From an optimization exercise on the open Yosys and OpenROAD flow, aimed at small area, a short achievable clock period and few clock cycles; shortcuts taken in it are not production practice.
RTL that was checked went through simulation tests only; none was proved equivalent to the original.
Some runs may be left out. An edit can pass the tests and still lose a function that they never use.
Function not checked in runs 2 to 8: the RTL went through the layout flow alone.
Power is estimated from default activity; no workload was simulated.

==> flow/design.v <==
module blank(clk,reset,x,y,clr_f);
input clk,reset;
output [7:0]x;
output [6:0]y;
output clr_f;
wire waste;
wire ofx,ofy;
wire [7:0]cx;
wire [6:0]cy;
counter8b horx(clk,reset,1'b1,cx,ofx);
counter8b #(120) hory(clk,reset,ofx,{waste,cy},ofy);
assign y = cy;
assign x = cx;
assign clr_f = ofy;
endmodule 
module counter8b #(parameter carret=160)(clk,reset,en,count,oflow);
input clk,reset,en;
output reg oflow;
output reg [7:0] count;
always @ (posedge clk, negedge reset)
begin 
	if (!reset)
		begin
		count <=0;
		oflow <=0;
		end
	else if (!en)
		begin
		end
	else if(count>=carret-1)
		begin
		count  <= 0;
		oflow <=1;
		end
	else
		begin
		oflow  <= 0;
		count <= count+1;
		end
end
endmodule 
	module bresen(xc,yc,r,xo,yo,CLK50,clearn,plot,done,idle);
	input [7:0]xc;
	input [5:0]r;
	input [6:0]yc;
	input CLK50,clearn,plot;
	output [7:0] xo;
	output [6:0] yo;
	output done;
	output idle;
	wire [10:0] x;
	wire  [7:0] y;
	reg signed [9:0] d,dn;
	reg [10:0] xn,xp;
	reg [7:0] yn,yp;
	reg [1:0] nst;
	reg [1:0] pst;
	reg enplot;
	wire holdn;
	parameter Ab=2'b00, Bb=2'b01,Cb=2'b10,Db=2'b11;
	setPixel pixplot(xc,yc,x[7:0],y[6:0],xo,yo,CLK50,clearn,enplot,holdn);
	always @(*)
	begin
	dn = d;
	xn = xp;
	yn = yp;
	enplot = 0;
	nst = Ab;
	case(pst)
	Ab: begin 
		 dn = 3 - (r << 1);
		 xn = 0;
		 yn = {2'b0,r};
		 enplot = 0;
		 if (plot) nst = Cb;
		 else nst = Ab;
		 end
	Bb: begin
	enplot = 1;
	if (xp>yp) nst = Ab;
		else 
		begin
		nst = Cb;
		xn = xp + 1;
			if (d < 0) dn = d + (xp <<< 2) + 6;
			else
				begin
					dn = d + ((xp-yp) <<< 2) + 10;
					yn = yp - 1;
				end			
	 	end
	end
	Cb:begin 
	enplot = 1;
		dn = d;
		xn = xp;
		yn = yp;
		if(holdn)
			nst = Bb;
		 else 
			nst = Cb;
		end
	default : nst=Ab;
	endcase
	end
	always @ (posedge CLK50, negedge clearn)
	begin
		if (!clearn)
		begin
		pst <= Ab;
		d <= 0;
		xp <= 0;
		yp <= 0;
		end
		else
		begin
		pst <= nst;
		d <= dn;
		xp <= xn;
		yp <= yn;	
		end
	end
	assign x = (pst == Ab) ?  0 : xp;
	assign y = (pst == Ab) ?  r : yp;
	assign done = (xn > yn);
	assign idle = (pst == Ab);
endmodule
module setPixel(xc,yc,x,y,xo,yo,CLK50,clearn,en,holdn);
input CLK50,clearn,en;
input [7:0]  xc,x;
input [6:0]  yc,y;
reg [2:0] p_state;
reg [2:0] n_state;
output reg holdn;
output reg [7:0] xo;
output reg [6:0] yo;
parameter A=3'd0,B=3'd1,C=3'd2,D=3'd3,E=3'd4,F=3'd5,G=3'd6,H=3'd7;
always @ (*)
begin
	case(p_state)
	A:
	begin
		xo = xc + x;
		yo = yc + y;
		holdn = 0;
		n_state = B;
	end
	B: 
	begin
		xo = xc - x;
		yo = yc + y;
		holdn = 0;
		n_state = C; 
	end
	C: 
	begin
		xo = xc + x;
		yo = yc - y;
		holdn = 0;
		n_state = D;
	end
	D: 
	begin
		xo = xc - x;
		yo = yc - y;
		holdn = 0;
		n_state = E; 
	end
	E: 
	begin
		xo = xc + y;
		yo = yc + x;
		holdn = 0;
		n_state = F; 
	end
	F: 
	begin
		xo = xc - y;
		yo = yc + x;
		holdn = 0;
		n_state = G; 
	end
	G: 
	begin
		xo = xc + y;
		yo = yc - x;
		holdn = 1;
		n_state = H; 
	end
	default: 
	begin
		xo = xc - y;
		yo = yc - x;
		holdn = 0;
		n_state = A;
	end
	endcase
end
always @ (posedge CLK50, negedge clearn)
begin
	if (!clearn)
		p_state <= A;
	else if (en)
		p_state<=n_state;	
end
endmodule
module circle_draw(xc,yc,rad,x,y,color,color_disp,CLK50,clearn,plot,wr,ready);
	input [7:0]xc;
	input [6:0]yc;
	input [5:0]rad;
	input CLK50,clearn,plot;
	input [2:0] color;
	output [7:0] x;
	output [6:0] y;
	output wr;
	output ready;
	output [2:0] color_disp;
	wire [7:0] xb,xf;
	wire [6:0] yb,yf;
	wire [5:0] r;
	reg [1:0] nst;
	reg [1:0] pst;
	parameter s0=2'd0,s1=2'd1,s2=2'd2;
	wire ofy;
	wire done;
	wire idle;
	assign r = ((rad > 59) || (rad == 0)) ? 59 : rad;
	blank emp(CLK50,clearn,xb,yb,ofy);
	bresen fill(xc,yc,r,xf,yf,CLK50,clearn,(pst == s2),done,idle);
	always @ (*)
	begin
		case (pst)
		s0: if(ofy) nst = s1;
			else nst = s0;
		s1: if(plot && idle) nst = s2;
			else nst = s1;
		s2: if(done) nst = s1;
			else nst = s2;
		default: nst = s0;
		endcase
	end
	always @ (posedge CLK50,negedge clearn)
	begin
	if(!clearn)
		pst <= s0;
	else 
		pst <= nst;
	end
	assign x = (pst == s0) ? xb : 
				  (pst == s1) ? 80 :
				  xf;
	assign y = (pst == s0) ? yb : 
				  (pst == s1) ? 60 :
				  yf;
	assign color_disp = (pst == s2) ? color : 0; 
	assign wr = (pst != s1);
	assign ready = (pst == s1) && idle;
endmodule
==> flow/run.sh <==
#!/bin/bash
# synth_recipe.tcl (not shown) runs the flow's synth.tcl, then flattens the netlist and writes it again
# the make line also repeats each setting of config.mk as NAME=value (left out here)
make -C /OpenROAD-flow-scripts/flow DESIGN_CONFIG=/design/flow/config.mk WORK_HOME=/design/flow/orfs CLKGATE_MAP_FILE= SYNTH_SCRIPT=/design/flow/synth_recipe.tcl finish
==> flow/config.mk <==
export PLATFORM = sky130hd
export DESIGN_NAME = circle_draw
export DESIGN_NICKNAME = circle_draw
export VERILOG_FILES = /design/flow/design.v
export SDC_FILE = /design/flow/constraint.sdc
export NUM_CORES = 4
export LEC_CHECK = 0
export CAP_MARGIN = 20
export CORE_MARGIN = 2
export CORE_UTILIZATION = 40
export PLACE_DENSITY = 0.6
export SLEW_MARGIN = 20
==> flow/constraint.sdc <==
create_clock -name core_clock -period 7.0 [get_ports {CLK50}]
set_input_delay 1.4000 -clock core_clock [delete_from_list [all_inputs] [get_ports {CLK50}]]
set_output_delay 1.4000 -clock core_clock [all_outputs]
set_load 0.01 [all_outputs]
Fig. 1: run 1, signal wires on met1
Drawn at 3 px/um.
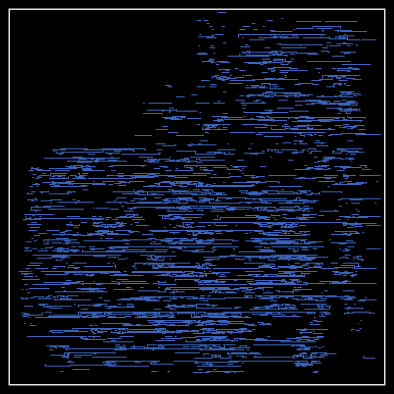
- share of all routed wire: 42%
- nets with wire on the layer: 802
- main direction: horizontal

Fig. 2: run 1, the metal 2 layer
Drawn at 3 px/um.
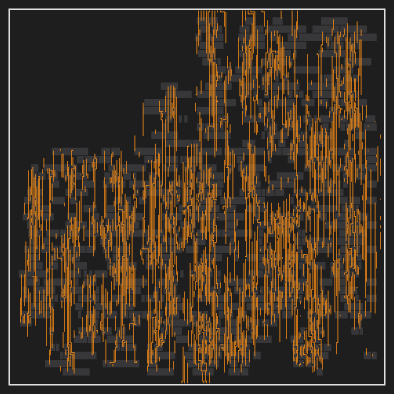
- longest straight run: 49.5 um
- share of all routed wire: 51%
- wire length on this layer: 8610 um
- nets with wire on the layer: 734
- main direction: vertical

==> flow_summary_export.csv, run 1 <==
group,metric,value,unit
worst_setup_path,cp-start-kind,"primary input",
final_layout,clock_area_frac,0.0220,
sta,fin_crit_sh,0.987,
worst_setup_path,r2r-end,"pst[0]",
worst_setup_path,path_buf_inv,4,
logic_synthesis,synth_area,5830,um^2
worst_setup_path,crit_required,5.60,ns
logic_synthesis,synth_cells,703,
final_layout,multiInputGateArea,4270,um^2
placed_design,gp_congestion,0.927,
logic_synthesis,syn_avg_cell_area,8.29,um^2
sta,hold_viol_final,0,
worst_setup_path,timing.rr.start,"fill.xp[4]",
final_layout,drive_above_1_share,0.115,
logic_synthesis,synth_compound_area_frac,0.210,
worst_setup_path,crit_family,"buffers and inverters",
cts,htree_levels,2,
placed_design,dp_hpwl,13100,um
power_and_ir_drop,sequentialPowerShare,0.155,
logic_synthesis,synthFlopType,"dfrtp_1",
cts,clkTransAtPathRegs,0.07,ns
floorplanning,floorplan.initialDensity,0.406,
floorplanning,nWellTaps,184,
run,maxCapViolations,0,
final_layout,fin_area,6890,um^2
cts,clock_latency,0.31,ns
detailed_routing,drc,0,
logic_synthesis,yosysMostFrequentCell,"ha_1",
global_route,gr-usage-met1,0.269,
logic_synthesis,synth_edf_count,0,
cts,post_cts_resized,9,
final_layout,final_cell_count_no_fill,946,
hold_path,hp-start,"emp.hory.oflow",
global_route,first_global_vias,5578,
sta,setup_viol,0,
worst_setup_path,cpPeakStageDelay,0.57,ns
floorplanning,die_area,15500,um^2
worst_setup_path,startpoint,"rad[5]",
logic_synthesis,synth.mux.area_fraction,0.0640,
run_status,status,"timing/DRC/antenna clean",
worst_setup_path,crit_slowest_cell,"clkdlybuf4s50_1",
final_layout,fin_util,0.479,
sta,drv_slew,0,
worst_setup_path,cp.arrival,5.51,ns
hold_path,whs_path_depth,1,
power_and_ir_drop,power_frac_clock,0.084,
cts,cts_setup_buffers,1,
global_route,met2_usage,0.391,
sta,period_needed,6.91,ns
sta,slew_headroom,0.472,
sta,setup_ws,0.0918,ns
placed_design,dp.cells,935,
logic_synthesis,yosysTopAreaCellShare,0.228,
worst_setup_path,crit_type,"in2out",
floorplanning,row_count,44,
logic_synthesis,synthDistinctLibCells,83,
final_layout,nets,861,
logic_synthesis,ys_async_sr_fraction,1.00,
final_layout,top_area_cell_class,"multi-input combinational cells",
final_layout,multi_input_area_share,0.620,
cts,clockBufferDepth,2,
global_route,met3_usage,0.0309,
final_layout,syn_to_final_growth,18.2,%
logic_synthesis,synth_top_cells_by_area,"dfrtp_1, ha_1, nand2_1",
floorplanning,num_io_pins,47,
floorplanning,die-width,125,um
global_route,overflow,0,
worst_setup_path,cp_common_cell,"a21oi_1",
logic_synthesis,syn-num-nets,803,
power_and_ir_drop,total_power,0.00319,W
final_layout,seq_share,0.193,
detailed_routing,via_per_inst,5.81,
logic_synthesis,synth_fa_ha_area_frac,0.163,
detailed_routing,drt-wirelength-per-cell,18.0,um
detailed_routing,drt-initial-drc-count,420,
detailed_routing,first_pass_iters,5,
global_route,gr-usage-all-layers,0.221,
power_and_ir_drop,p_clk,0.000268,W
power_and_ir_drop,power_leader,"combinational logic",
sta,skew,0.0110,ns
sta,holdWs,0.520,ns
floorplanning,fp.coreArea,14400,um^2
hold_path,hold_class,"reg2reg",
logic_synthesis,synth_top_family_by_area,"simple AND/OR/NAND/NOR gates",
hold_path,whs_endpoint,"emp.hory.oflow",
cts,cts_num_sinks,53,
logic_synthesis,yosysWarnings,5,
worst_setup_path,r2r_slack,3.00,ns
final_layout,inverters_excl_clock,46,
power_and_ir_drop,p_comb_frac,0.761,
logic_synthesis,yosys-top-cells-count,"ha_1, nand2_1, nor2_1, dfrtp_1, inv_1",
power_and_ir_drop,power.density,463,nW/um^2
worst_setup_path,cp-end-kind,"output pin",
placed_design,portBuffers,46,
placed_design,dpl_cell_area,6620,um^2
power_and_ir_drop,powerSeq,0.000494,W
power_and_ir_drop,swShare,0.493,
sta,max_freq,0.145,GHz
global_route,busiest_layer,"met2",
logic_synthesis,yosysTopAreaCell,"dfrtp_1",
worst_setup_path,ff2ff_path_depth,13,
power_and_ir_drop,switchingPower,0.00157,W
worst_setup_path,cp.depth,17,
global_route,grt_pass1_wl,28100,um
cts,cts_tree,"done",
global_route,antenna_found_initial,0,
Testbench counts for the RTL of run 1, summed over its fixed seeds: cycles 98,776.
Fig. 3: run 1, metal 3
Drawn at 3 px/um.
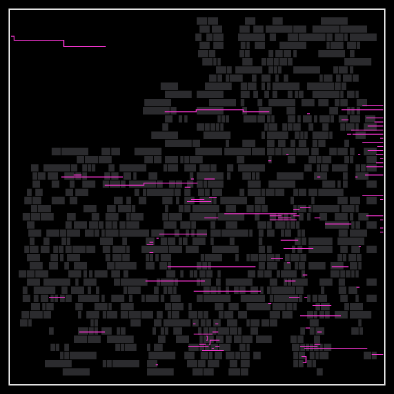
- longest straight run: 29.0 um
- wire length on this layer: 539 um
- share of all routed wire: 3.2%
- main direction: horizontal
- nets with wire on the layer: 70

[run 1: cell usage in the layout, fill, tap and decap left out, types with 7 or more instances in the layout]
cell | netlist | layout
clkdlybuf4s50_1 | 0 | 40
xnor2_1 | 17 | 17
dfrtp_1 | 53 | 53
a211oi_1 | 8 | 8
inv_1 | 43 | 43
nor3_1 | 26 | 26
nand3_1 | 20 | 20
xor2_1 | 17 | 17
nor2_1 | 56 | 55
o21ai_0 | 42 | 39
and2_1 | 8 | 8
nand4_1 | 12 | 12
nand2b_1 | 8 | 8
mux2i_1 | 20 | 20
buf_4 | 1 | 35
nor2b_1 | 13 | 13
a21oi_1 | 38 | 37
nand2_1 | 66 | 66
o211ai_1 | 7 | 7
and3_1 | 10 | 10
a21o_1 | 10 | 10
o21a_1 | 13 | 13
ha_1 | 68 | 66
[run 1: registers in the layout, summed over array words and instances, names as in the netlist]
register	flops
fill.yp	8
emp.hory.count	8
pst	2
emp.horx.count	8
fill.pixplot.p_state	3
fill.xp	11
fill.d	9
emp.hory.oflow	1
fill.pst	2
emp.horx.oflow	1
[run 1: layer usage]
metal  routed length, um  share of wire
met5                   0              0
met4                 636          0.037
met3                 538          0.032
met2                8610           0.51
met1                7220           0.42
Fig. 4: run 1, path with the least slack
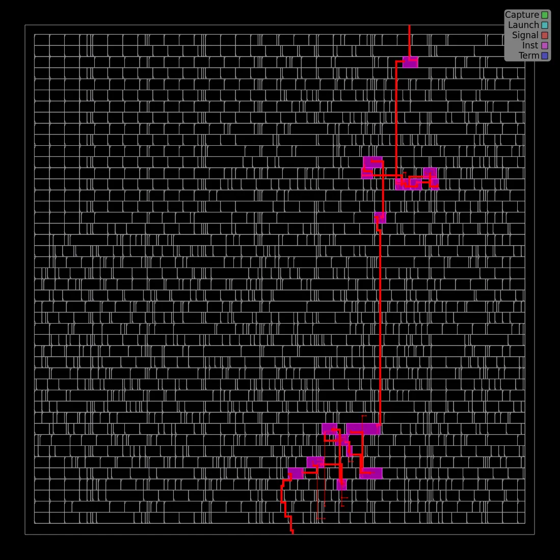

## Run 2: what changed since run 1
==> flow/design.v (replaced) <==
module circle_draw(xc,yc,rad,x,y,color,color_disp,CLK50,clearn,plot,wr,ready);
	input [7:0] xc;
	input [6:0] yc;
	input [5:0] rad;
	input CLK50,clearn,plot;
	input [2:0] color;
	output [7:0] x;
	output [6:0] y;
	output [2:0] color_disp;
	output wr;
	output ready;
	localparam IDLE = 2'b00, CLR = 2'b01, SET = 2'b10, DRW = 2'b11;
	reg [1:0] m;
	reg [7:0] xo;
	reg [6:0] yo;
	reg [2:0] col;
	reg [5:0] a, b;
	reg [7:0] e;
	reg [2:0] ph;
	wire [5:0] r = (rad == 6'd0 || rad > 6'd59) ? 6'd59 : rad;
	wire a0 = (a == 6'd0);
	wire dec = ~e[7];
	wire endpt = (ph == 3'd7) | (ph == 3'd5 & a0);
	wire done = (b < a);
	wire [5:0] xs = ph[2] ? b : a;
	wire xneg = ph[2] ? ph[0] : ph[1];
	wire [5:0] ys = ph[2] ? a : b;
	wire yneg = ph[2] ? ph[1] : ph[0];
	wire [7:0] gx = xneg ? xc - {2'b0, xs} : xc + {2'b0, xs};
	wire [6:0] gy = yneg ? yc - {1'b0, ys} : yc + {1'b0, ys};
	always @(posedge CLK50 or negedge clearn)
	begin
		if (!clearn) begin
			m <= CLR;
			xo <= 8'd0;
			yo <= 7'd0;
			col <= 3'd0;
		end else begin
			case (m)
			CLR: begin
				{yo, xo} <= {yo, xo} + 15'd1;
				if (&{yo, xo}) m <= IDLE;
			end
			IDLE: begin
				col <= color;
				if (plot) m <= SET;
			end
			SET: m <= DRW;
			default: if (done) m <= IDLE;
			endcase
			if (m[1]) begin
				xo <= gx;
				yo <= gy;
			end
		end
	end
	always @(posedge CLK50)
	begin
		if (m == IDLE) begin
			a <= 6'd0;
			b <= r;
			e <= 8'd1 - {2'b0, r};
			ph <= 3'd0;
		end else if (m[1]) begin
			if (endpt) begin
				ph <= 3'd0;
				a <= a + 6'd1;
				if (dec) begin
					b <= b - 6'd1;
					e <= e + {1'b0, a, 1'b0} - {1'b0, b, 1'b0} + 8'd5;
				end else
					e <= e + {1'b0, a, 1'b0} + 8'd3;
			end else if (ph == 3'd1 && a0)
				ph <= 3'd4;
			else
				ph <= ph + 3'd1;
		end
	end
	assign x = xo;
	assign y = yo;
	assign color_disp = col;
	assign wr = m[0];
	assign ready = ~m[1] & ~m[0];
endmodule
Fig. 5: run 2, path with the least slack
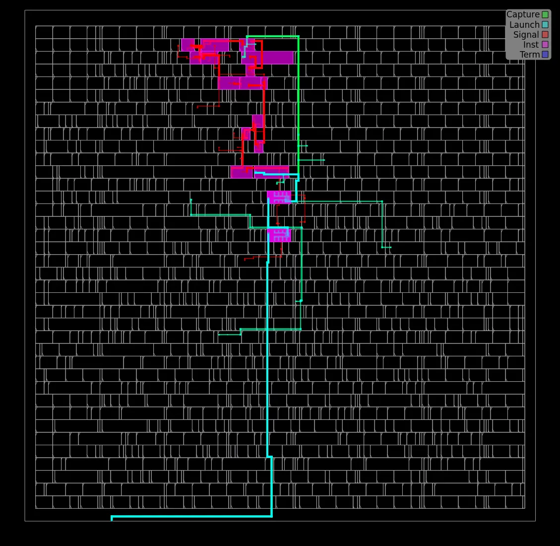
post-route core utilization: 0.468
Min Clock Period, post-route: 3.87 ns
fin worst setup slack: 3.13 ns
setup_tns: 0 ns
Layout Cells excl Fill: 702

Fig. 6: run 2, M4 wires
Drawn at 4 px/um.
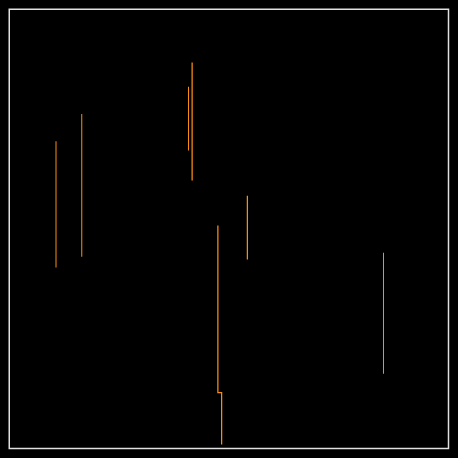
- nets with wire on the layer: 7
- main direction: vertical
- wire length on this layer: 212 um
- longest straight run: 41.6 um

Fig. 7: run 2, signal wires on met1
Drawn at 3 px/um.
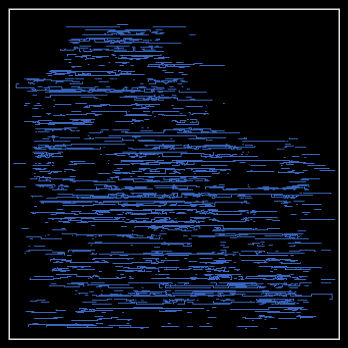
- share of all routed wire: 49%
- nets with wire on the layer: 586
- main direction: horizontal
- longest straight run: 45.5 um

==> flow_summary_export.csv, run 2 <==
group,metric,value,unit
run_status,status,"timing/DRC/antenna clean",
logic_synthesis,ys_seq_area_frac,0.248,
cts,post_cts_resized,0,
sta,holdWs,0.517,ns
worst_setup_path,cp_max_fo,8,
power_and_ir_drop,ir_drop,352,uV
final_layout,final_cell_mix,"ha_1, nor2_1, inv_1, clkdlybuf4s50_1, a21oi_1",
sta,rsz0062_at_grt,"no",
final_layout,final_common_cell,"ha_1",
logic_synthesis,synth_fa_ha_area_frac,0.164,
logic_synthesis,yosysMostFrequentCell,"ha_1",
cts,cts_num_sinks,43,
sta,max_freq,0.259,GHz
floorplanning,num_io_pins,47,
global_route,overflow,0,
final_layout,drive_above_1_share,0.0605,
sta,skew,0.0171,ns
power_and_ir_drop,total_power,0.00278,W
power_and_ir_drop,power.leakage,2.10,nW
detailed_routing,drt-wirelength-per-cell,15.9,um
global_route,grt_pass1_wl,18500,um
logic_synthesis,yosys-top-cells-count,"ha_1, nor2_1, inv_1, a21oi_1, xnor2_1",
detailed_routing,drc,0,
global_route,grt_max_degree,38,
logic_synthesis,synth_edf_count,14,
power_and_ir_drop,switchingPower,0.00134,W
logic_synthesis,yosysTopAreaCellShare,0.146,
worst_setup_path,crit_family,"simple AND/OR/NAND/NOR gates",
final_layout,nets,644,
power_and_ir_drop,p_comb_frac,0.722,
power_and_ir_drop,sequentialPowerShare,0.218,
cts,cts_setup_buffers,0,
power_and_ir_drop,p_comb,0.00201,W
final_layout,syn_to_final_growth,14.1,%
floorplanning,die_h,109,um
sta,setup_viol,0,
sta,slew_headroom,0.345,
worst_setup_path,cp-start-kind,"flop",
detailed_routing,first_pass_iters,5,
logic_synthesis,synthDistinctLibCells,71,
placed_design,dp.cells,694,
worst_setup_path,r2r_slack,3.13,ns
placed_design,gp_congestion,0.871,
logic_synthesis,ys_async_sr_fraction,0.465,
logic_synthesis,syn_avg_cell_area,8.44,um^2
placed_design,post-place-ws,3.20,ns
power_and_ir_drop,powerSeq,0.000607,W
sta,hold_viol_final,0,
logic_synthesis,synth_top_family_by_area,"compound AO/OA/AOI/OAI gates",
worst_setup_path,crit_type,"reg2reg",
detailed_routing,via_per_inst,5.55,
logic_synthesis,yosysWarnings,1,
floorplanning,fp.coreArea,10800,um^2
power_and_ir_drop,power_leader,"combinational logic",
worst_setup_path,cp.arrival,3.90,ns
worst_setup_path,cp-end-kind,"flop",
cts,cts_root_buffer,"clkbuf_8",
placed_design,portBuffers,46,
worst_setup_path,cp_common_cell,"ha_1",
global_route,gr-usage-all-layers,0.195,
floorplanning,die-width,109,um
worst_setup_path,crit_slowest_cell,"dfxtp_1",
floorplanning,row_count,38,
power_and_ir_drop,power_frac_clock,0.059,
logic_synthesis,synth_top_cells_by_area,"ha_1, dfrtp_1, edfxtp_1",
logic_synthesis,synth_cells,527,
logic_synthesis,syn-num-nets,610,
cts,holdBufCountCts,0,
run,maxCapViolations,0,
logic_synthesis,synth_area,4450,um^2
logic_synthesis,synth-simple-area-share,0.185,
sta,fin_crit_sh,0.552,
placed_design,dpl_cell_area,4990,um^2
logic_synthesis,synth-xor-area-share,0.0846,
global_route,first_global_vias,3784,
worst_setup_path,path_buf_inv,1,
logic_synthesis,synth_compound_area_frac,0.202,
logic_synthesis,synthFlopType,"dfrtp_1",
global_route,antenna_found_initial,0,
power_and_ir_drop,power.density,547,nW/um^2
cts,htree_levels,2,
final_layout,largest_registers,"e (8), xo (8), yo (7)",
sta,drv_slew,0,
final_layout,insertedDiodeCount,0,
floorplanning,die_area,12000,um^2
cts,clkTransAtPathRegs,0.09,ns
hold_path,hold_class,"reg2reg",
logic_synthesis,ys_ff_latch,43,
power_and_ir_drop,p_clk,0.000165,W
cts,cts_tree,"done",
floorplanning,floorplan.initialDensity,0.410,
placed_design,dp_hpwl,8690,um
detailed_routing,num_vias,3898,
logic_synthesis,yosysTopAreaCell,"ha_1",
worst_setup_path,path_cells,"ha_1, o21ai_0, nor4_1, nor3_1, inv_1, ha_1, ha_1, nor4bb_1, or3_1, a211oi_1, o41ai_2, xnor2_1, o21ai_1",
power_and_ir_drop,swShare,0.482,
power_and_ir_drop,internal_power,0.00144,W
detailed_routing,drt-initial-drc-count,305,
cts,clock_latency,0.31,ns
cts,clockBufferDepth,2,
cts,cts_buffers,5,
logic_synthesis,synth.mux.area_fraction,0.0498,
detailed_routing,drt_wl_total,11200,um
worst_setup_path,crit_required,7.03,ns
final_layout,fin_area,5080,um^2
worst_setup_path,cpPeakStageDelay,0.53,ns
detailed_routing,ant_nets,0,
sta,worstMarginPinSlew,0.979,ns
==> run 2: cell count changes after synthesis, sizes merged, moves of 12 or more <==
cell	delta
nand2	-37
xnor2	+19
o21ai	-16
edfxtp	+14
ha	-16
dfrtp	-34
nor3	-12
==> run 2: final timing paths <==
kind                       startpoint      to  cells past startpoint
max                              a[2]    e[7]                     13
min reg2reg                    col[2]  col[2]                      1
min                            col[2]  col[2]                      1
max in group asynchronous      clearn   xo[3]                      1
max reg2reg                      a[2]    e[7]                     13
min in group asynchronous      clearn   xo[4]                      1
==> run 2: layout make-up <==
class                   count  area (um^2)
clock inverters             2         13.8
well taps                 140          175
repair buffers             49          483
inverters                  47          176
flip-flops and latches     43         1100
fillers                  1055         5760
clock buffers               6         72.6
multi-input cells         415         3050
==> run 2: logic make-up after synthesis <==
logic type,after synthesis
xor+xnor,43
mux,21
fa+ha+maj,56
flops,43
buf+inv,69
compound gates,136
simple gates,159
==> run 2: metal layers <==
metal	share of wire	global-route usage	vias to the layer above	wire length, um
met2	0.45	0.322	83	4980
li1	-	-	1963	-
met3	0.042	0.0249	14	473
met5	0	0	-	0
met1	0.49	0.267	1838	5500
met4	0.019	0.0570	0	212
Fig. 8: run 2, metal 3
Drawn at 3 px/um.
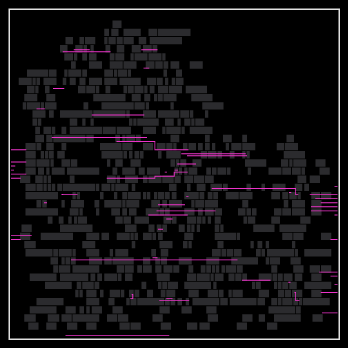

## Run 3: what changed since run 2
--- a/flow/design.v
+++ b/flow/design.v
@@ -22,12 +22,15 @@
 	wire dec = ~e[7];
 	wire endpt = (ph == 3'd7) | (ph == 3'd5 & a0);
 	wire done = (b < a);
+	wire [7:0] edelta = dec ? (8'd4 - {1'b0, b, 1'b0}) : 8'd2;
 	wire [5:0] xs = ph[2] ? b : a;
 	wire xneg = ph[2] ? ph[0] : ph[1];
 	wire [5:0] ys = ph[2] ? a : b;
 	wire yneg = ph[2] ? ph[1] : ph[0];
-	wire [7:0] gx = xneg ? xc - {2'b0, xs} : xc + {2'b0, xs};
-	wire [6:0] gy = yneg ? yc - {1'b0, ys} : yc + {1'b0, ys};
+	wire [8:0] gxs = {xc, 1'b1} + {{2'b0, xs} ^ {8{xneg}}, xneg};
+	wire [7:0] gys = {yc, 1'b1} + {{1'b0, ys} ^ {7{yneg}}, yneg};
+	wire [7:0] gx = gxs[8:1];
+	wire [6:0] gy = gys[7:1];
 	always @(posedge CLK50 or negedge clearn)
 	begin
 		if (!clearn) begin
@@ -65,11 +68,8 @@
 			if (endpt) begin
 				ph <= 3'd0;
 				a <= a + 6'd1;
-				if (dec) begin
-					b <= b - 6'd1;
-					e <= e + {1'b0, a, 1'b0} - {1'b0, b, 1'b0} + 8'd5;
-				end else
-					e <= e + {1'b0, a, 1'b0} + 8'd3;
+				if (dec) b <= b - 6'd1;
+				e <= e + {1'b0, a, 1'b1} + edelta;
 			end else if (ph == 3'd1 && a0)
 				ph <= 3'd4;
 			else
Fig. 9: run 3, metal 3
Drawn at 4 px/um.
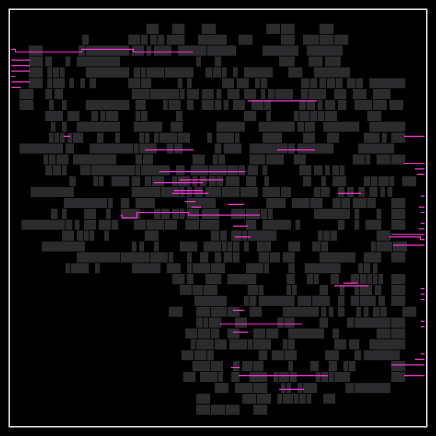
- share of all routed wire: 3.6%
- longest straight run: 22.1 um
- nets with wire on the layer: 49
- main direction: horizontal

Fig. 10: run 3, clock distribution
Drawn at 4 px/um.
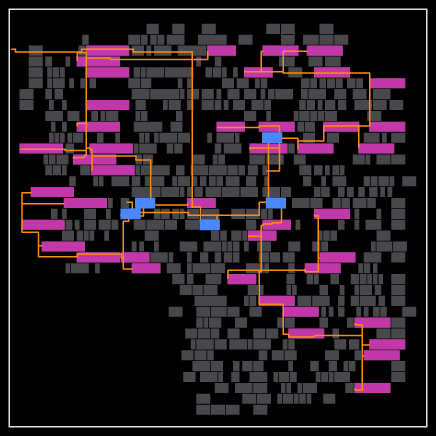
- flip-flops: magenta (count 43)
- clock wires: orange (length 641 um)
- cells driving clock nets: blue (count 5)
- routed clock nets: 6

Fig. 11: run 3, path with the least slack
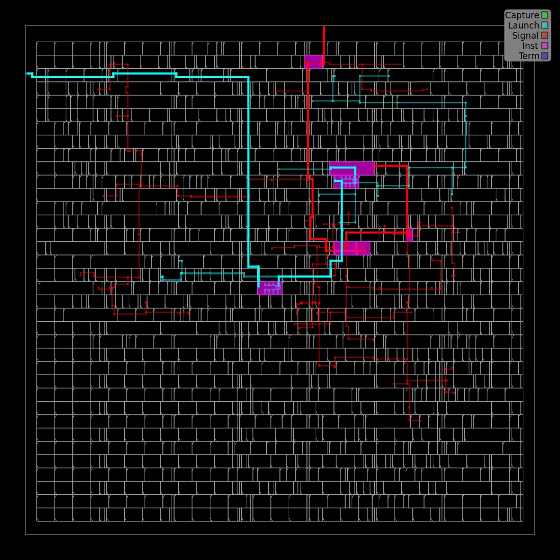
Min Clock Period, post-route: 4.02 ns
post-route core utilization: 0.476
Layout Cells excl Fill: 638

==> flow_summary_export.csv, run 3 <==
group,metric,value,unit
worst_setup_path,cp-end-kind,"output pin",
final_layout,fin_area,4630,um^2
cts,holdBufCountCts,0,
cts,clockBufferDepth,2,
worst_setup_path,ff2ff_path_depth,6,
final_layout,insertedDiodeCount,0,
final_layout,top_area_cell_class,"multi-input combinational cells",
logic_synthesis,synth_compound_area_frac,0.166,
hold_path,hold_class,"reg2reg",
logic_synthesis,ys_seq_area_frac,0.276,
logic_synthesis,synth.mux.area_fraction,0.0710,
sta,holdWs,0.518,ns
placed_design,portBuffers,46,
global_route,antenna_found_initial,0,
logic_synthesis,synth_top_cells_by_area,"dfrtp_1, ha_1, edfxtp_1",
worst_setup_path,cp.arrival,2.62,ns
logic_synthesis,ys_ff_latch,43,
global_route,gr-usage-all-layers,0.182,
detailed_routing,drt-wirelength-per-cell,15.3,um
final_layout,nonClkBufAreaFrac,0.103,
final_layout,multi_input_area_share,0.583,
final_layout,nets,575,
worst_setup_path,crit_family,"buffers and inverters",
cts,cts_buffers,5,
worst_setup_path,crit_slowest_cell,"dfrtp_1",
final_layout,seq_share,0.238,
cts,clock_latency,0.30,ns
worst_setup_path,cp-start-kind,"flop",
worst_setup_path,path_buf_inv,3,
sta,setup_viol,0,
cts,cts_setup_buffers,0,
run,maxCapViolations,0,
final_layout,final_common_cell,"nor2_1",
sta,worstMarginPinSlew,0.917,ns
cts,clkTransAtPathRegs,0.09,ns
cts,post_cts_resized,0,
logic_synthesis,synth_fa_ha_area_frac,0.151,
floorplanning,num_io_pins,47,
detailed_routing,ant_nets,0,
detailed_routing,first_pass_iters,4,
sta,fin_crit_sh,0.574,
worst_setup_path,crit_required,5.60,ns
cts,cts_num_sinks,43,
logic_synthesis,synth_top_family_by_area,"simple AND/OR/NAND/NOR gates",
worst_setup_path,path_cells,"inv_1, ha_1, buf_4, clkdlybuf4s50_1",
sta,slew_headroom,0.383,
global_route,busiest_layer,"met2",
cts,cts_tree,"done",
logic_synthesis,syn_avg_cell_area,8.49,um^2
placed_design,dp_hpwl,7430,um
final_layout,drive_above_1_share,0.0614,
final_layout,syn_to_final_growth,15.8,%
final_layout,clock_area_frac,0.0181,
logic_synthesis,synth_edf_count,14,
logic_synthesis,synth_cells,471,
final_layout,nClkBuffers,6,
worst_setup_path,cp_max_fo,31,
sta,skew,0.00981,ns
placed_design,post-place-ws,3.13,ns
global_route,grt_pass1_wl,16000,um
logic_synthesis,synth-xor-area-share,0.109,
logic_synthesis,syn-num-nets,542,
sta,rsz0062_at_grt,"no",
placed_design,dp.cells,630,
floorplanning,fp.coreArea,9730,um^2
sta,max_freq,0.249,GHz
hold_path,whs_path_depth,1,
logic_synthesis,yosysWarnings,1,
final_layout,inverters_excl_clock,28,
final_layout,multiInputGateArea,2700,um^2
global_route,met3_usage,0.0257,
worst_setup_path,cp.depth,4,
worst_setup_path,cpPeakStageDelay,0.64,ns
logic_synthesis,ys_async_sr_fraction,0.465,
logic_synthesis,yosys-top-cells-count,"nor2_1, a21oi_1, nand2_1, ha_1",
floorplanning,die-width,104,um
global_route,overflow,0,
final_layout,num-multi-input-gates,378,
final_layout,fillers,978,
power_and_ir_drop,ir_drop,221,uV
final_layout,buffers,48,
logic_synthesis,synth_area,4000,um^2
global_route,gr-usage-met1,0.247,
floorplanning,row_count,36,
logic_synthesis,synthFlopType,"dfrtp_1",
final_layout,final_cell_mix,"nor2_1, clkdlybuf4s50_1, nand2_1, a21oi_1, ha_1",
placed_design,gp_congestion,0.876,
logic_synthesis,synth-simple-area-share,0.178,
placed_design,dpl_cell_area,4550,um^2
floorplanning,floorplan.initialDensity,0.411,
global_route,first_global_vias,3148,
logic_synthesis,synthDistinctLibCells,61,
final_layout,seq_area,1100,um^2
detailed_routing,drt-initial-drc-count,215,
cts,htree_levels,2,
sta,drv_slew,0,
detailed_routing,drc,0,
logic_synthesis,yosysTopAreaCellShare,0.119,
detailed_routing,num_vias,3371,
detailed_routing,drt_wl_total,9770,um
power_and_ir_drop,total_power,0.00246,W
detailed_routing,via_per_inst,5.28,
global_route,grt_max_degree,32,
power_and_ir_drop,power.density,532,nW/um^2
floorplanning,nWellTaps,133,
sta,fin_tns_setup,0,ns
worst_setup_path,crit_type,"reg2out",
power_and_ir_drop,power.leakage,1.88,nW
sta,hold_viol_final,0,
logic_synthesis,yosysTopAreaCell,"dfrtp_1",
final_layout,seq_cells,43,
floorplanning,die_area,10800,um^2
logic_synthesis,yosysMostFrequentCell,"nor2_1",
final_layout,largest_registers,"e (8), xo (8), yo (7)",
global_route,met2_usage,0.308,
run_status,status,"timing/DRC/antenna clean",
cts,cts_root_buffer,"clkbuf_8",
sta,setup_ws,2.98,ns
floorplanning,die_h,104,um
## run 3: report_power, final
group / internal [W] / switching, W / leakage, nW / total (W)
logic: 0.000789 / 0.000885 / 1.40 / 0.00167
clock network: 0.0000702 / 0.0000897 / 0.0455 / 0.000160
registers: 0.000428 / 0.000202 / 0.434 / 0.000630
## run 3: path summary, 6_finish.rpt
path                             start      to  slack [ns]
worst max-delay path              m[1]   ready        2.98
worst min-delay path            col[2]  col[2]        0.52
worst max register to register    m[1]    b[5]        3.16
worst min register to register  col[2]  col[2]        0.52
max in group asynchronous       clearn    m[1]        4.82
min in group asynchronous       clearn   xo[5]        1.61
## run 3: per-layer routing
layer,wire [um],part of all wire,vias up
met1,4620,0.47,1568
li1,-,-,1725
met4,91,0.0093,0
met2,4710,0.48,72
met5,0,0,-
met3,353,0.036,6
## run 3: kinds of logic after synthesis
| group | after synthesis |
|---|---|
| xor gates and xnor gates | 50 |
| and+or+nand+nor | 149 |
| buffers and inverters | 50 |
| adders and majority gates | 44 |
| AOI/OAI and AO/OA | 109 |
| muxes | 26 |
| DFF | 43 |
Fig. 12: run 3, signal wires on met1
Drawn at 4 px/um.
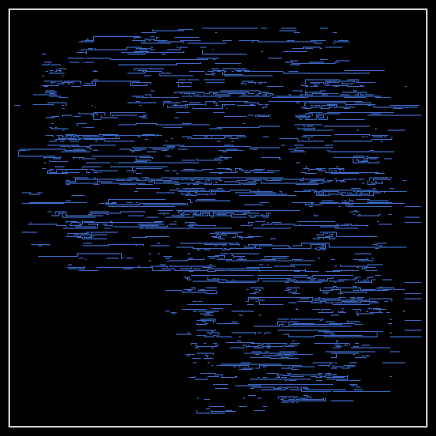

## Run 4: what changed since run 3
==> flow/design.v (replaced) <==
module circle_draw(xc,yc,rad,x,y,color,color_disp,CLK50,clearn,plot,wr,ready);
	input [7:0] xc;
	input [6:0] yc;
	input [5:0] rad;
	input CLK50,clearn,plot;
	input [2:0] color;
	output [7:0] x;
	output [6:0] y;
	output [2:0] color_disp;
	output wr;
	output ready;
	function [8:0] add8;
		input [7:0] p, q;
		input ci;
		integer i;
		reg c;
		begin
			c = ci;
			for (i = 0; i < 8; i = i + 1) begin
				add8[i] = p[i] ^ q[i] ^ c;
				c = (p[i] & q[i]) | (c & (p[i] ^ q[i]));
			end
			add8[8] = c;
		end
	endfunction
	localparam IDLE = 2'b00, CLR = 2'b01, SET = 2'b10, DRW = 2'b11;
	reg [1:0] m;
	reg [7:0] xo;
	reg [6:0] yo;
	reg [2:0] col;
	reg [5:0] a, b;
	reg [7:0] e;
	reg [2:0] ph;
	wire [5:0] r = (rad == 6'd0 || &rad[5:2]) ? 6'd59 : rad;
	wire a0 = (a == 6'd0);
	wire dec = ~e[7];
	wire endpt = (ph == 3'd7) | (ph == 3'd5 & a0);
	wire [8:0] bma = add8({2'b0, b}, {2'b11, ~a}, 1'b1);
	wire done = ~bma[8];
	wire [5:0] xs = ph[2] ? b : a;
	wire xneg = ph[2] ? ph[0] : ph[1];
	wire [5:0] ys = ph[2] ? a : b;
	wire yneg = ph[2] ? ph[1] : ph[0];
	wire [8:0] gxs = add8(xc, {{2{xneg}}, xs ^ {6{xneg}}}, xneg);
	wire [8:0] gys = add8({1'b0, yc}, {1'b0, yneg, ys ^ {6{yneg}}}, yneg);
	wire [8:0] ai = add8({2'b0, a}, 8'd0, 1'b1);
	wire [8:0] bd = add8({2'b0, b}, 8'hff, 1'b0);
	wire [7:0] t1 = {1'b0, ai[5:0], 1'b1};
	wire [7:0] t2 = dec ? {1'b1, ~bd[5:0], 1'b1} : 8'd0;
	wire [7:0] cs_s = e ^ t1 ^ t2;
	wire [7:0] cs_c = (e & t1) | (e & t2) | (t1 & t2);
	wire [8:0] en = add8(cs_s, {cs_c[6:0], dec}, 1'b0);
	wire [8:0] e0 = add8({2'b11, ~r}, 8'd1, 1'b1);
	wire lfb = ~(yo[6] ^ yo[5]);
	wire clr_end = ({yo, xo} == 15'h4000);
	always @(posedge CLK50 or negedge clearn)
	begin
		if (!clearn) begin
			m <= CLR;
			xo <= 8'd0;
			yo <= 7'd0;
			col <= 3'd0;
		end else begin
			case (m)
			CLR: begin
				xo <= {xo[6:0], lfb};
				yo <= {yo[5:0], xo[7]};
				if (clr_end) m <= IDLE;
			end
			IDLE: begin
				col <= color;
				if (plot) m <= SET;
			end
			SET: m <= DRW;
			default: if (done) m <= IDLE;
			endcase
			if (m[1]) begin
				xo <= gxs[7:0];
				yo <= gys[6:0];
			end
		end
	end
	always @(posedge CLK50)
	begin
		if (m == IDLE) begin
			a <= 6'd0;
			b <= r;
			e <= e0[7:0];
			ph <= 3'd0;
		end else if (m[1]) begin
			if (endpt) begin
				ph <= 3'd0;
				a <= ai[5:0];
				if (dec) b <= bd[5:0];
				e <= en[7:0];
			end else if (ph == 3'd1 && a0)
				ph <= 3'd4;
			else
				ph <= ph + 3'd1;
		end
	end
	assign x = xo;
	assign y = yo;
	assign color_disp = col;
	assign wr = m[0];
	assign ready = ~m[1] & ~m[0];
endmodule
Fig. 13: run 4, signal wires on met1
Drawn at 4 px/um.
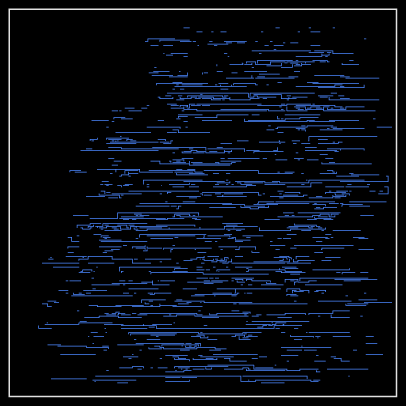
- main direction: horizontal
- share of all routed wire: 48%

Fig. 14: run 4, clock distribution
Drawn at 4 px/um.
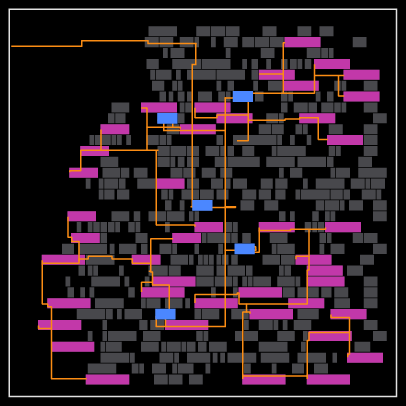
- clock wires: orange (length 692 um)
- flip-flops: magenta (count 43)
- cells driving clock nets: blue (count 5)
- flops lie: spread over the die
- routed clock nets: 6

==> flow_summary_export.csv, run 4 <==
group,metric,value,unit
worst_setup_path,crit_family,"adder cells",
global_route,antenna_found_initial,0,
worst_setup_path,timing.rr.start,"ph[2]",
detailed_routing,drc,0,
cts,clockBufferDepth,2,
logic_synthesis,yosysTopAreaCell,"dfrtp_1",
worst_setup_path,startpoint,"xc[0]",
logic_synthesis,yosysTopAreaCellShare,0.139,
sta,rsz0062_at_grt,"no",
final_layout,insertedDiodeCount,0,
worst_setup_path,cpPeakStageDelay,0.50,ns
floorplanning,floorplan.initialDensity,0.414,
sta,slew_headroom,0.341,
hold_path,hp-start,"col[1]",
sta,setup_ws,2.58,ns
worst_setup_path,r2r_slack,2.60,ns
worst_setup_path,cp-start-kind,"primary input",
worst_setup_path,crit_slowest_cell,"clkdlybuf4s50_1",
detailed_routing,first_pass_iters,4,
hold_path,whs_endpoint,"col[1]",
worst_setup_path,critPathCapture,"xo[7]",
worst_setup_path,crit_required,7.16,ns
final_layout,final_common_cell,"inv_1",
cts,post_cts_resized,0,
placed_design,post-place-ws,2.25,ns
global_route,grt_pass1_wl,12100,um
detailed_routing,wl_met2,3490,um
detailed_routing,ant_nets,0,
cts,holdBufCountCts,0,
global_route,gr-usage-met1,0.229,
floorplanning,nWellTaps,105,
final_layout,nets,475,
logic_synthesis,ys_async_sr_fraction,0.465,
detailed_routing,wl_met3,320,um
cts,cts_num_sinks,43,
final_layout,top_area_cell_class,"multi-input combinational cells",
sta,holdWs,0.520,ns
power_and_ir_drop,ir_drop,150,uV
cts,clock_latency,0.32,ns
run,maxCapViolations,0,
power_and_ir_drop,power.leakage,1.78,nW
final_layout,largest_registers,"e (8), xo (8), yo (7)",
sta,worstMarginPinSlew,0.986,ns
global_route,busiest_layer,"met2",
placed_design,gp_congestion,0.821,
final_layout,multi_input_area_share,0.507,
cts,cts_buffers,5,
global_route,gr-usage-all-layers,0.172,
logic_synthesis,ys_seq_area_frac,0.322,
logic_synthesis,syn_avg_cell_area,9.55,um^2
power_and_ir_drop,power.density,500,nW/um^2
cts,cts_root_buffer,"clkbuf_8",
final_layout,clock_area_frac,0.0297,
placed_design,dpl_cell_area,3960,um^2
final_layout,num-multi-input-gates,251,
final_layout,syn_to_final_growth,19.4,%
placed_design,portBuffers,46,
global_route,grt_max_degree,40,
placed_design,dp_hpwl,5800,um
sta,period_needed,4.42,ns
sta,fin_crit_sh,0.631,
worst_setup_path,cp.arrival,4.58,ns
global_route,met3_usage,0.0334,
global_route,first_global_vias,2538,
global_route,met2_usage,0.283,
logic_synthesis,synthDistinctLibCells,40,
final_layout,inverters_excl_clock,48,
detailed_routing,drt-wirelength-per-cell,14.8,um
final_layout,seq_cells,43,
sta,drv_slew,0,
floorplanning,fp.coreArea,8260,um^2
sta,setup_viol,0,
worst_setup_path,r2r-end,"xo[7]",
logic_synthesis,yosys-top-cells-count,"inv_1, nand2_1, nor2_1, ha_1, o21ai_0",
sta,max_freq,0.226,GHz
detailed_routing,num_vias,2527,
detailed_routing,drt_wl_total,7450,um
floorplanning,num_io_pins,47,
logic_synthesis,synth_top_cells_by_area,"dfrtp_1, fa_1, edfxtp_1",
logic_synthesis,ys_ff_latch,43,
final_layout,final_cell_mix,"inv_1, clkdlybuf4s50_1, nand2_1",
logic_synthesis,synthFlopType,"dfrtp_1",
final_layout,fillers,799,
cts,htree_levels,2,
final_layout,seq_share,0.270,
cts,cts_tree,"done",
final_layout,fin_area,4080,um^2
final_layout,seq_area,1100,um^2
final_layout,nClkBuffers,6,
sta,fin_tns_setup,0,ns
detailed_routing,wl_met1,3540,um
logic_synthesis,yosysMostFrequentCell,"inv_1",
hold_path,whs_path_depth,1,
worst_setup_path,cp_max_fo,2,
floorplanning,die_area,9300,um^2
run_status,status,"timing/DRC/antenna clean",
final_layout,nonClkBufAreaFrac,0.116,
worst_setup_path,ff2ff_path_depth,16,
cts,clkTransAtPathRegs,0.10,ns
sta,hold_viol_final,0,
worst_setup_path,cp-end-kind,"flop",
logic_synthesis,yosysWarnings,1,
worst_setup_path,crit_type,"in2reg",
sta,skew,0.0169,ns
worst_setup_path,path_cells,"clkdlybuf4s50_1, o21ai_0, fa_1, fa_1, fa_1, inv_1, fa_1, inv_1, fa_1, inv_1, fa_1, xnor2_1, xnor2_1, nor2_1, a21oi_1, o21ai_0",
logic_synthesis,syn-num-nets,436,
detailed_routing,via_per_inst,5.02,
logic_synthesis,synth_edf_count,14,
floorplanning,row_count,33,
worst_setup_path,cp.depth,16,
worst_setup_path,cp_common_cell,"fa_1",
global_route,overflow,0,
logic_synthesis,synth_area,3420,um^2
cts,cts_setup_buffers,0,
final_layout,buffers,48,
detailed_routing,top_layer,"met4",
hold_path,hold_class,"reg2reg",
floorplanning,die-width,96.4,um
worst_setup_path,path_buf_inv,4,
final_layout,drive_above_1_share,0.0603,
final_layout,multiInputGateArea,2070,um^2
logic_synthesis,synth_cells,358,
floorplanning,die_h,96.4,um
detailed_routing,drt-initial-drc-count,86,
Fig. 15: run 4, metal 3
Drawn at 4 px/um.
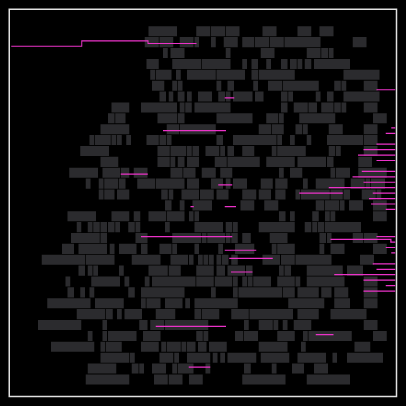
- nets with wire on the layer: 34
- wire length on this layer: 320 um
- share of all routed wire: 4.3%
- longest straight run: 22.5 um

-- run 4: cell count changes after synthesis, sizes merged, moves of 5 or more --
cell,before,now
a21oi,40,21
and2,5,0
and3,5,0
fa,7,23
ha,37,28
inv,28,47
nand3,11,5
nor2,52,31
nor3,11,4
o22ai,7,0
xnor2,28,18
xor2,22,10
-- run 4: kinds of logic (layout without fill, tap and decap cells) --
logic type               after synthesis  count (layout)  share of synthesized area
AO/OA/AOI/OAI                         55              55                     0.0875
buffers and inverters                 64             104                     0.0717
multiplexers                          28              28                     0.0911
XOR/XNOR                              28              28                     0.0717
flip-flops                            43              43                      0.322
adder cells (fa/ha/maj)               51              51                      0.237
AND/OR/NAND/NOR                       89              89                      0.118
-- run 4: per-stage QoR --
stage,std cells,power (W),utilization
2_1_floorplan,358,0.00146,-
3_3_place_gp,495,0.00181,0.480
3_5_place_dp,495,0.00186,0.480
4_1_cts,503,0.00208,0.494
5_1_grt,503,0.00228,0.494
6_report,503,0.00204,0.494
-- run 4: report_power, final --
group	leakage, nW	internal [W]	total [W]	switching, W
Combinational	1.28	0.000604	0.00125	0.000646
Sequential	0.439	0.000432	0.000576	0.000144
Clock	0.0618	0.000118	0.000214	0.0000968
Fig. 16: run 4, path with the least slack
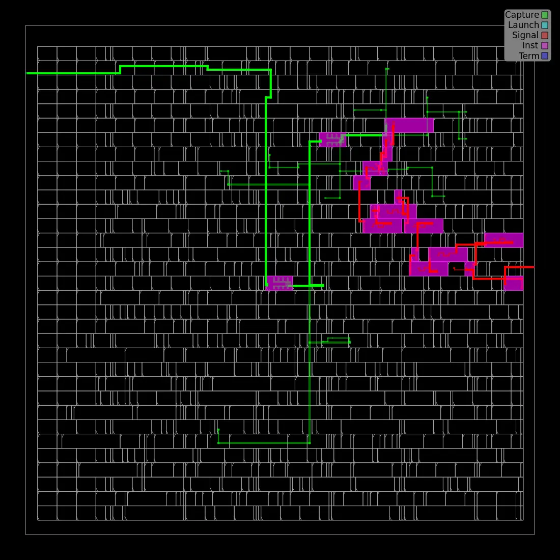

## Run 5: what changed since run 4
--- a/flow/config.mk
+++ b/flow/config.mk
@@ -9,4 +9,5 @@
 export CORE_MARGIN = 2
 export CORE_UTILIZATION = 40
 export PLACE_DENSITY = 0.6
+export SETUP_SLACK_MARGIN = 3.5
 export SLEW_MARGIN = 20
Fig. 17: run 5, path with the least slack
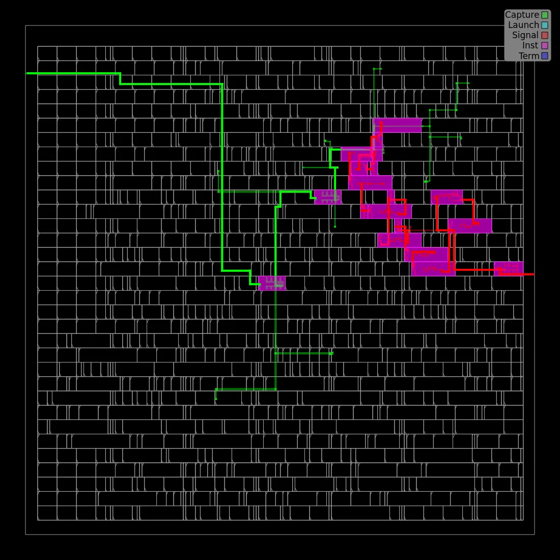
Min Clock Period, post-route: 3.78 ns
post-route core utilization: 0.522
fin worst setup slack: 3.22 ns
Layout Cells excl Fill: 517

Fig. 18: run 5, signal wires on met1
Drawn at 4 px/um.
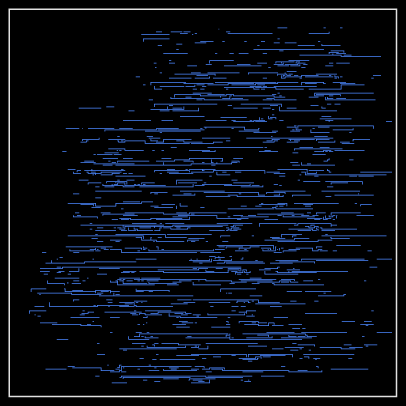
- share of all routed wire: 49%
- nets with wire on the layer: 444
- wire length on this layer: 3690 um
- main direction: horizontal
- longest straight run: 44.6 um

Fig. 19: run 5, the metal 2 layer
Drawn at 4 px/um.
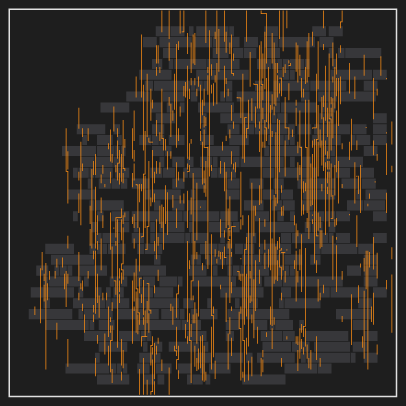
- nets with wire on the layer: 388
- wire length on this layer: 3550 um
- main direction: vertical
- share of all routed wire: 47%
- longest straight run: 41.1 um

==> flow_summary_export.csv, run 5 <==
group,metric,value,unit
floorplanning,num_io_pins,47,
placed_design,portBuffers,46,
worst_setup_path,path_cells,"buf_8, o21ai_4, fa_2, fa_2, fa_2, inv_2, fa_2, inv_2, fa_2, inv_2, fa_2, xnor2_2, xnor2_1, nor2_1, a21oi_1, o21ai_1",
global_route,first_global_vias,2553,
detailed_routing,via_per_inst,4.98,
final_layout,num-multi-input-gates,251,
floorplanning,die-width,96.4,um
run,maxCapViolations,0,
placed_design,dpl_cell_area,4030,um^2
cts,cts_setup_buffers,6,
power_and_ir_drop,p_comb,0.00139,W
final_layout,drive_above_1_share,0.206,
hold_path,hold_class,"reg2reg",
worst_setup_path,startpoint,"xc[0]",
power_and_ir_drop,internal_power,0.00123,W
logic_synthesis,synthFlopType,"dfrtp_1",
cts,htree_levels,2,
final_layout,nonClkBufAreaFrac,0.137,
detailed_routing,top_layer,"met4",
worst_setup_path,cp-start-kind,"primary input",
floorplanning,fp.coreArea,8260,um^2
sta,holdWs,0.516,ns
power_and_ir_drop,power.leakage,1.88,nW
final_layout,seq_share,0.257,
placed_design,dp_hpwl,5780,um
power_and_ir_drop,swShare,0.433,
final_layout,syn_to_final_growth,26.1,%
worst_setup_path,timing.rr.start,"ph[2]",
sta,hold_viol_final,0,
detailed_routing,drt-wirelength-per-cell,14.7,um
detailed_routing,drt_wl_total,7600,um
final_layout,fin_area,4310,um^2
sta,setup_viol,0,
final_layout,buffers,62,
detailed_routing,ant_nets,0,
detailed_routing,wl_met2,3550,um
floorplanning,floorplan.initialDensity,0.414,
logic_synthesis,synth_edf_count,14,
final_layout,inverters_excl_clock,48,
placed_design,gp_congestion,0.797,
power_and_ir_drop,powerSeq,0.000574,W
logic_synthesis,synth_top_cells_by_area,"dfrtp_1, fa_1, edfxtp_1",
power_and_ir_drop,switchingPower,0.000938,W
global_route,gr-usage-met1,0.245,
final_layout,nClkBuffers,5,
logic_synthesis,yosysTopAreaCellShare,0.139,
sta,max_freq,0.265,GHz
cts,clkTransAtPathRegs,0.09,ns
logic_synthesis,syn_avg_cell_area,9.55,um^2
final_layout,multiInputGateArea,2180,um^2
logic_synthesis,synthDistinctLibCells,40,
final_layout,clock_area_frac,0.0261,
worst_setup_path,cp_common_cell,"fa_2",
cts,cts_num_sinks,43,
detailed_routing,num_vias,2574,
power_and_ir_drop,sequentialPowerShare,0.265,
detailed_routing,drc,0,
final_layout,seq_cells,43,
run_status,status,"timing/DRC/antenna clean",
worst_setup_path,path_buf_inv,4,
floorplanning,die_area,9300,um^2
cts,cts_tree,"done",
logic_synthesis,syn-num-nets,436,
worst_setup_path,r2r-end,"xo[7]",
power_and_ir_drop,power_leader,"combinational logic",
worst_setup_path,critPathCapture,"xo[7]",
sta,worstMarginPinSlew,0.931,ns
worst_setup_path,r2r_slack,3.32,ns
worst_setup_path,cp_max_fo,2,
logic_synthesis,yosysTopAreaCell,"dfrtp_1",
global_route,gr-usage-all-layers,0.177,
final_layout,fillers,757,
sta,fin_crit_sh,0.540,
global_route,grt_max_degree,40,
worst_setup_path,cp-end-kind,"flop",
detailed_routing,wl_met1,3690,um
worst_setup_path,cp.depth,16,
final_layout,multi_input_area_share,0.506,
logic_synthesis,yosysWarnings,1,
worst_setup_path,ff2ff_path_depth,16,
sta,rsz0062_at_grt,"yes",
worst_setup_path,crit_required,7.16,ns
worst_setup_path,cp.arrival,3.93,ns
worst_setup_path,cpPeakStageDelay,0.35,ns
logic_synthesis,ys_seq_area_frac,0.322,
global_route,antenna_found_initial,0,
cts,clock_latency,0.30,ns
sta,slew_headroom,0.378,
sta,drv_slew,0,
global_route,overflow,0,
floorplanning,row_count,33,
cts,cts_root_buffer,"clkbuf_8",
cts,clockBufferDepth,2,
final_layout,largest_registers,"e (8), xo (8), yo (7)",
power_and_ir_drop,power_frac_clock,0.092,
final_layout,final_cell_mix,"nand2_1, clkdlybuf4s50_1, inv_1",
global_route,busiest_layer,"met2",
logic_synthesis,yosysMostFrequentCell,"inv_1",
final_layout,top_area_cell_class,"multi-input combinational cells",
power_and_ir_drop,ir_drop,192,uV
power_and_ir_drop,total_power,0.00217,W
floorplanning,die_h,96.4,um
power_and_ir_drop,p_clk,0.000200,W
power_and_ir_drop,power.density,503,nW/um^2
power_and_ir_drop,p_comb_frac,0.643,
final_layout,nets,489,
final_layout,seq_area,1110,um^2
floorplanning,nWellTaps,105,
worst_setup_path,crit_family,"adder cells",
global_route,met2_usage,0.294,
cts,cts_buffers,5,
global_route,grt_pass1_wl,12500,um
detailed_routing,drt-initial-drc-count,90,
sta,skew,0.00944,ns
worst_setup_path,crit_type,"in2reg",
logic_synthesis,ys_async_sr_fraction,0.465,
==> run 5: cell counts after synthesis <==
Identical to the previous run, type by type.
==> run 5: logic make-up (layout without fill, tap and decap cells) <==
family	after synthesis	count (layout)	synth area share
xor gates and xnor gates	28	28	0.0717
AOI/OAI and AO/OA	55	55	0.0875
and+or+nand+nor	89	89	0.118
muxes	28	28	0.0911
DFF	43	43	0.322
adders and majority gates	51	51	0.237
buffers and inverters	64	118	0.0717
==> run 5: metrics by stage <==
step / utilization / cells / setup WS, ns
after floorplan: - / 358 / 3.10
after global placement: 0.488 / 495 / 2.40
after detailed placement: 0.488 / 495 / 2.35
after CTS: 0.509 / 509 / 3.12
after global routing: 0.522 / 517 / 3.12
final: 0.522 / 517 / 3.22
==> run 5: worst min-delay path by stage <==
stage           start     end  slack (ns)  depth (start not counted)
2_1_floorplan    a[1]    a[1]        0.49                          2
3_3_place_gp   col[1]  col[1]        0.49                          1
3_5_place_dp   col[1]  col[1]        0.50                          1
4_1_cts        col[1]  col[1]        0.52                          1
5_1_grt        col[2]  col[2]        0.54                          1
6_report       col[1]  col[1]        0.52                          1
## Run 6: what changed since run 5
--- a/flow/config.mk
+++ b/flow/config.mk
@@ -5,6 +5,7 @@
 export SDC_FILE = /design/flow/constraint.sdc
 export NUM_CORES = 4
 export LEC_CHECK = 0
+export ABC_CLOCK_PERIOD_IN_PS = 2500
 export CAP_MARGIN = 20
 export CORE_MARGIN = 2
 export CORE_UTILIZATION = 40
Fig. 20: run 6, metal 3
Drawn at 4 px/um.
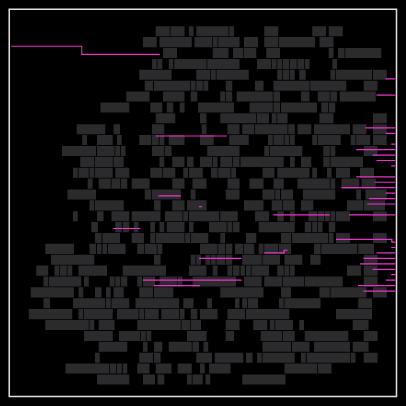
- wire length on this layer: 285 um
- main direction: horizontal
- longest straight run: 24.4 um
- share of all routed wire: 3.8%
- nets with wire on the layer: 32

==> flow_summary_export.csv, run 6 <==
group,metric,value,unit
run_status,status,"timing/DRC/antenna clean",
logic_synthesis,synth_edf_count,14,
cts,clock_latency,0.30,ns
logic_synthesis,ys_ff_latch,43,
floorplanning,num_io_pins,47,
logic_synthesis,synthFlopType,"dfrtp_1",
detailed_routing,num_vias,2574,
floorplanning,die_area,9300,um^2
power_and_ir_drop,swShare,0.433,
power_and_ir_drop,power.density,503,nW/um^2
cts,cts_num_sinks,43,
final_layout,syn_to_final_growth,26.1,%
sta,hold_viol_final,0,
worst_setup_path,cp.depth,16,
sta,rsz0062_at_grt,"yes",
logic_synthesis,ys_seq_area_frac,0.322,
cts,post_cts_resized,37,
power_and_ir_drop,ir_drop,192,uV
power_and_ir_drop,switchingPower,0.000938,W
power_and_ir_drop,internal_power,0.00123,W
sta,fin_crit_sh,0.540,
logic_synthesis,yosysWarnings,1,
floorplanning,die_h,96.4,um
placed_design,portBuffers,46,
sta,fin_tns_setup,0,ns
power_and_ir_drop,sequentialPowerShare,0.265,
sta,max_freq,0.265,GHz
worst_setup_path,crit_required,7.16,ns
detailed_routing,ant_nets,0,
cts,cts_root_buffer,"clkbuf_8",
logic_synthesis,synthDistinctLibCells,40,
final_layout,final_cell_mix,"nand2_1, clkdlybuf4s50_1, inv_1",
cts,clkTransAtPathRegs,0.09,ns
logic_synthesis,synth-xor-area-share,0.0717,
floorplanning,row_count,33,
detailed_routing,drt-wirelength-per-cell,14.7,um
worst_setup_path,timing.rr.start,"ph[2]",
global_route,overflow,0,
power_and_ir_drop,total_power,0.00217,W
global_route,grt_max_degree,40,
logic_synthesis,synth_compound_area_frac,0.0875,
final_layout,fin_area,4310,um^2
floorplanning,die-width,96.4,um
hold_path,hp-start,"col[1]",
worst_setup_path,crit_family,"adder cells",
cts,clockBufferDepth,2,
global_route,first_global_vias,2553,
logic_synthesis,synth_top_cells_by_area,"dfrtp_1, fa_1, edfxtp_1",
logic_synthesis,synth_area,3420,um^2
detailed_routing,first_pass_iters,4,
worst_setup_path,cp-end-kind,"flop",
logic_synthesis,synth_cells,358,
worst_setup_path,startpoint,"xc[0]",
placed_design,dpl_cell_area,4030,um^2
global_route,antenna_found_initial,0,
cts,cts_tree,"done",
sta,drv_slew,0,
detailed_routing,drc,0,
logic_synthesis,synth_top_family_by_area,"adder cells",
hold_path,hold_class,"reg2reg",
power_and_ir_drop,power_frac_clock,0.092,
sta,skew,0.00944,ns
logic_synthesis,yosys-top-cells-count,"inv_1, nand2_1, nor2_1, ha_1, o21ai_0",
worst_setup_path,crit_type,"in2reg",
logic_synthesis,ys_async_sr_fraction,0.465,
sta,slew_headroom,0.378,
floorplanning,floorplan.initialDensity,0.414,
detailed_routing,drt_wl_total,7600,um
final_layout,nets,489,
cts,holdBufCountCts,0,
logic_synthesis,syn-num-nets,436,
detailed_routing,drt-initial-drc-count,90,
worst_setup_path,path_cells,"buf_8, o21ai_4, fa_2, fa_2, fa_2, inv_2, fa_2, inv_2, fa_2, inv_2, fa_2, xnor2_2, xnor2_1, nor2_1, a21oi_1, o21ai_1",
worst_setup_path,cp_max_fo,2,
detailed_routing,via_per_inst,4.98,
worst_setup_path,critPathCapture,"xo[7]",
worst_setup_path,cpPeakStageDelay,0.35,ns
power_and_ir_drop,p_comb_frac,0.643,
run,maxCapViolations,0,
sta,period_needed,3.78,ns
logic_synthesis,yosysTopAreaCell,"dfrtp_1",
final_layout,insertedDiodeCount,0,
hold_path,whs_endpoint,"col[1]",
sta,worstMarginPinSlew,0.931,ns
global_route,gr-usage-all-layers,0.177,
worst_setup_path,ff2ff_path_depth,16,
final_layout,drive_above_1_share,0.206,
logic_synthesis,synth.mux.area_fraction,0.0911,
power_and_ir_drop,power.leakage,1.88,nW
final_layout,largest_registers,"e (8), xo (8), yo (7)",
global_route,grt_pass1_wl,12500,um
worst_setup_path,cp-start-kind,"primary input",
worst_setup_path,cp.arrival,3.93,ns
cts,cts_setup_buffers,6,
logic_synthesis,synth_fa_ha_area_frac,0.237,
worst_setup_path,r2r_slack,3.32,ns
worst_setup_path,r2r-end,"xo[7]",
cts,htree_levels,2,
logic_synthesis,synth-simple-area-share,0.118,
worst_setup_path,cp_common_cell,"fa_2",
floorplanning,fp.coreArea,8260,um^2
cts,cts_buffers,5,
worst_setup_path,crit_slowest_cell,"fa_2",
logic_synthesis,syn_avg_cell_area,9.55,um^2
logic_synthesis,yosysTopAreaCellShare,0.139,
placed_design,gp_congestion,0.797,
logic_synthesis,yosysMostFrequentCell,"inv_1",
placed_design,dp_hpwl,5780,um
worst_setup_path,path_buf_inv,4,
hold_path,whs_path_depth,1,
sta,setup_viol,0,
Fig. 21: run 6, clock distribution
Drawn at 4 px/um.
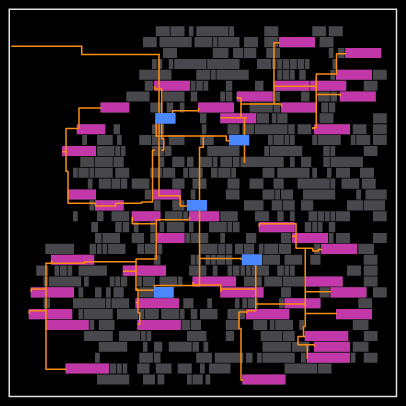
- clock wires: orange (length 634 um)
- flip-flops: magenta (count 43)
- cells driving clock nets: blue (count 5)
- flops lie: spread over the die

[run 6: final cells by class]
cell class / count / area [um^2]
fillers: 757 / 3950
multi-input cells: 251 / 2180
flip-flops and latches: 43 / 1110
repair buffers: 62 / 589
inverters: 48 / 190
well taps: 105 / 131
clock buffers: 5 / 68.8
clock inverters: 3 / 43.8
[run 6: metrics by stage]
stage / hold WS, ns / instances / utilization / setup slack (ns)
after detailed placement: 0.500 / 495 / 0.488 / 2.35
after floorplan: 0.488 / 358 / - / 3.10
final: 0.516 / 517 / 0.522 / 3.22
after global routing: 0.544 / 517 / 0.522 / 3.12
after CTS: 0.522 / 509 / 0.509 / 3.12
after global placement: 0.490 / 495 / 0.488 / 2.40
[run 6: power by group through the flow]
stage	clock (W)	combinational, W	sequential (W)
final	0.000200	0.00139	0.000574
after global routing	0.000217	0.00160	0.000593
after CTS	0.000207	0.00138	0.000577
after detailed placement	0	0.00132	0.000585
after global placement	0	0.00128	0.000579
after floorplan	0	0.000958	0.000543
[run 6: layer usage]
layer	share of wire	GRT usage
met5	0	0
met4	0.0096	0.0434
met3	0.037	0.0264
met2	0.47	0.294
met1	0.49	0.245
## Run 7: what changed since run 6
--- a/flow/config.mk
+++ b/flow/config.mk
@@ -5,10 +5,9 @@
 export SDC_FILE = /design/flow/constraint.sdc
 export NUM_CORES = 4
 export LEC_CHECK = 0
-export ABC_CLOCK_PERIOD_IN_PS = 2500
 export CAP_MARGIN = 20
 export CORE_MARGIN = 2
 export CORE_UTILIZATION = 40
 export PLACE_DENSITY = 0.6
-export SETUP_SLACK_MARGIN = 3.5
+export SETUP_SLACK_MARGIN = 4.0
 export SLEW_MARGIN = 20
Fig. 22: run 7, metal 3
Drawn at 4 px/um.
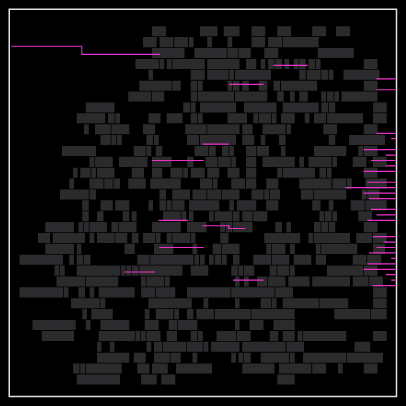
- share of all routed wire: 3.3%
- wire length on this layer: 248 um
- longest straight run: 19.3 um
- nets with wire on the layer: 32
- main direction: horizontal

Fig. 23: run 7, path with the least slack
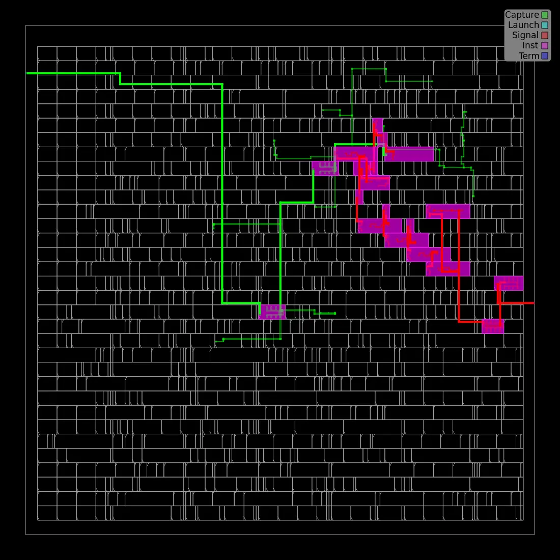
fin worst setup slack: 3.22 ns
post-route core utilization: 0.532
Min Clock Period, post-route: 3.78 ns

Fig. 24: run 7, clock distribution
Drawn at 4 px/um.
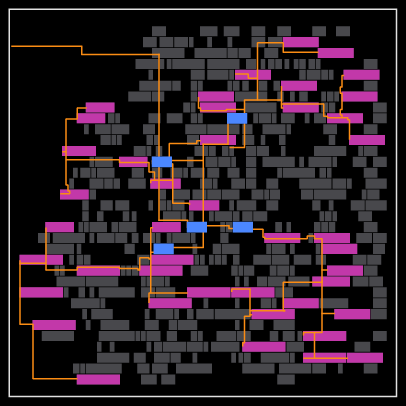
- flip-flops: magenta (count 43)
- cells driving clock nets: blue (count 5)
- clock wires: orange (length 630 um)
- flops lie: spread over the die
- routed clock nets: 6

==> flow_summary_export.csv, run 7 <==
group,metric,value,unit
power_and_ir_drop,power_leader,"combinational logic",
worst_setup_path,cp.arrival,3.93,ns
sta,worstMarginPinSlew,0.937,ns
sta,hold_viol_final,0,
global_route,grt_max_degree,40,
final_layout,inverters_excl_clock,48,
floorplanning,die_area,9300,um^2
placed_design,post-place-ws,2.34,ns
cts,clockBufferDepth,2,
worst_setup_path,cp.depth,16,
final_layout,final_cell_count_no_fill,517,
logic_synthesis,yosysTopAreaCell,"dfrtp_1",
final_layout,drive_above_1_share,0.226,
sta,max_freq,0.265,GHz
worst_setup_path,cpPeakStageDelay,0.38,ns
worst_setup_path,crit_type,"in2reg",
power_and_ir_drop,internal_power,0.00125,W
final_layout,nets,489,
logic_synthesis,ys_async_sr_fraction,0.465,
detailed_routing,drt-initial-drc-count,80,
power_and_ir_drop,p_clk,0.000169,W
floorplanning,die_h,96.4,um
cts,cts_root_buffer,"clkbuf_8",
final_layout,clock_area_frac,0.0213,
placed_design,gp_congestion,0.777,
cts,clock_latency,0.30,ns
logic_synthesis,synth_top_cells_by_area,"dfrtp_1, fa_1, edfxtp_1",
final_layout,top_area_cell_class,"multi-input combinational cells",
logic_synthesis,synthFlopType,"dfrtp_1",
placed_design,portBuffers,46,
floorplanning,floorplan.initialDensity,0.414,
worst_setup_path,path_buf_inv,5,
cts,clkTransAtPathRegs,0.09,ns
sta,skew,0.00823,ns
power_and_ir_drop,powerSeq,0.000575,W
detailed_routing,drt-wirelength-per-cell,14.7,um
final_layout,num-multi-input-gates,251,
global_route,overflow,0,
power_and_ir_drop,swShare,0.434,
sta,fin_tns_setup,0,ns
floorplanning,num_io_pins,47,
worst_setup_path,path_cells,"buf_8, inv_8, fa_2, fa_2, fa_2, inv_2, fa_2, inv_2, fa_2, inv_2, fa_2, xnor2_2, xnor2_1, nor2_1, a21oi_1, o21ai_1",
global_route,grt_pass1_wl,12600,um
final_layout,syn_to_final_growth,28.6,%
final_layout,final_cell_mix,"clkdlybuf4s50_1, nand2_1, inv_1",
final_layout,buffers,62,
worst_setup_path,cp-start-kind,"primary input",
logic_synthesis,synth_area,3420,um^2
power_and_ir_drop,p_comb,0.00146,W
final_layout,insertedDiodeCount,0,
logic_synthesis,yosysTopAreaCellShare,0.139,
detailed_routing,ant_nets,0,
power_and_ir_drop,ir_drop,179,uV
global_route,gr-usage-all-layers,0.178,
final_layout,seq_area,1110,um^2
cts,htree_levels,2,
logic_synthesis,ys_seq_area_frac,0.322,
power_and_ir_drop,power.leakage,1.87,nW
final_layout,multi_input_area_share,0.513,
final_layout,nClkBuffers,6,
run,maxCapViolations,0,
hold_path,hold_class,"reg2reg",
cts,holdBufCountCts,0,
worst_setup_path,cp-end-kind,"flop",
placed_design,dp.cells,495,
floorplanning,row_count,33,
sta,drv_slew,0,
power_and_ir_drop,p_comb_frac,0.662,
logic_synthesis,synthDistinctLibCells,40,
detailed_routing,first_pass_iters,4,
floorplanning,nWellTaps,105,
logic_synthesis,yosys-top-cells-count,"inv_1, nand2_1, nor2_1, ha_1, o21ai_0",
worst_setup_path,cp_max_fo,1,
detailed_routing,num_vias,2528,
logic_synthesis,synth_cells,358,
sta,setup_viol,0,
worst_setup_path,cp_common_cell,"fa_2",
floorplanning,die-width,96.4,um
logic_synthesis,syn_avg_cell_area,9.55,um^2
cts,cts_num_sinks,43,
global_route,antenna_found_initial,0,
power_and_ir_drop,switchingPower,0.000954,W
detailed_routing,via_per_inst,4.89,
final_layout,nonClkBufAreaFrac,0.139,
final_layout,fin_area,4400,um^2
run_status,status,"timing/DRC/antenna clean",
detailed_routing,drt_wl_total,7590,um
worst_setup_path,crit_slowest_cell,"fa_2",
worst_setup_path,crit_family,"adder cells",
sta,holdWs,0.501,ns
sta,fin_crit_sh,0.539,
power_and_ir_drop,sequentialPowerShare,0.261,
logic_synthesis,syn-num-nets,436,
sta,slew_headroom,0.375,
power_and_ir_drop,power.density,500,nW/um^2
floorplanning,fp.coreArea,8260,um^2
detailed_routing,drc,0,
placed_design,dpl_cell_area,4090,um^2
logic_synthesis,yosysMostFrequentCell,"inv_1",
final_layout,seq_cells,43,
final_layout,largest_registers,"e (8), xo (8), yo (7)",
power_and_ir_drop,power_frac_clock,0.077,
cts,cts_tree,"done",
worst_setup_path,crit_required,7.16,ns
[run 7: cell count changes in the layout (fill, tap and decap cells not counted), moves of 3 or more]
cell,previous run,this run
o21ai_1,9,13
ha_2,3,0
ha_4,0,5
o21ai_0,17,13
[run 7: final timing paths]
check / from / to / slack, ns
setup / recovery: xc[1] / xo[7] / 3.22
hold / removal: a[1] / a[1] / 0.50
setup reg to reg: b[0] / e[6] / 3.30
hold reg to reg: a[1] / a[1] / 0.50
max in group asynchronous: clearn / yo[6] / 4.82
min in group asynchronous: clearn / m[1] / 1.61
[run 7: routing by layer]
metal	share of wire	global-route usage	wire [um]
met4	0.0088	0.0352	67
met2	0.47	0.300	3600
met1	0.48	0.245	3670
met5	0	0	0
met3	0.033	0.0256	247
[run 7: cell families (layout without fill, tap and decap cells)]
family          after synthesis  count (layout)  synth area share
simple gates                 89              89             0.118
buf+inv                      64             118            0.0717
compound gates               55              55            0.0875
fa+ha+maj                    51              51             0.237
flops                        43              43             0.322
xor+xnor                     28              28            0.0717
mux                          28              28            0.0911
[run 7: repair_timing]
item | 4_1_cts | 5_1_grt
buffers inserted | 8 | 6
gates resized for setup | 58 | 8
pin swaps | 10 | 11
setup endpoints to repair | 17 | 12
Fig. 25: run 7, signal wires on met1
Drawn at 4 px/um.
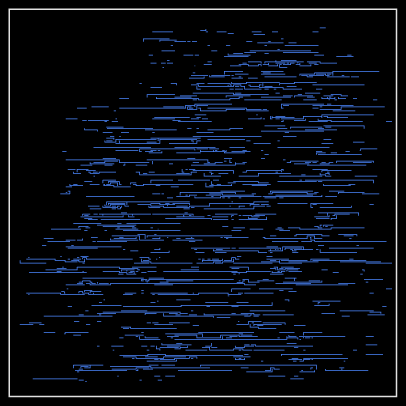

## Run 8: what changed since run 7
--- a/flow/design.v
+++ b/flow/design.v
@@ -28,6 +28,7 @@
 	reg [7:0] xo;
 	reg [6:0] yo;
 	reg [2:0] col;
+	reg rdy;
 	reg [5:0] a, b;
 	reg [7:0] e;
 	reg [2:0] ph;
@@ -41,15 +42,15 @@
 	wire xneg = ph[2] ? ph[0] : ph[1];
 	wire [5:0] ys = ph[2] ? a : b;
 	wire yneg = ph[2] ? ph[1] : ph[0];
-	wire [8:0] gxs = add8(xc, {{2{xneg}}, xs ^ {6{xneg}}}, xneg);
-	wire [8:0] gys = add8({1'b0, yc}, {1'b0, yneg, ys ^ {6{yneg}}}, yneg);
+	wire [8:0] gxs = {xc, 1'b1} + {{2{xneg}}, xs ^ {6{xneg}}, xneg};
+	wire [7:0] gys = {yc, 1'b1} + {yneg, ys ^ {6{yneg}}, yneg};
 	wire [8:0] ai = add8({2'b0, a}, 8'd0, 1'b1);
 	wire [8:0] bd = add8({2'b0, b}, 8'hff, 1'b0);
 	wire [7:0] t1 = {1'b0, ai[5:0], 1'b1};
 	wire [7:0] t2 = dec ? {1'b1, ~bd[5:0], 1'b1} : 8'd0;
 	wire [7:0] cs_s = e ^ t1 ^ t2;
 	wire [7:0] cs_c = (e & t1) | (e & t2) | (t1 & t2);
-	wire [8:0] en = add8(cs_s, {cs_c[6:0], dec}, 1'b0);
+	wire [7:0] en = cs_s + {cs_c[6:0], dec};
 	wire [8:0] e0 = add8({2'b11, ~r}, 8'd1, 1'b1);
 	wire lfb = ~(yo[6] ^ yo[5]);
 	wire clr_end = ({yo, xo} == 15'h4000);
@@ -57,6 +58,7 @@
 	begin
 		if (!clearn) begin
 			m <= CLR;
+			rdy <= 1'b0;
 			xo <= 8'd0;
 			yo <= 7'd0;
 			col <= 3'd0;
@@ -65,18 +67,27 @@
 			CLR: begin
 				xo <= {xo[6:0], lfb};
 				yo <= {yo[5:0], xo[7]};
-				if (clr_end) m <= IDLE;
+				if (clr_end) begin
+					m <= IDLE;
+					rdy <= 1'b1;
+				end
 			end
 			IDLE: begin
 				col <= color;
-				if (plot) m <= SET;
+				if (plot) begin
+					m <= SET;
+					rdy <= 1'b0;
+				end
 			end
 			SET: m <= DRW;
-			default: if (done) m <= IDLE;
+			default: if (done) begin
+				m <= IDLE;
+				rdy <= 1'b1;
+			end
 			endcase
 			if (m[1]) begin
-				xo <= gxs[7:0];
-				yo <= gys[6:0];
+				xo <= gxs[8:1];
+				yo <= gys[7:1];
 			end
 		end
 	end
@@ -103,5 +114,5 @@
 	assign y = yo;
 	assign color_disp = col;
 	assign wr = m[0];
-	assign ready = ~m[1] & ~m[0];
+	assign ready = rdy;
 endmodule
Fig. 26: run 8, signal wires on met1
Drawn at 4 px/um.
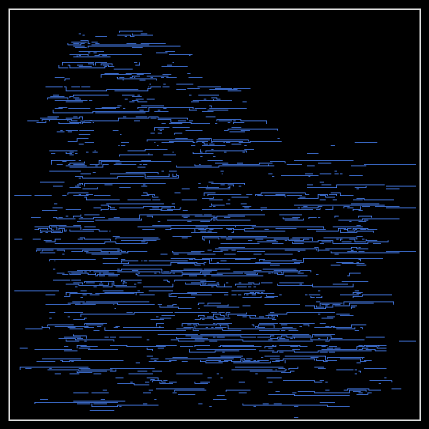
- share of all routed wire: 48%
- nets with wire on the layer: 518

Fig. 27: run 8, the metal 2 layer
Drawn at 4 px/um.
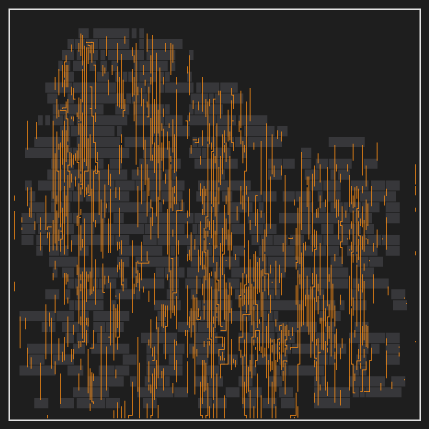
- share of all routed wire: 48%
- longest straight run: 40.8 um

==> flow_summary_export.csv, run 8 <==
group,metric,value,unit
run_status,status,"timing/DRC/antenna clean",
final_layout,largest_registers,"e (8), xo (8), yo (7)",
detailed_routing,drt-initial-drc-count,111,
sta,fin_tns_setup,0,ns
power_and_ir_drop,swShare,0.459,
sta,hold_viol_final,0,
logic_synthesis,synth.mux.area_fraction,0.104,
final_layout,final_cell_count_no_fill,608,
worst_setup_path,r2r_slack,4.04,ns
detailed_routing,drt_wl_total,9230,um
global_route,antenna_found_initial,0,
power_and_ir_drop,power_frac_clock,0.070,
final_layout,inverters_excl_clock,50,
worst_setup_path,cp.depth,13,
logic_synthesis,yosysTopAreaCellShare,0.152,
detailed_routing,wl_met2,4440,um
sta,holdWs,0.512,ns
logic_synthesis,synth-simple-area-share,0.128,
placed_design,dp.cells,580,
final_layout,nets,559,
final_layout,final_cell_mix,"inv_1, clkdlybuf4s50_1, mux2i_1",
sta,rsz0062_at_grt,"yes",
floorplanning,fp.coreArea,9330,um^2
logic_synthesis,synth_fa_ha_area_frac,0.188,
final_layout,fillers,839,
final_layout,seq_share,0.224,
power_and_ir_drop,internal_power,0.00157,W
worst_setup_path,cp_common_cell,"ha_1",
logic_synthesis,yosysWarnings,1,
power_and_ir_drop,power_leader,"combinational logic",
floorplanning,die_h,102,um
cts,cts_root_buffer,"clkbuf_8",
final_layout,seq_area,1130,um^2
detailed_routing,wl_met3,262,um
placed_design,post-place-ws,2.63,ns
final_layout,fin_util,0.543,
worst_setup_path,critPathCapture,"e[7]",
logic_synthesis,synth_area,3870,um^2
sta,period_needed,2.96,ns
placed_design,dp_hpwl,6910,um
run,maxCapViolations,0,
floorplanning,row_count,35,
placed_design,gp_congestion,0.889,
sta,drv_slew,0,
detailed_routing,wl_met1,4450,um
detailed_routing,first_pass_iters,4,
power_and_ir_drop,ir_drop,246,uV
global_route,grt_max_degree,36,
power_and_ir_drop,total_power,0.00290,W
logic_synthesis,synth_top_cells_by_area,"ha_1, dfrtp_1, edfxtp_1",
power_and_ir_drop,power.density,572,nW/um^2
sta,worstMarginPinSlew,0.809,ns
detailed_routing,drt-wirelength-per-cell,15.2,um
logic_synthesis,synth-xor-area-share,0.0792,
final_layout,drive_above_1_share,0.215,
final_layout,clock_area_frac,0.0220,
final_layout,seq_cells,44,
final_layout,fin_area,5060,um^2
floorplanning,floorplan.initialDensity,0.415,
logic_synthesis,synth_edf_count,14,
cts,cts_num_sinks,44,
sta,fin_crit_sh,0.423,
hold_path,hp-start,"col[2]",
final_layout,nClkBuffers,5,
logic_synthesis,synth_compound_area_frac,0.138,
worst_setup_path,cp_max_fo,3,
power_and_ir_drop,powerSeq,0.000576,W
logic_synthesis,ys_ff_latch,44,
worst_setup_path,crit_required,7.07,ns
logic_synthesis,yosysMostFrequentCell,"inv_1",
floorplanning,die-width,102,um
placed_design,dpl_cell_area,4470,um^2
logic_synthesis,ys_async_sr_fraction,0.477,
sta,setup_viol,0,
floorplanning,nWellTaps,129,
placed_design,portBuffers,46,
final_layout,top_area_cell_class,"multi-input combinational cells",
power_and_ir_drop,p_comb,0.00212,W
sta,slew_headroom,0.450,
logic_synthesis,ys_seq_area_frac,0.291,
global_route,busiest_layer,"met2",
sta,max_freq,0.337,GHz
final_layout,num-multi-input-gates,310,
final_layout,final_common_cell,"inv_1",
worst_setup_path,timing.rr.start,"a[0]",
detailed_routing,drc,0,
floorplanning,die_area,10500,um^2
final_layout,buffers,67,
final_layout,multiInputGateArea,2860,um^2
worst_setup_path,cp-end-kind,"flop",
sta,setup_ws,4.04,ns
final_layout,syn_to_final_growth,30.9,%
global_route,met2_usage,0.296,
logic_synthesis,yosysTopAreaCell,"ha_1",
global_route,first_global_vias,2919,
power_and_ir_drop,power.leakage,2.05,nW
cts,clock_latency,0.31,ns
logic_synthesis,yosys-top-cells-count,"inv_1, ha_1, mux2i_1, nand2_1, o21ai_0",
sta,skew,0.0139,ns
worst_setup_path,ff2ff_path_depth,13,
detailed_routing,top_layer,"met4",
logic_synthesis,syn-num-nets,501,
cts,cts_buffers,5,
worst_setup_path,crit_family,"adder cells",
detailed_routing,num_vias,3137,
cts,htree_levels,2,
logic_synthesis,syn_avg_cell_area,9.21,um^2
final_layout,multi_input_area_share,0.564,
worst_setup_path,crit_slowest_cell,"fa_1",
worst_setup_path,path_cells,"ha_1, ha_1, ha_1, ha_1, inv_1, fa_1, inv_1, ha_4, inv_2, o21ai_2, a31oi_4, xnor2_1, a21o_1",
logic_synthesis,synthFlopType,"dfrtp_1",
power_and_ir_drop,p_comb_frac,0.731,
logic_synthesis,synth_cells,420,
detailed_routing,ant_nets,0,
logic_synthesis,synth_top_family_by_area,"adder cells",
worst_setup_path,cpPeakStageDelay,0.50,ns
worst_setup_path,cp.arrival,3.04,ns
global_route,gr-usage-met1,0.250,
cts,clockBufferDepth,2,
power_and_ir_drop,p_clk,0.000204,W
worst_setup_path,path_buf_inv,3,
global_route,met3_usage,0.0233,
cts,cts_tree,"done",
detailed_routing,via_per_inst,5.16,
global_route,overflow,0,
final_layout,insertedDiodeCount,0,
cts,holdBufCountCts,0,
worst_setup_path,startpoint,"a[0]",
cts,clkTransAtPathRegs,0.10,ns
power_and_ir_drop,sequentialPowerShare,0.199,
worst_setup_path,r2r-end,"e[7]",
power_and_ir_drop,switchingPower,0.00133,W
hold_path,hold_class,"reg2reg",
global_route,grt_pass1_wl,14500,um
logic_synthesis,synthDistinctLibCells,60,
global_route,gr-usage-all-layers,0.178,
floorplanning,num_io_pins,47,
worst_setup_path,cp-start-kind,"flop",
worst_setup_path,crit_type,"reg2reg",
final_layout,nonClkBufAreaFrac,0.121,
Fig. 28: run 8, clock distribution
Drawn at 4 px/um.
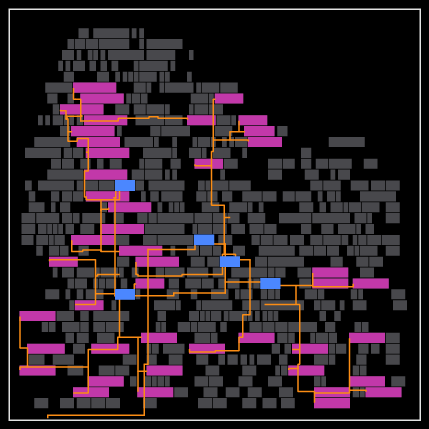
- flip-flops: magenta (count 44)
- clock wires: orange (length 671 um)
- cells driving clock nets: blue (count 5)
- routed clock nets: 6

==> run 8: changes by cell type in the layout (fill, tap and decap cells not counted), moves of 6 or more <==
cell,before,now
fa_2,17,0
inv_2,13,5
ha_4,5,16
nor2_1,30,22
nand2_1,34,28
mux2i_1,16,31
nor3b_1,0,7
o21ai_1,13,5
inv_1,33,45
o21ai_2,0,6
ha_1,23,29
xor2_1,10,20
==> run 8: cells by family after synthesis <==
kind of cell,after synthesis
AND/OR/NAND/NOR,99
AO/OA/AOI/OAI,84
adder cells (fa/ha/maj),54
buffers and inverters,66
flip-flops,44
XOR/XNOR,35
multiplexers,38
==> run 8: worst min-delay path by stage <==
| stage | to | slack [ns] | depth (start not counted) |
|---|---|---|---|
| 2_1_floorplan | a[1] | 0.53 | 2 |
| 3_3_place_gp | col[2] | 0.49 | 1 |
| 3_5_place_dp | col[2] | 0.50 | 1 |
| 4_1_cts | col[2] | 0.52 | 1 |
| 5_1_grt | col[2] | 0.54 | 1 |
| 6_report | col[2] | 0.51 | 1 |
==> run 8: what timing repair did <==
action                                  4_1_cts  5_1_grt
endpoints found under the setup margin       31       19
gates resized for setup                      47       37
buffers inserted                             16        3
pin swaps                                    10       14
hold endpoints to repair                      0        0
Fig. 29: run 8, metal 3
Drawn at 4 px/um.
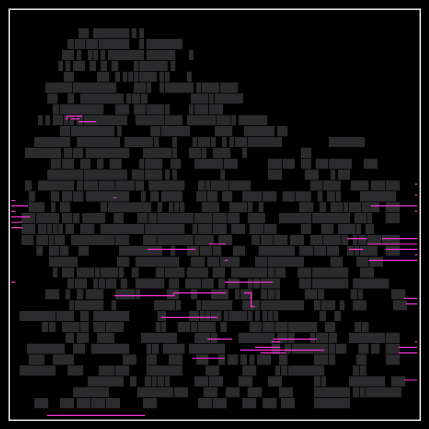

## Run 9: what changed since run 8
--- a/flow/design.v
+++ b/flow/design.v
@@ -25,25 +25,48 @@
 	endfunction
 	localparam IDLE = 2'b00, CLR = 2'b01, SET = 2'b10, DRW = 2'b11;
 	reg [1:0] m;
+	reg rdy;
 	reg [7:0] xo;
 	reg [6:0] yo;
 	reg [2:0] col;
-	reg rdy;
 	reg [5:0] a, b;
 	reg [7:0] e;
 	reg [2:0] ph;
+	reg n1, n2, c3, c4;
 	wire [5:0] r = (rad == 6'd0 || &rad[5:2]) ? 6'd59 : rad;
 	wire a0 = (a == 6'd0);
-	wire dec = ~e[7];
-	wire endpt = (ph == 3'd7) | (ph == 3'd5 & a0);
+	wire dec = ~e[7] | (&e[6:1]);
 	wire [8:0] bma = add8({2'b0, b}, {2'b11, ~a}, 1'b1);
 	wire done = ~bma[8];
 	wire [5:0] xs = ph[2] ? b : a;
-	wire xneg = ph[2] ? ph[0] : ph[1];
 	wire [5:0] ys = ph[2] ? a : b;
-	wire yneg = ph[2] ? ph[1] : ph[0];
+	wire xneg = ph[1];
+	wire yneg = ph[0];
 	wire [8:0] gxs = {xc, 1'b1} + {{2{xneg}}, xs ^ {6{xneg}}, xneg};
 	wire [7:0] gys = {yc, 1'b1} + {yneg, ys ^ {6{yneg}}, yneg};
+	wire [7:0] gx = gxs[8:1];
+	wire [6:0] gy = gys[7:1];
+	wire [7:0] mask = {c4 & ~a0, c4, c3 & ~a0, c3, {2{~n2 & ~a0}}, {2{~n1}}};
+	reg [2:0] nxt;
+	reg more;
+	integer k;
+	always @(*) begin
+		nxt = 3'd0;
+		more = 1'b0;
+		for (k = 7; k >= 0; k = k - 1)
+			if (k > ph && mask[k]) begin
+				nxt = k;
+				more = 1'b1;
+			end
+	end
+	wire set1 = (ph == 3'd1) & (gx == 8'd159);
+	wire set2 = ((ph == 3'd3) | ((ph == 3'd1) & a0)) & (gx == 8'd0);
+	wire xv = ~(xc[7] & (xc[6] | xc[5]));
+	wire [7:0] q = {~xc[7:5] + 3'd5, ~xc[4:0]};    
+	wire [8:0] qmb = add8(q, {2'b11, ~b}, 1'b1);
+	wire [8:0] xmb = add8(xc, {2'b11, ~b}, 1'b1);
+	wire v3 = ~xv | qmb[8];
+	wire v4 = ~xv | xmb[8];
 	wire [8:0] ai = add8({2'b0, a}, 8'd0, 1'b1);
 	wire [8:0] bd = add8({2'b0, b}, 8'hff, 1'b0);
 	wire [7:0] t1 = {1'b0, ai[5:0], 1'b1};
@@ -51,7 +74,6 @@
 	wire [7:0] cs_s = e ^ t1 ^ t2;
 	wire [7:0] cs_c = (e & t1) | (e & t2) | (t1 & t2);
 	wire [7:0] en = cs_s + {cs_c[6:0], dec};
-	wire [8:0] e0 = add8({2'b11, ~r}, 8'd1, 1'b1);
 	wire lfb = ~(yo[6] ^ yo[5]);
 	wire clr_end = ({yo, xo} == 15'h4000);
 	always @(posedge CLK50 or negedge clearn)
@@ -79,35 +101,42 @@
 					rdy <= 1'b0;
 				end
 			end
-			SET: m <= DRW;
+			SET: begin
+				m <= DRW;
+				end
 			default: if (done) begin
 				m <= IDLE;
 				rdy <= 1'b1;
 			end
 			endcase
 			if (m[1]) begin
-				xo <= gxs[8:1];
-				yo <= gys[7:1];
+				xo <= gx;
+				yo <= gy;
 			end
 		end
 	end
 	always @(posedge CLK50)
 	begin
+		c3 <= v3;
+		c4 <= v4;
 		if (m == IDLE) begin
 			a <= 6'd0;
 			b <= r;
-			e <= e0[7:0];
+			e <= {2'b11, ~r};
 			ph <= 3'd0;
+			n1 <= 1'b0;
+			n2 <= 1'b0;
 		end else if (m[1]) begin
-			if (endpt) begin
-				ph <= 3'd0;
+			if (set1) n1 <= 1'b1;
+			if (set2) n2 <= 1'b1;
+			if (more)
+				ph <= nxt;
+			else begin
+				ph <= (n1 | set1) ? 3'd2 : 3'd0;
 				a <= ai[5:0];
 				if (dec) b <= bd[5:0];
-				e <= en[7:0];
-			end else if (ph == 3'd1 && a0)
-				ph <= 3'd4;
-			else
-				ph <= ph + 3'd1;
+				e <= en;
+			end
 		end
 	end
 	assign x = xo;
Fig. 30: run 9, metal 3
Drawn at 4 px/um.
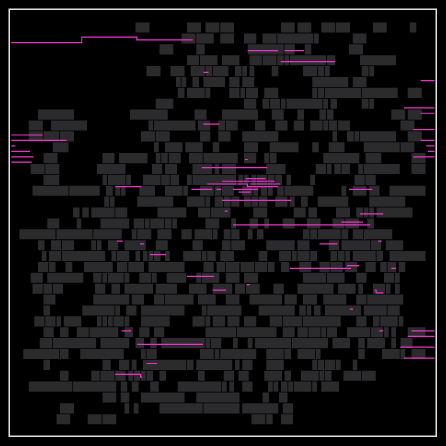
- main direction: horizontal
- longest straight run: 34.0 um
- share of all routed wire: 3.6%
- nets with wire on the layer: 48
- wire length on this layer: 388 um

Fig. 31: run 9, path with the least slack
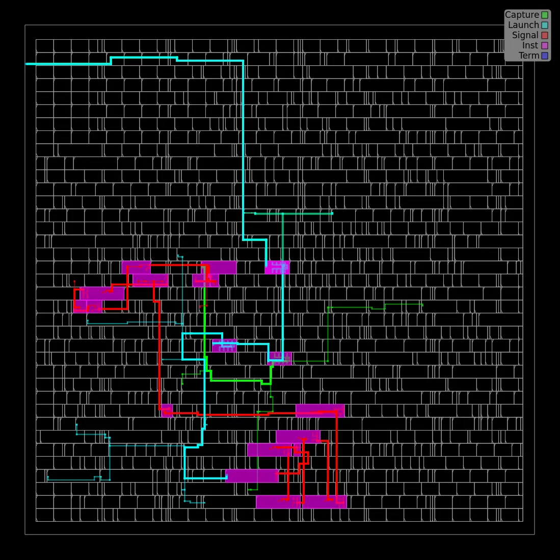
post-route core utilization: 0.533
Layout Cells excl Fill: 670

Fig. 32: run 9, the metal 2 layer
Drawn at 4 px/um.
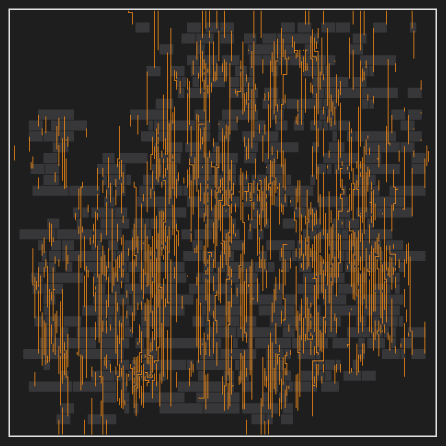
- main direction: vertical
- share of all routed wire: 50%

==> flow_summary_export.csv, run 9 <==
group,metric,value,unit
sta,fin_crit_sh,0.431,
cts,holdBufCountCts,0,
global_route,met2_usage,0.348,
logic_synthesis,yosysTopAreaCellShare,0.146,
final_layout,largest_registers,"e (8), xo (8), yo (7)",
final_layout,seq_area,1200,um^2
worst_setup_path,path_cells,"inv_2, ha_4, ha_4, ha_4, ha_4, xor2_4, nor2_2, fa_1, ha_4, o21a_1, a21oi_2, xor2_2, mux2i_1, a21oi_1",
floorplanning,floorplan.initialDensity,0.410,
global_route,grt_max_degree,33,
logic_synthesis,ys_seq_area_frac,0.283,
logic_synthesis,synth_area,4190,um^2
sta,worstMarginPinSlew,1.01,ns
global_route,overflow,0,
final_layout,final_cell_mix,"inv_1, nor2_1, clkdlybuf4s50_1",
logic_synthesis,synth_compound_area_frac,0.173,
global_route,gr-usage-all-layers,0.197,
cts,clock_latency,0.31,ns
placed_design,dp.cells,638,
global_route,met3_usage,0.0276,
logic_synthesis,syn_avg_cell_area,8.89,um^2
logic_synthesis,ys_ff_latch,48,
sta,setup_ws,3.98,ns
cts,clkTransAtPathRegs,0.11,ns
placed_design,portBuffers,46,
sta,fin_tns_setup,0,ns
final_layout,fillers,956,
detailed_routing,drt-initial-drc-count,145,
sta,slew_headroom,0.325,
floorplanning,die-width,106,um
detailed_routing,wl_met1,4830,um
cts,clockBufferDepth,2,
sta,skew,0.0117,ns
logic_synthesis,synthDistinctLibCells,63,
hold_path,whs_endpoint,"n2",
final_layout,nets,616,
global_route,busiest_layer,"met2",
global_route,gr-usage-met1,0.250,
global_route,grt_pass1_wl,17800,um
final_layout,syn_to_final_growth,29.9,%
worst_setup_path,timing.rr.start,"b[1]",
detailed_routing,drt_wl_total,10800,um
worst_setup_path,r2r_slack,3.98,ns
power_and_ir_drop,ir_drop,287,uV
run,maxCapViolations,0,
logic_synthesis,synth-simple-area-share,0.141,
placed_design,post-place-ws,3.29,ns
hold_path,hold_class,"reg2reg",
logic_synthesis,synthFlopType,"dfrtp_1",
final_layout,multiInputGateArea,3140,um^2
final_layout,final_common_cell,"inv_1",
logic_synthesis,synth_fa_ha_area_frac,0.182,
worst_setup_path,cp_max_fo,2,
floorplanning,die_h,106,um
logic_synthesis,synth_edf_count,12,
cts,cts_root_buffer,"clkbuf_8",
global_route,first_global_vias,3658,
sta,period_needed,3.02,ns
logic_synthesis,synth-xor-area-share,0.0749,
final_layout,fin_area,5450,um^2
worst_setup_path,crit_family,"adder cells",
logic_synthesis,synth.mux.area_fraction,0.0892,
worst_setup_path,r2r-end,"e[7]",
worst_setup_path,path_buf_inv,1,
detailed_routing,via_per_inst,5.45,
sta,hold_viol_final,0,
logic_synthesis,synth_cells,472,
cts,post_cts_resized,58,
power_and_ir_drop,power.leakage,2.26,nW
cts,htree_levels,2,
floorplanning,fp.coreArea,10200,um^2
sta,rsz0062_at_grt,"yes",
final_layout,insertedDiodeCount,0,
sta,drv_slew,0,
floorplanning,num_io_pins,47,
placed_design,dpl_cell_area,4810,um^2
worst_setup_path,cp-end-kind,"flop",
power_and_ir_drop,power.density,527,nW/um^2
detailed_routing,drt-wirelength-per-cell,16.2,um
logic_synthesis,yosysMostFrequentCell,"ha_1",
worst_setup_path,cp_common_cell,"ha_4",
floorplanning,die_area,11300,um^2
cts,cts_tree,"done",
worst_setup_path,crit_required,7.20,ns
worst_setup_path,cp-start-kind,"flop",
worst_setup_path,cpPeakStageDelay,0.59,ns
global_route,antenna_found_initial,0,
cts,cts_setup_buffers,18,
final_layout,drive_above_1_share,0.197,
detailed_routing,wl_met3,387,um
detailed_routing,ant_nets,0,
worst_setup_path,ff2ff_path_depth,14,
logic_synthesis,syn-num-nets,555,
hold_path,whs_path_depth,2,
detailed_routing,first_pass_iters,4,
worst_setup_path,crit_type,"reg2reg",
sta,max_freq,0.331,GHz
worst_setup_path,crit_slowest_cell,"fa_1",
placed_design,gp_congestion,0.851,
sta,holdWs,0.487,ns
run_status,status,"timing/DRC/antenna clean",
Testbench counts for the RTL of run 9, summed over its fixed seeds: cycles 78,871.
==> run 9: changes by cell type after synthesis, sizes merged, moves of 4 or more <==
cell	previous run	this run
a21oi	25	38
a21o	3	11
nand2	32	27
xnor2	15	26
inv	50	43
dfxtp	9	15
nor2	25	40
o21bai	0	5
xor2	20	9
nand3	5	10
mux2i	33	29
nor3b	7	3
==> run 9: layout make-up <==
type	count	area share
clock buffer	6	0.0172
timing repair buffer	71	0.117
multi-input combinational	363	0.577
clock inverter	2	0.00712
sequential	48	0.221
tap	136	0.0312
inverter	44	0.0305
==> run 9: worst max path at each step <==
stage / start / endpoint / slack [ns] / depth (start not counted)
after floorplan: b[0] / e[7] / 3.97 / 14
after global placement: xc[0] / n1 / 3.34 / 9
final: b[1] / e[7] / 3.98 / 14
after global routing: e[1] / e[7] / 3.83 / 13
after detailed placement: xc[0] / n1 / 3.29 / 9
after CTS: b[0] / e[7] / 3.99 / 14
==> run 9: where the power goes <==
group          internal (W)  leakage [nW]  switching, W
Sequential         0.000451         0.484      0.000175
Clock              0.000130        0.0669      0.000107
Combinational       0.00100          1.71       0.00101
Fig. 33: run 9, signal wires on met1
Drawn at 4 px/um.
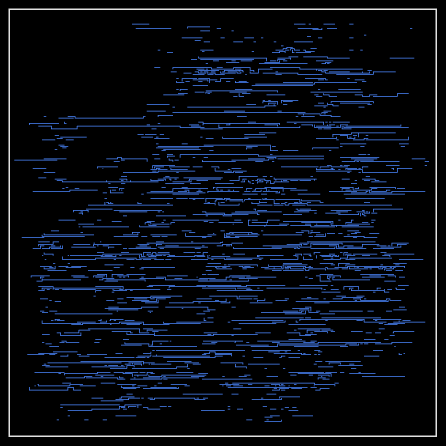

## Run 10: what changed since run 9
--- a/flow/config.mk
+++ b/flow/config.mk
@@ -9,5 +9,5 @@
 export CORE_MARGIN = 2
 export CORE_UTILIZATION = 40
 export PLACE_DENSITY = 0.6
-export SETUP_SLACK_MARGIN = 4.0
+export SETUP_SLACK_MARGIN = 4.3
 export SLEW_MARGIN = 20
Fig. 34: run 10, signal wires on met1
Drawn at 4 px/um.
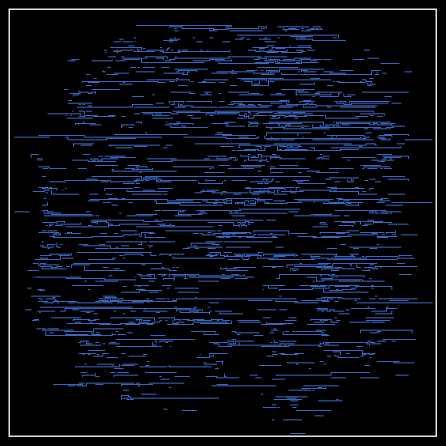
- main direction: horizontal
- wire length on this layer: 5160 um
- nets with wire on the layer: 576
- longest straight run: 41.4 um

Fig. 35: run 10, the metal 2 layer
Drawn at 4 px/um.
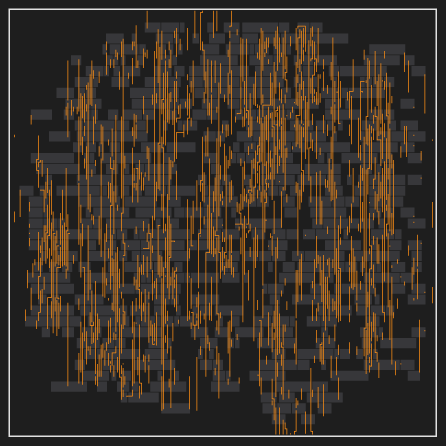
- longest straight run: 43.5 um
- nets with wire on the layer: 547
- share of all routed wire: 48%
- main direction: vertical

==> flow_summary_export.csv, run 10 <==
group,metric,value,unit
detailed_routing,drt_wl_total,11100,um
global_route,first_global_vias,3619,
logic_synthesis,ys_ff_latch,48,
worst_setup_path,crit_family,"adder cells",
global_route,gr-usage-all-layers,0.195,
floorplanning,die_h,106,um
power_and_ir_drop,power_frac_clock,0.055,
sta,worstMarginPinSlew,1.03,ns
floorplanning,die_area,11300,um^2
power_and_ir_drop,powerSeq,0.000585,W
worst_setup_path,crit_required,7.20,ns
global_route,antenna_found_initial,0,
logic_synthesis,yosysMostFrequentCell,"ha_1",
run,maxCapViolations,0,
detailed_routing,drt-wirelength-per-cell,15.9,um
worst_setup_path,ff2ff_path_depth,14,
logic_synthesis,ys_seq_area_frac,0.283,
placed_design,portBuffers,46,
run_status,status,"timing/DRC/antenna clean",
worst_setup_path,critPathCapture,"e[7]",
floorplanning,floorplan.initialDensity,0.410,
power_and_ir_drop,swShare,0.448,
cts,post_cts_resized,90,
power_and_ir_drop,switchingPower,0.00140,W
worst_setup_path,path_buf_inv,2,
power_and_ir_drop,power.leakage,2.49,nW
worst_setup_path,cpPeakStageDelay,0.52,ns
worst_setup_path,r2r-end,"e[7]",
worst_setup_path,r2r_slack,4.01,ns
sta,holdWs,0.506,ns
placed_design,gp_congestion,0.799,
worst_setup_path,cp-start-kind,"flop",
detailed_routing,via_per_inst,5.35,
final_layout,drive_above_1_share,0.299,
worst_setup_path,timing.rr.start,"b[0]",
final_layout,final_common_cell,"buf_4",
global_route,grt_pass1_wl,17900,um
logic_synthesis,synth_area,4190,um^2
final_layout,largest_registers,"e (8), xo (8), yo (7)",
power_and_ir_drop,p_clk,0.000171,W
final_layout,seq_area,1200,um^2
placed_design,dpl_cell_area,4980,um^2
global_route,grt_max_degree,33,
cts,holdBufCountCts,0,
global_route,overflow,0,
final_layout,syn_to_final_growth,40.4,%
power_and_ir_drop,internal_power,0.00173,W
logic_synthesis,yosysTopAreaCellShare,0.146,
final_layout,final_cell_mix,"buf_4, inv_1, nor2_1",
placed_design,post-place-ws,3.37,ns
placed_design,dp.cells,639,
sta,hold_viol_final,0,
floorplanning,fp.coreArea,10200,um^2
final_layout,fin_area,5890,um^2
power_and_ir_drop,power.density,531,nW/um^2
power_and_ir_drop,ir_drop,266,uV
detailed_routing,first_pass_iters,4,
final_layout,nets,644,
worst_setup_path,cp-end-kind,"flop",
logic_synthesis,syn-num-nets,555,
Fig. 36: run 10, clock distribution
Drawn at 4 px/um.
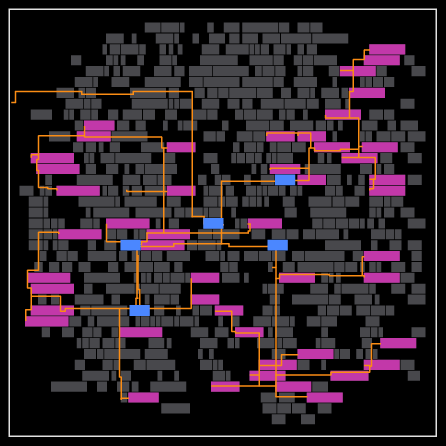
- cells driving clock nets: blue (count 5)
- flip-flops: magenta (count 48)
- clock wires: orange (length 725 um)
- routed clock nets: 6

run 10: logic make-up after synthesis:
family	after synthesis	synth area share
compound gates	115	0.173
xor+xnor	35	0.0749
fa+ha+maj	57	0.182
buf+inv	61	0.0570
flops	48	0.283
mux	35	0.0892
simple gates	121	0.141
run 10: how the worst min path moves through the flow:
| stage | end | cells past startpoint |
|---|---|---|
| after detailed placement | n2 | 2 |
| final | n2 | 2 |
| after floorplan | n2 | 2 |
| after global placement | n2 | 2 |
| after CTS | n2 | 2 |
| after global routing | n2 | 2 |
run 10: per-layer routing:
| metal | vias up | global-route usage | routed length (um) |
|---|---|---|---|
| met5 | - | 0 | 0 |
| met2 | 83 | 0.342 | 5370 |
| met1 | 1792 | 0.260 | 5160 |
| met3 | 9 | 0.0282 | 488 |
| met4 | 0 | 0.0282 | 70 |
| li1 | 1852 | - | - |
run 10: final cells by class:
| cell class | instances | share of cell area |
|---|---|---|
| Timing Repair Buffer | 99 | 0.150 |
| Sequential cell | 48 | 0.204 |
| Multi-Input combinational cell | 363 | 0.574 |
| Inverter | 44 | 0.0285 |
| Tap cell | 136 | 0.0289 |
| Clock buffer | 6 | 0.0123 |
| Clock inverter | 2 | 0.00191 |
Fig. 37: run 10, metal 3
Drawn at 4 px/um.
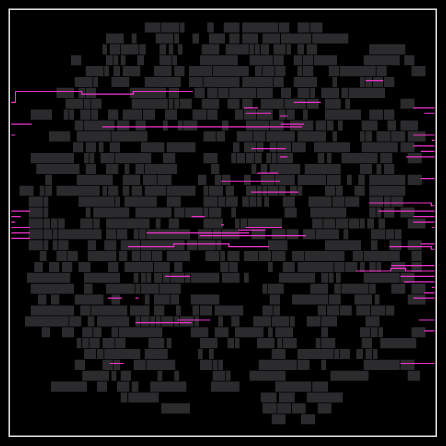

## Run 11: what changed since run 10
--- a/flow/config.mk
+++ b/flow/config.mk
@@ -9,5 +9,5 @@
 export CORE_MARGIN = 2
 export CORE_UTILIZATION = 40
 export PLACE_DENSITY = 0.6
-export SETUP_SLACK_MARGIN = 4.3
+export SETUP_SLACK_MARGIN = 3.5
 export SLEW_MARGIN = 20
Fig. 38: run 11, metal 3
Drawn at 4 px/um.
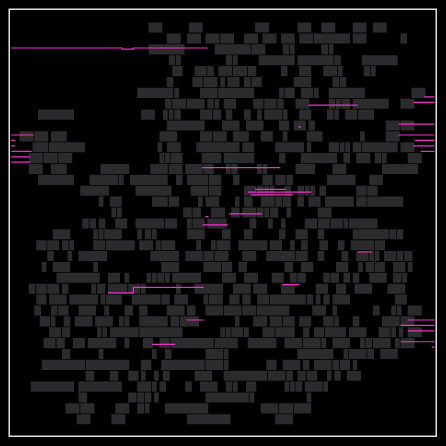
- nets with wire on the layer: 28
- longest straight run: 27.6 um
- wire length on this layer: 257 um

Fig. 39: run 11, path with the least slack
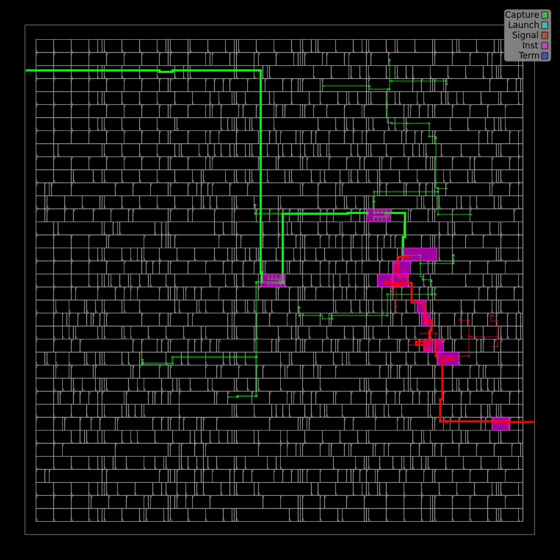
post-route core utilization: 0.482
fin worst setup slack: 3.66 ns
Min Clock Period, post-route: 3.34 ns
Layout Cells excl Fill: 648

Fig. 40: run 11, clock distribution
Drawn at 4 px/um.
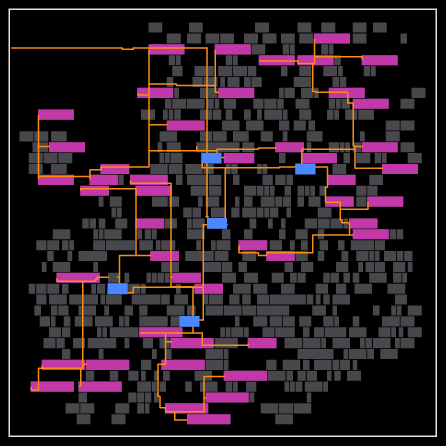
- cells driving clock nets: blue (count 5)
- flip-flops: magenta (count 48)
- clock wires: orange (length 770 um)
- flops lie: spread over the die

==> flow_summary_export.csv, run 11 <==
group,metric,value,unit
global_route,grt_pass1_wl,17200,um
logic_synthesis,synth.mux.area_fraction,0.0892,
power_and_ir_drop,swShare,0.463,
logic_synthesis,synth_top_family_by_area,"adder cells",
worst_setup_path,startpoint,"xc[4]",
power_and_ir_drop,ir_drop,240,uV
final_layout,final_common_cell,"ha_1",
power_and_ir_drop,power.density,509,nW/um^2
sta,rsz0062_at_grt,"yes",
hold_path,hp-start,"n2",
global_route,gr-usage-all-layers,0.190,
floorplanning,floorplan.initialDensity,0.410,
worst_setup_path,cp.depth,9,
detailed_routing,drt_wl_total,10100,um
global_route,met2_usage,0.315,
worst_setup_path,path_buf_inv,1,
cts,clockBufferDepth,2,
global_route,overflow,0,
sta,skew,0.0154,ns
final_layout,largest_registers,"e (8), xo (8), yo (7)",
final_layout,seq_area,1190,um^2
worst_setup_path,r2r_slack,3.71,ns
final_layout,final_cell_mix,"ha_1, inv_1, clkdlybuf4s50_1",
worst_setup_path,r2r-end,"e[7]",
global_route,busiest_layer,"met2",
detailed_routing,top_layer,"met4",
logic_synthesis,synth_fa_ha_area_frac,0.182,
global_route,antenna_found_initial,0,
logic_synthesis,synth_compound_area_frac,0.173,
power_and_ir_drop,power.leakage,2.13,nW
detailed_routing,wl_met1,5010,um
logic_synthesis,syn-num-nets,555,
floorplanning,die_h,106,um
logic_synthesis,yosysTopAreaCellShare,0.146,
worst_setup_path,crit_required,7.23,ns
final_layout,drive_above_1_share,0.0742,
logic_synthesis,ys_seq_area_frac,0.283,
logic_synthesis,ys_ff_latch,48,
sta,setup_viol,0,
detailed_routing,num_vias,3412,
logic_synthesis,ys_async_sr_fraction,0.438,
run_status,status,"timing/DRC/antenna clean",
cts,clock_latency,0.32,ns
sta,worstMarginPinSlew,0.976,ns
cts,cts_setup_buffers,1,
power_and_ir_drop,switchingPower,0.00116,W
logic_synthesis,synth-simple-area-share,0.141,
hold_path,hold_class,"reg2reg",
cts,clkTransAtPathRegs,0.11,ns
worst_setup_path,cpPeakStageDelay,0.46,ns
logic_synthesis,synth_area,4190,um^2
global_route,met3_usage,0.0288,
worst_setup_path,cp-start-kind,"primary input",
detailed_routing,wl_met2,4710,um
cts,post_cts_resized,2,
detailed_routing,drt-initial-drc-count,164,
global_route,gr-usage-met1,0.260,
worst_setup_path,crit_family,"compound AO/OA/AOI/OAI gates",
detailed_routing,wl_met3,256,um
hold_path,whs_endpoint,"n2",
global_route,first_global_vias,3451,
logic_synthesis,synth-xor-area-share,0.0749,
power_and_ir_drop,internal_power,0.00135,W
detailed_routing,via_per_inst,5.27,
worst_setup_path,timing.rr.start,"b[0]",
worst_setup_path,ff2ff_path_depth,14,
sta,max_freq,0.300,GHz
hold_path,whs_path_depth,2,
floorplanning,die-width,106,um
final_layout,syn_to_final_growth,17.6,%
sta,hold_viol_final,0,
placed_design,portBuffers,46,
cts,holdBufCountCts,0,
worst_setup_path,cp-end-kind,"flop",
placed_design,gp_congestion,0.869,
run,maxCapViolations,0,
placed_design,dp_hpwl,7740,um
floorplanning,fp.coreArea,10200,um^2
detailed_routing,drt-wirelength-per-cell,15.6,um
cts,cts_root_buffer,"clkbuf_8",
worst_setup_path,critPathCapture,"n1",
final_layout,multiInputGateArea,2810,um^2
floorplanning,die_area,11300,um^2
logic_synthesis,yosysMostFrequentCell,"ha_1",
global_route,grt_max_degree,33,
power_and_ir_drop,sequentialPowerShare,0.247,
worst_setup_path,cp.arrival,3.57,ns
placed_design,post-place-ws,3.19,ns
detailed_routing,first_pass_iters,4,
final_layout,nets,594,
power_and_ir_drop,power_frac_clock,0.088,
## run 11: worst min-delay path: cells and delay by family (launching register included)
kind | cells | cell delay, ns
compound gates | 1 | 0.07
buf+inv | 1 | 0.06
flops | 1 | 0.32
## run 11: area by class of cell
type / instances / share of cell area
sequential: 48 / 0.241
clock inverter: 3 / 0.00913
tap: 136 / 0.0345
inverter: 44 / 0.0337
timing repair buffer: 49 / 0.0979
clock buffer: 5 / 0.0140
multi-input combinational: 363 / 0.569
## run 11: metrics by stage
| stage | area, um^2 | utilization | cells | hold slack, ns |
|---|---|---|---|---|
| after floorplan | 4190 | - | 472 | 0.434 |
| after global placement | 4760 | 0.465 | 638 | 0.451 |
| after detailed placement | 4760 | 0.465 | 638 | 0.463 |
| after CTS | 4880 | 0.477 | 647 | 0.480 |
| after global routing | 4930 | 0.482 | 648 | 0.516 |
| final | 4930 | 0.482 | 648 | 0.476 |
## run 11: power groups by stage
stage	registers (W)	logic (W)	clock network (W)
5_1_grt	0.000646	0.00189	0.000233
3_5_place_dp	0.000636	0.00163	0
3_3_place_gp	0.000634	0.00161	0
4_1_cts	0.000625	0.00165	0.000226
6_report	0.000622	0.00167	0.000220
2_1_floorplan	0.000566	0.00125	0
Fig. 41: run 11, signal wires on met1
Drawn at 4 px/um.
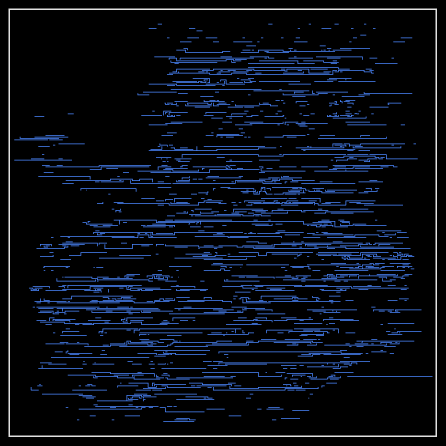

## Run 12: what changed since run 11
--- a/flow/config.mk
+++ b/flow/config.mk
@@ -9,5 +9,5 @@
 export CORE_MARGIN = 2
 export CORE_UTILIZATION = 40
 export PLACE_DENSITY = 0.6
-export SETUP_SLACK_MARGIN = 3.5
+export SETUP_SLACK_MARGIN = 3.8
 export SLEW_MARGIN = 20
Fig. 42: run 12, signal wires on met1
Drawn at 4 px/um.
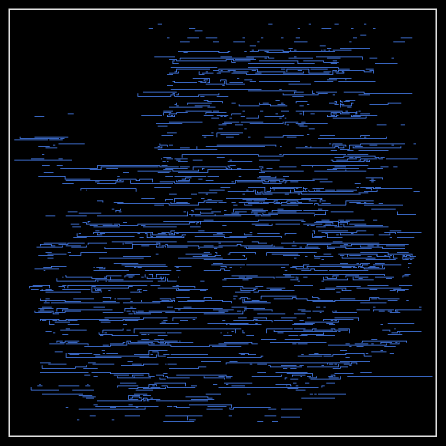
- longest straight run: 30.8 um
- nets with wire on the layer: 548
- share of all routed wire: 48%

Fig. 43: run 12, path with the least slack
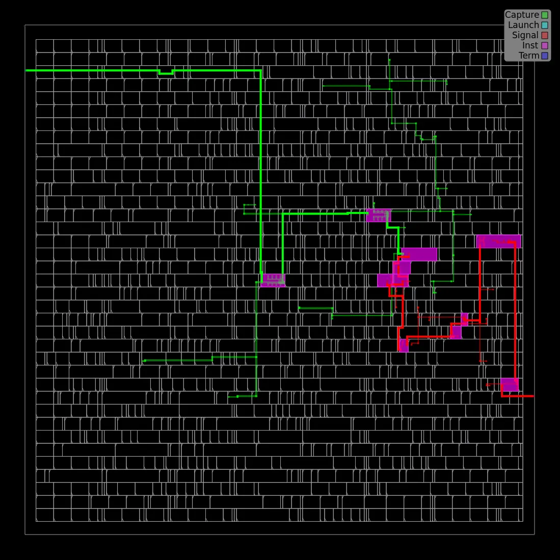
fin worst setup slack: 3.88 ns
Min Clock Period, post-route: 3.12 ns
post-route core utilization: 0.512
Layout Cells excl Fill: 654

Fig. 44: run 12, clock distribution
Drawn at 4 px/um.
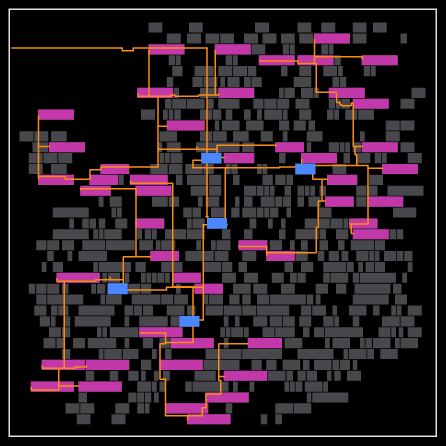
- flip-flops: magenta (count 48)
- cells driving clock nets: blue (count 5)
- clock wires: orange (length 772 um)
- flops lie: spread over the die
- routed clock nets: 6

==> flow_summary_export.csv, run 12 <==
group,metric,value,unit
power_and_ir_drop,powerSeq,0.000631,W
global_route,antenna_found_initial,0,
final_layout,drive_above_1_share,0.153,
placed_design,post-place-ws,3.19,ns
power_and_ir_drop,power_frac_clock,0.081,
worst_setup_path,ff2ff_path_depth,13,
detailed_routing,drt_wl_total,10500,um
global_route,gr-usage-met1,0.261,
final_layout,clock_area_frac,0.0217,
floorplanning,die_h,106,um
worst_setup_path,cpPeakStageDelay,0.50,ns
detailed_routing,drt-initial-drc-count,160,
worst_setup_path,cp.arrival,3.35,ns
power_and_ir_drop,p_comb,0.00186,W
final_layout,seq_cells,48,
worst_setup_path,crit_required,7.23,ns
global_route,busiest_layer,"met2",
floorplanning,die-width,106,um
final_layout,syn_to_final_growth,24.9,%
logic_synthesis,yosysTopAreaCellShare,0.146,
placed_design,portBuffers,46,
final_layout,num-multi-input-gates,363,
power_and_ir_drop,power.leakage,2.17,nW
sta,rsz0062_at_grt,"yes",
hold_path,whs_path_depth,2,
cts,clockBufferDepth,2,
final_layout,top_area_cell_class,"multi-input combinational cells",
final_layout,seq_share,0.228,
power_and_ir_drop,switchingPower,0.00124,W
global_route,overflow,0,
detailed_routing,first_pass_iters,4,
floorplanning,floorplan.initialDensity,0.410,
logic_synthesis,syn-num-nets,555,
logic_synthesis,synth-simple-area-share,0.141,
placed_design,gp_congestion,0.869,
worst_setup_path,cp.depth,8,
floorplanning,nWellTaps,136,
placed_design,dpl_cell_area,4760,um^2
final_layout,inverters_excl_clock,44,
placed_design,dp_hpwl,7740,um
global_route,grt_pass1_wl,17500,um
power_and_ir_drop,swShare,0.458,
sta,skew,0.0134,ns
final_layout,nets,600,
global_route,met3_usage,0.0282,
final_layout,buffers,55,
power_and_ir_drop,power.density,518,nW/um^2
placed_design,dp.cells,638,
power_and_ir_drop,p_clk,0.000220,W
power_and_ir_drop,internal_power,0.00147,W
sta,worstMarginPinSlew,0.748,ns
global_route,met2_usage,0.324,
final_layout,seq_area,1200,um^2
global_route,first_global_vias,3516,
power_and_ir_drop,sequentialPowerShare,0.233,
worst_setup_path,path_buf_inv,2,
sta,hold_viol_final,0,
floorplanning,die_area,11300,um^2
sta,setup_viol,0,
logic_synthesis,ys_async_sr_fraction,0.438,
power_and_ir_drop,ir_drop,251,uV
global_route,grt_max_degree,33,
run_status,status,"timing/DRC/antenna clean",
final_layout,final_common_cell,"clkdlybuf4s50_1",
logic_synthesis,ys_ff_latch,48,
worst_setup_path,crit_family,"simple AND/OR/NAND/NOR gates",
logic_synthesis,synth_area,4190,um^2
cts,holdBufCountCts,0,
logic_synthesis,synth-xor-area-share,0.0749,
final_layout,largest_registers,"e (8), xo (8), yo (7)",
-- run 12: cell counts after synthesis --
Identical to the previous run, type by type.
-- run 12: timing repair --
item / 4_1_cts / 5_1_grt
gates cloned: 0 / 0
pin swaps: 5 / 16
gates resized for setup: 20 / 45
buffers inserted: 4 / 4
endpoints found under the setup margin: 13 / 8
-- run 12: through the flow --
| step | util | hold WS (ns) | total power, W |
|---|---|---|---|
| 5_1_grt | 0.512 | 0.521 | 0.00297 |
| 3_5_place_dp | 0.465 | 0.463 | 0.00226 |
| 4_1_cts | 0.490 | 0.480 | 0.00257 |
| 2_1_floorplan | - | 0.434 | 0.00181 |
| 6_report | 0.512 | 0.485 | 0.00271 |
| 3_3_place_gp | 0.465 | 0.451 | 0.00224 |
-- run 12: final timing paths --
kind	start	to	slack (ns)
hold / removal	n2	n2	0.48
hold reg to reg	n2	n2	0.48
min in group asynchronous	clearn	xo[7]	1.03
setup reg to reg	e[3]	e[7]	3.88
setup / recovery	xc[6]	n1	3.88
max in group asynchronous	clearn	m[1]	5.60
-- run 12: metal layers --
layer,share of wire,wire [um]
met5,0,0
met4,0.014,146
met3,0.029,308
met2,0.48,5020
met1,0.48,4990

==> gallery <==
The metal 2 layer.
panel A
Drawn at 4 px/um.
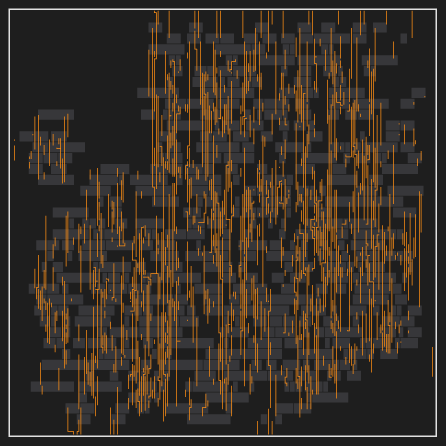
panel B
Drawn at 3 px/um.
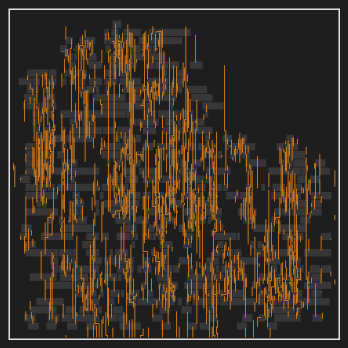
panel C
Drawn at 4 px/um.
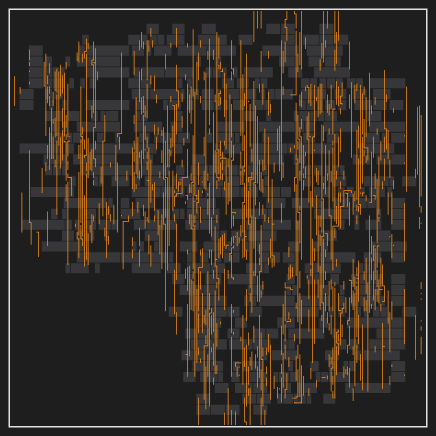
Run 12 is panel A.
Run 3 is panel C.
Run 2 is panel B.

Key to panel A:
- nets with wire on the layer: 496
- main direction: vertical


==> gallery <==
The metal 2 layer.
Drawn at 4 px/um.
(a)
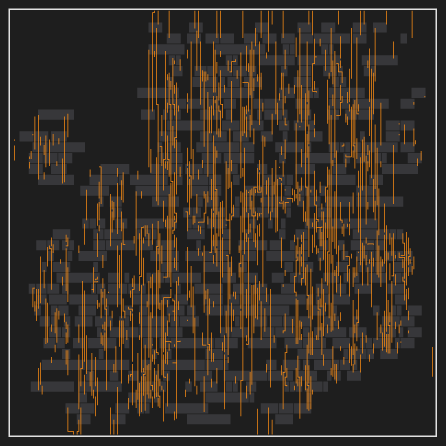
(b)
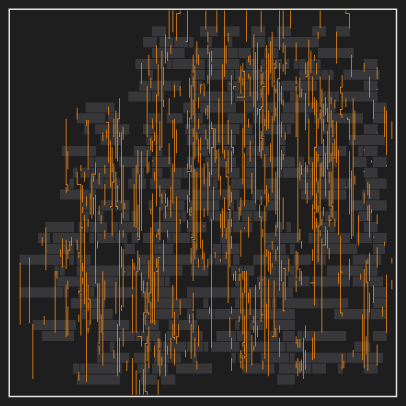
- (a) = run 11
- (b) = run 7

Key to (a):
- longest straight run: 37.7 um
- wire length on this layer: 4710 um
- main direction: vertical
- nets with wire on the layer: 485

static timing again, ports no longer ideal:
Ports are ideal in the flow. The routed layouts listed here were re-timed in OpenROAD. Step 1, drivers: a clkbuf_16 drives CLK50 and a buf_2 each remaining input, both assumed. Step 2, shift: input delay + t, output delay - t, t = (earliest + latest rising clock arrival at the registers) / 2. This alone moves slack from input paths to output paths. Three values: ideal ports, drivers, drivers and shift; two values: the first two.
run	t, ns	slack for setup (ns)	worst slew at a driven data input, ns
run 1	0.344	0.092 / 0.061 / 0.061	0.06
run 2	0.333	3.133 / 3.133 / 3.133	0.04
run 3	0.324	2.982 / 2.948 / 3.163	0.05
run 4	0.342	2.585 / 2.590 / 2.248	0.04
run 5	0.329	3.222 / 3.200 / 2.871	0.05
run 6	0.329	3.222 / 3.200 / 2.871	0.05
run 7	0.326	3.225 / 3.202 / 2.877	0.06
run 8	0.332	4.036 / 4.036 / 3.718	0.04
run 9	0.339	3.982 / 3.982 / 3.691	0.04
run 10	0.338	4.010 / 4.010 / 3.868	0.05
run 11	0.348	3.661 / 3.671 / 3.323	0.04
run 12	0.349	3.876 / 3.882 / 3.537	0.04
After both steps setup and hold are still met in every run listed.
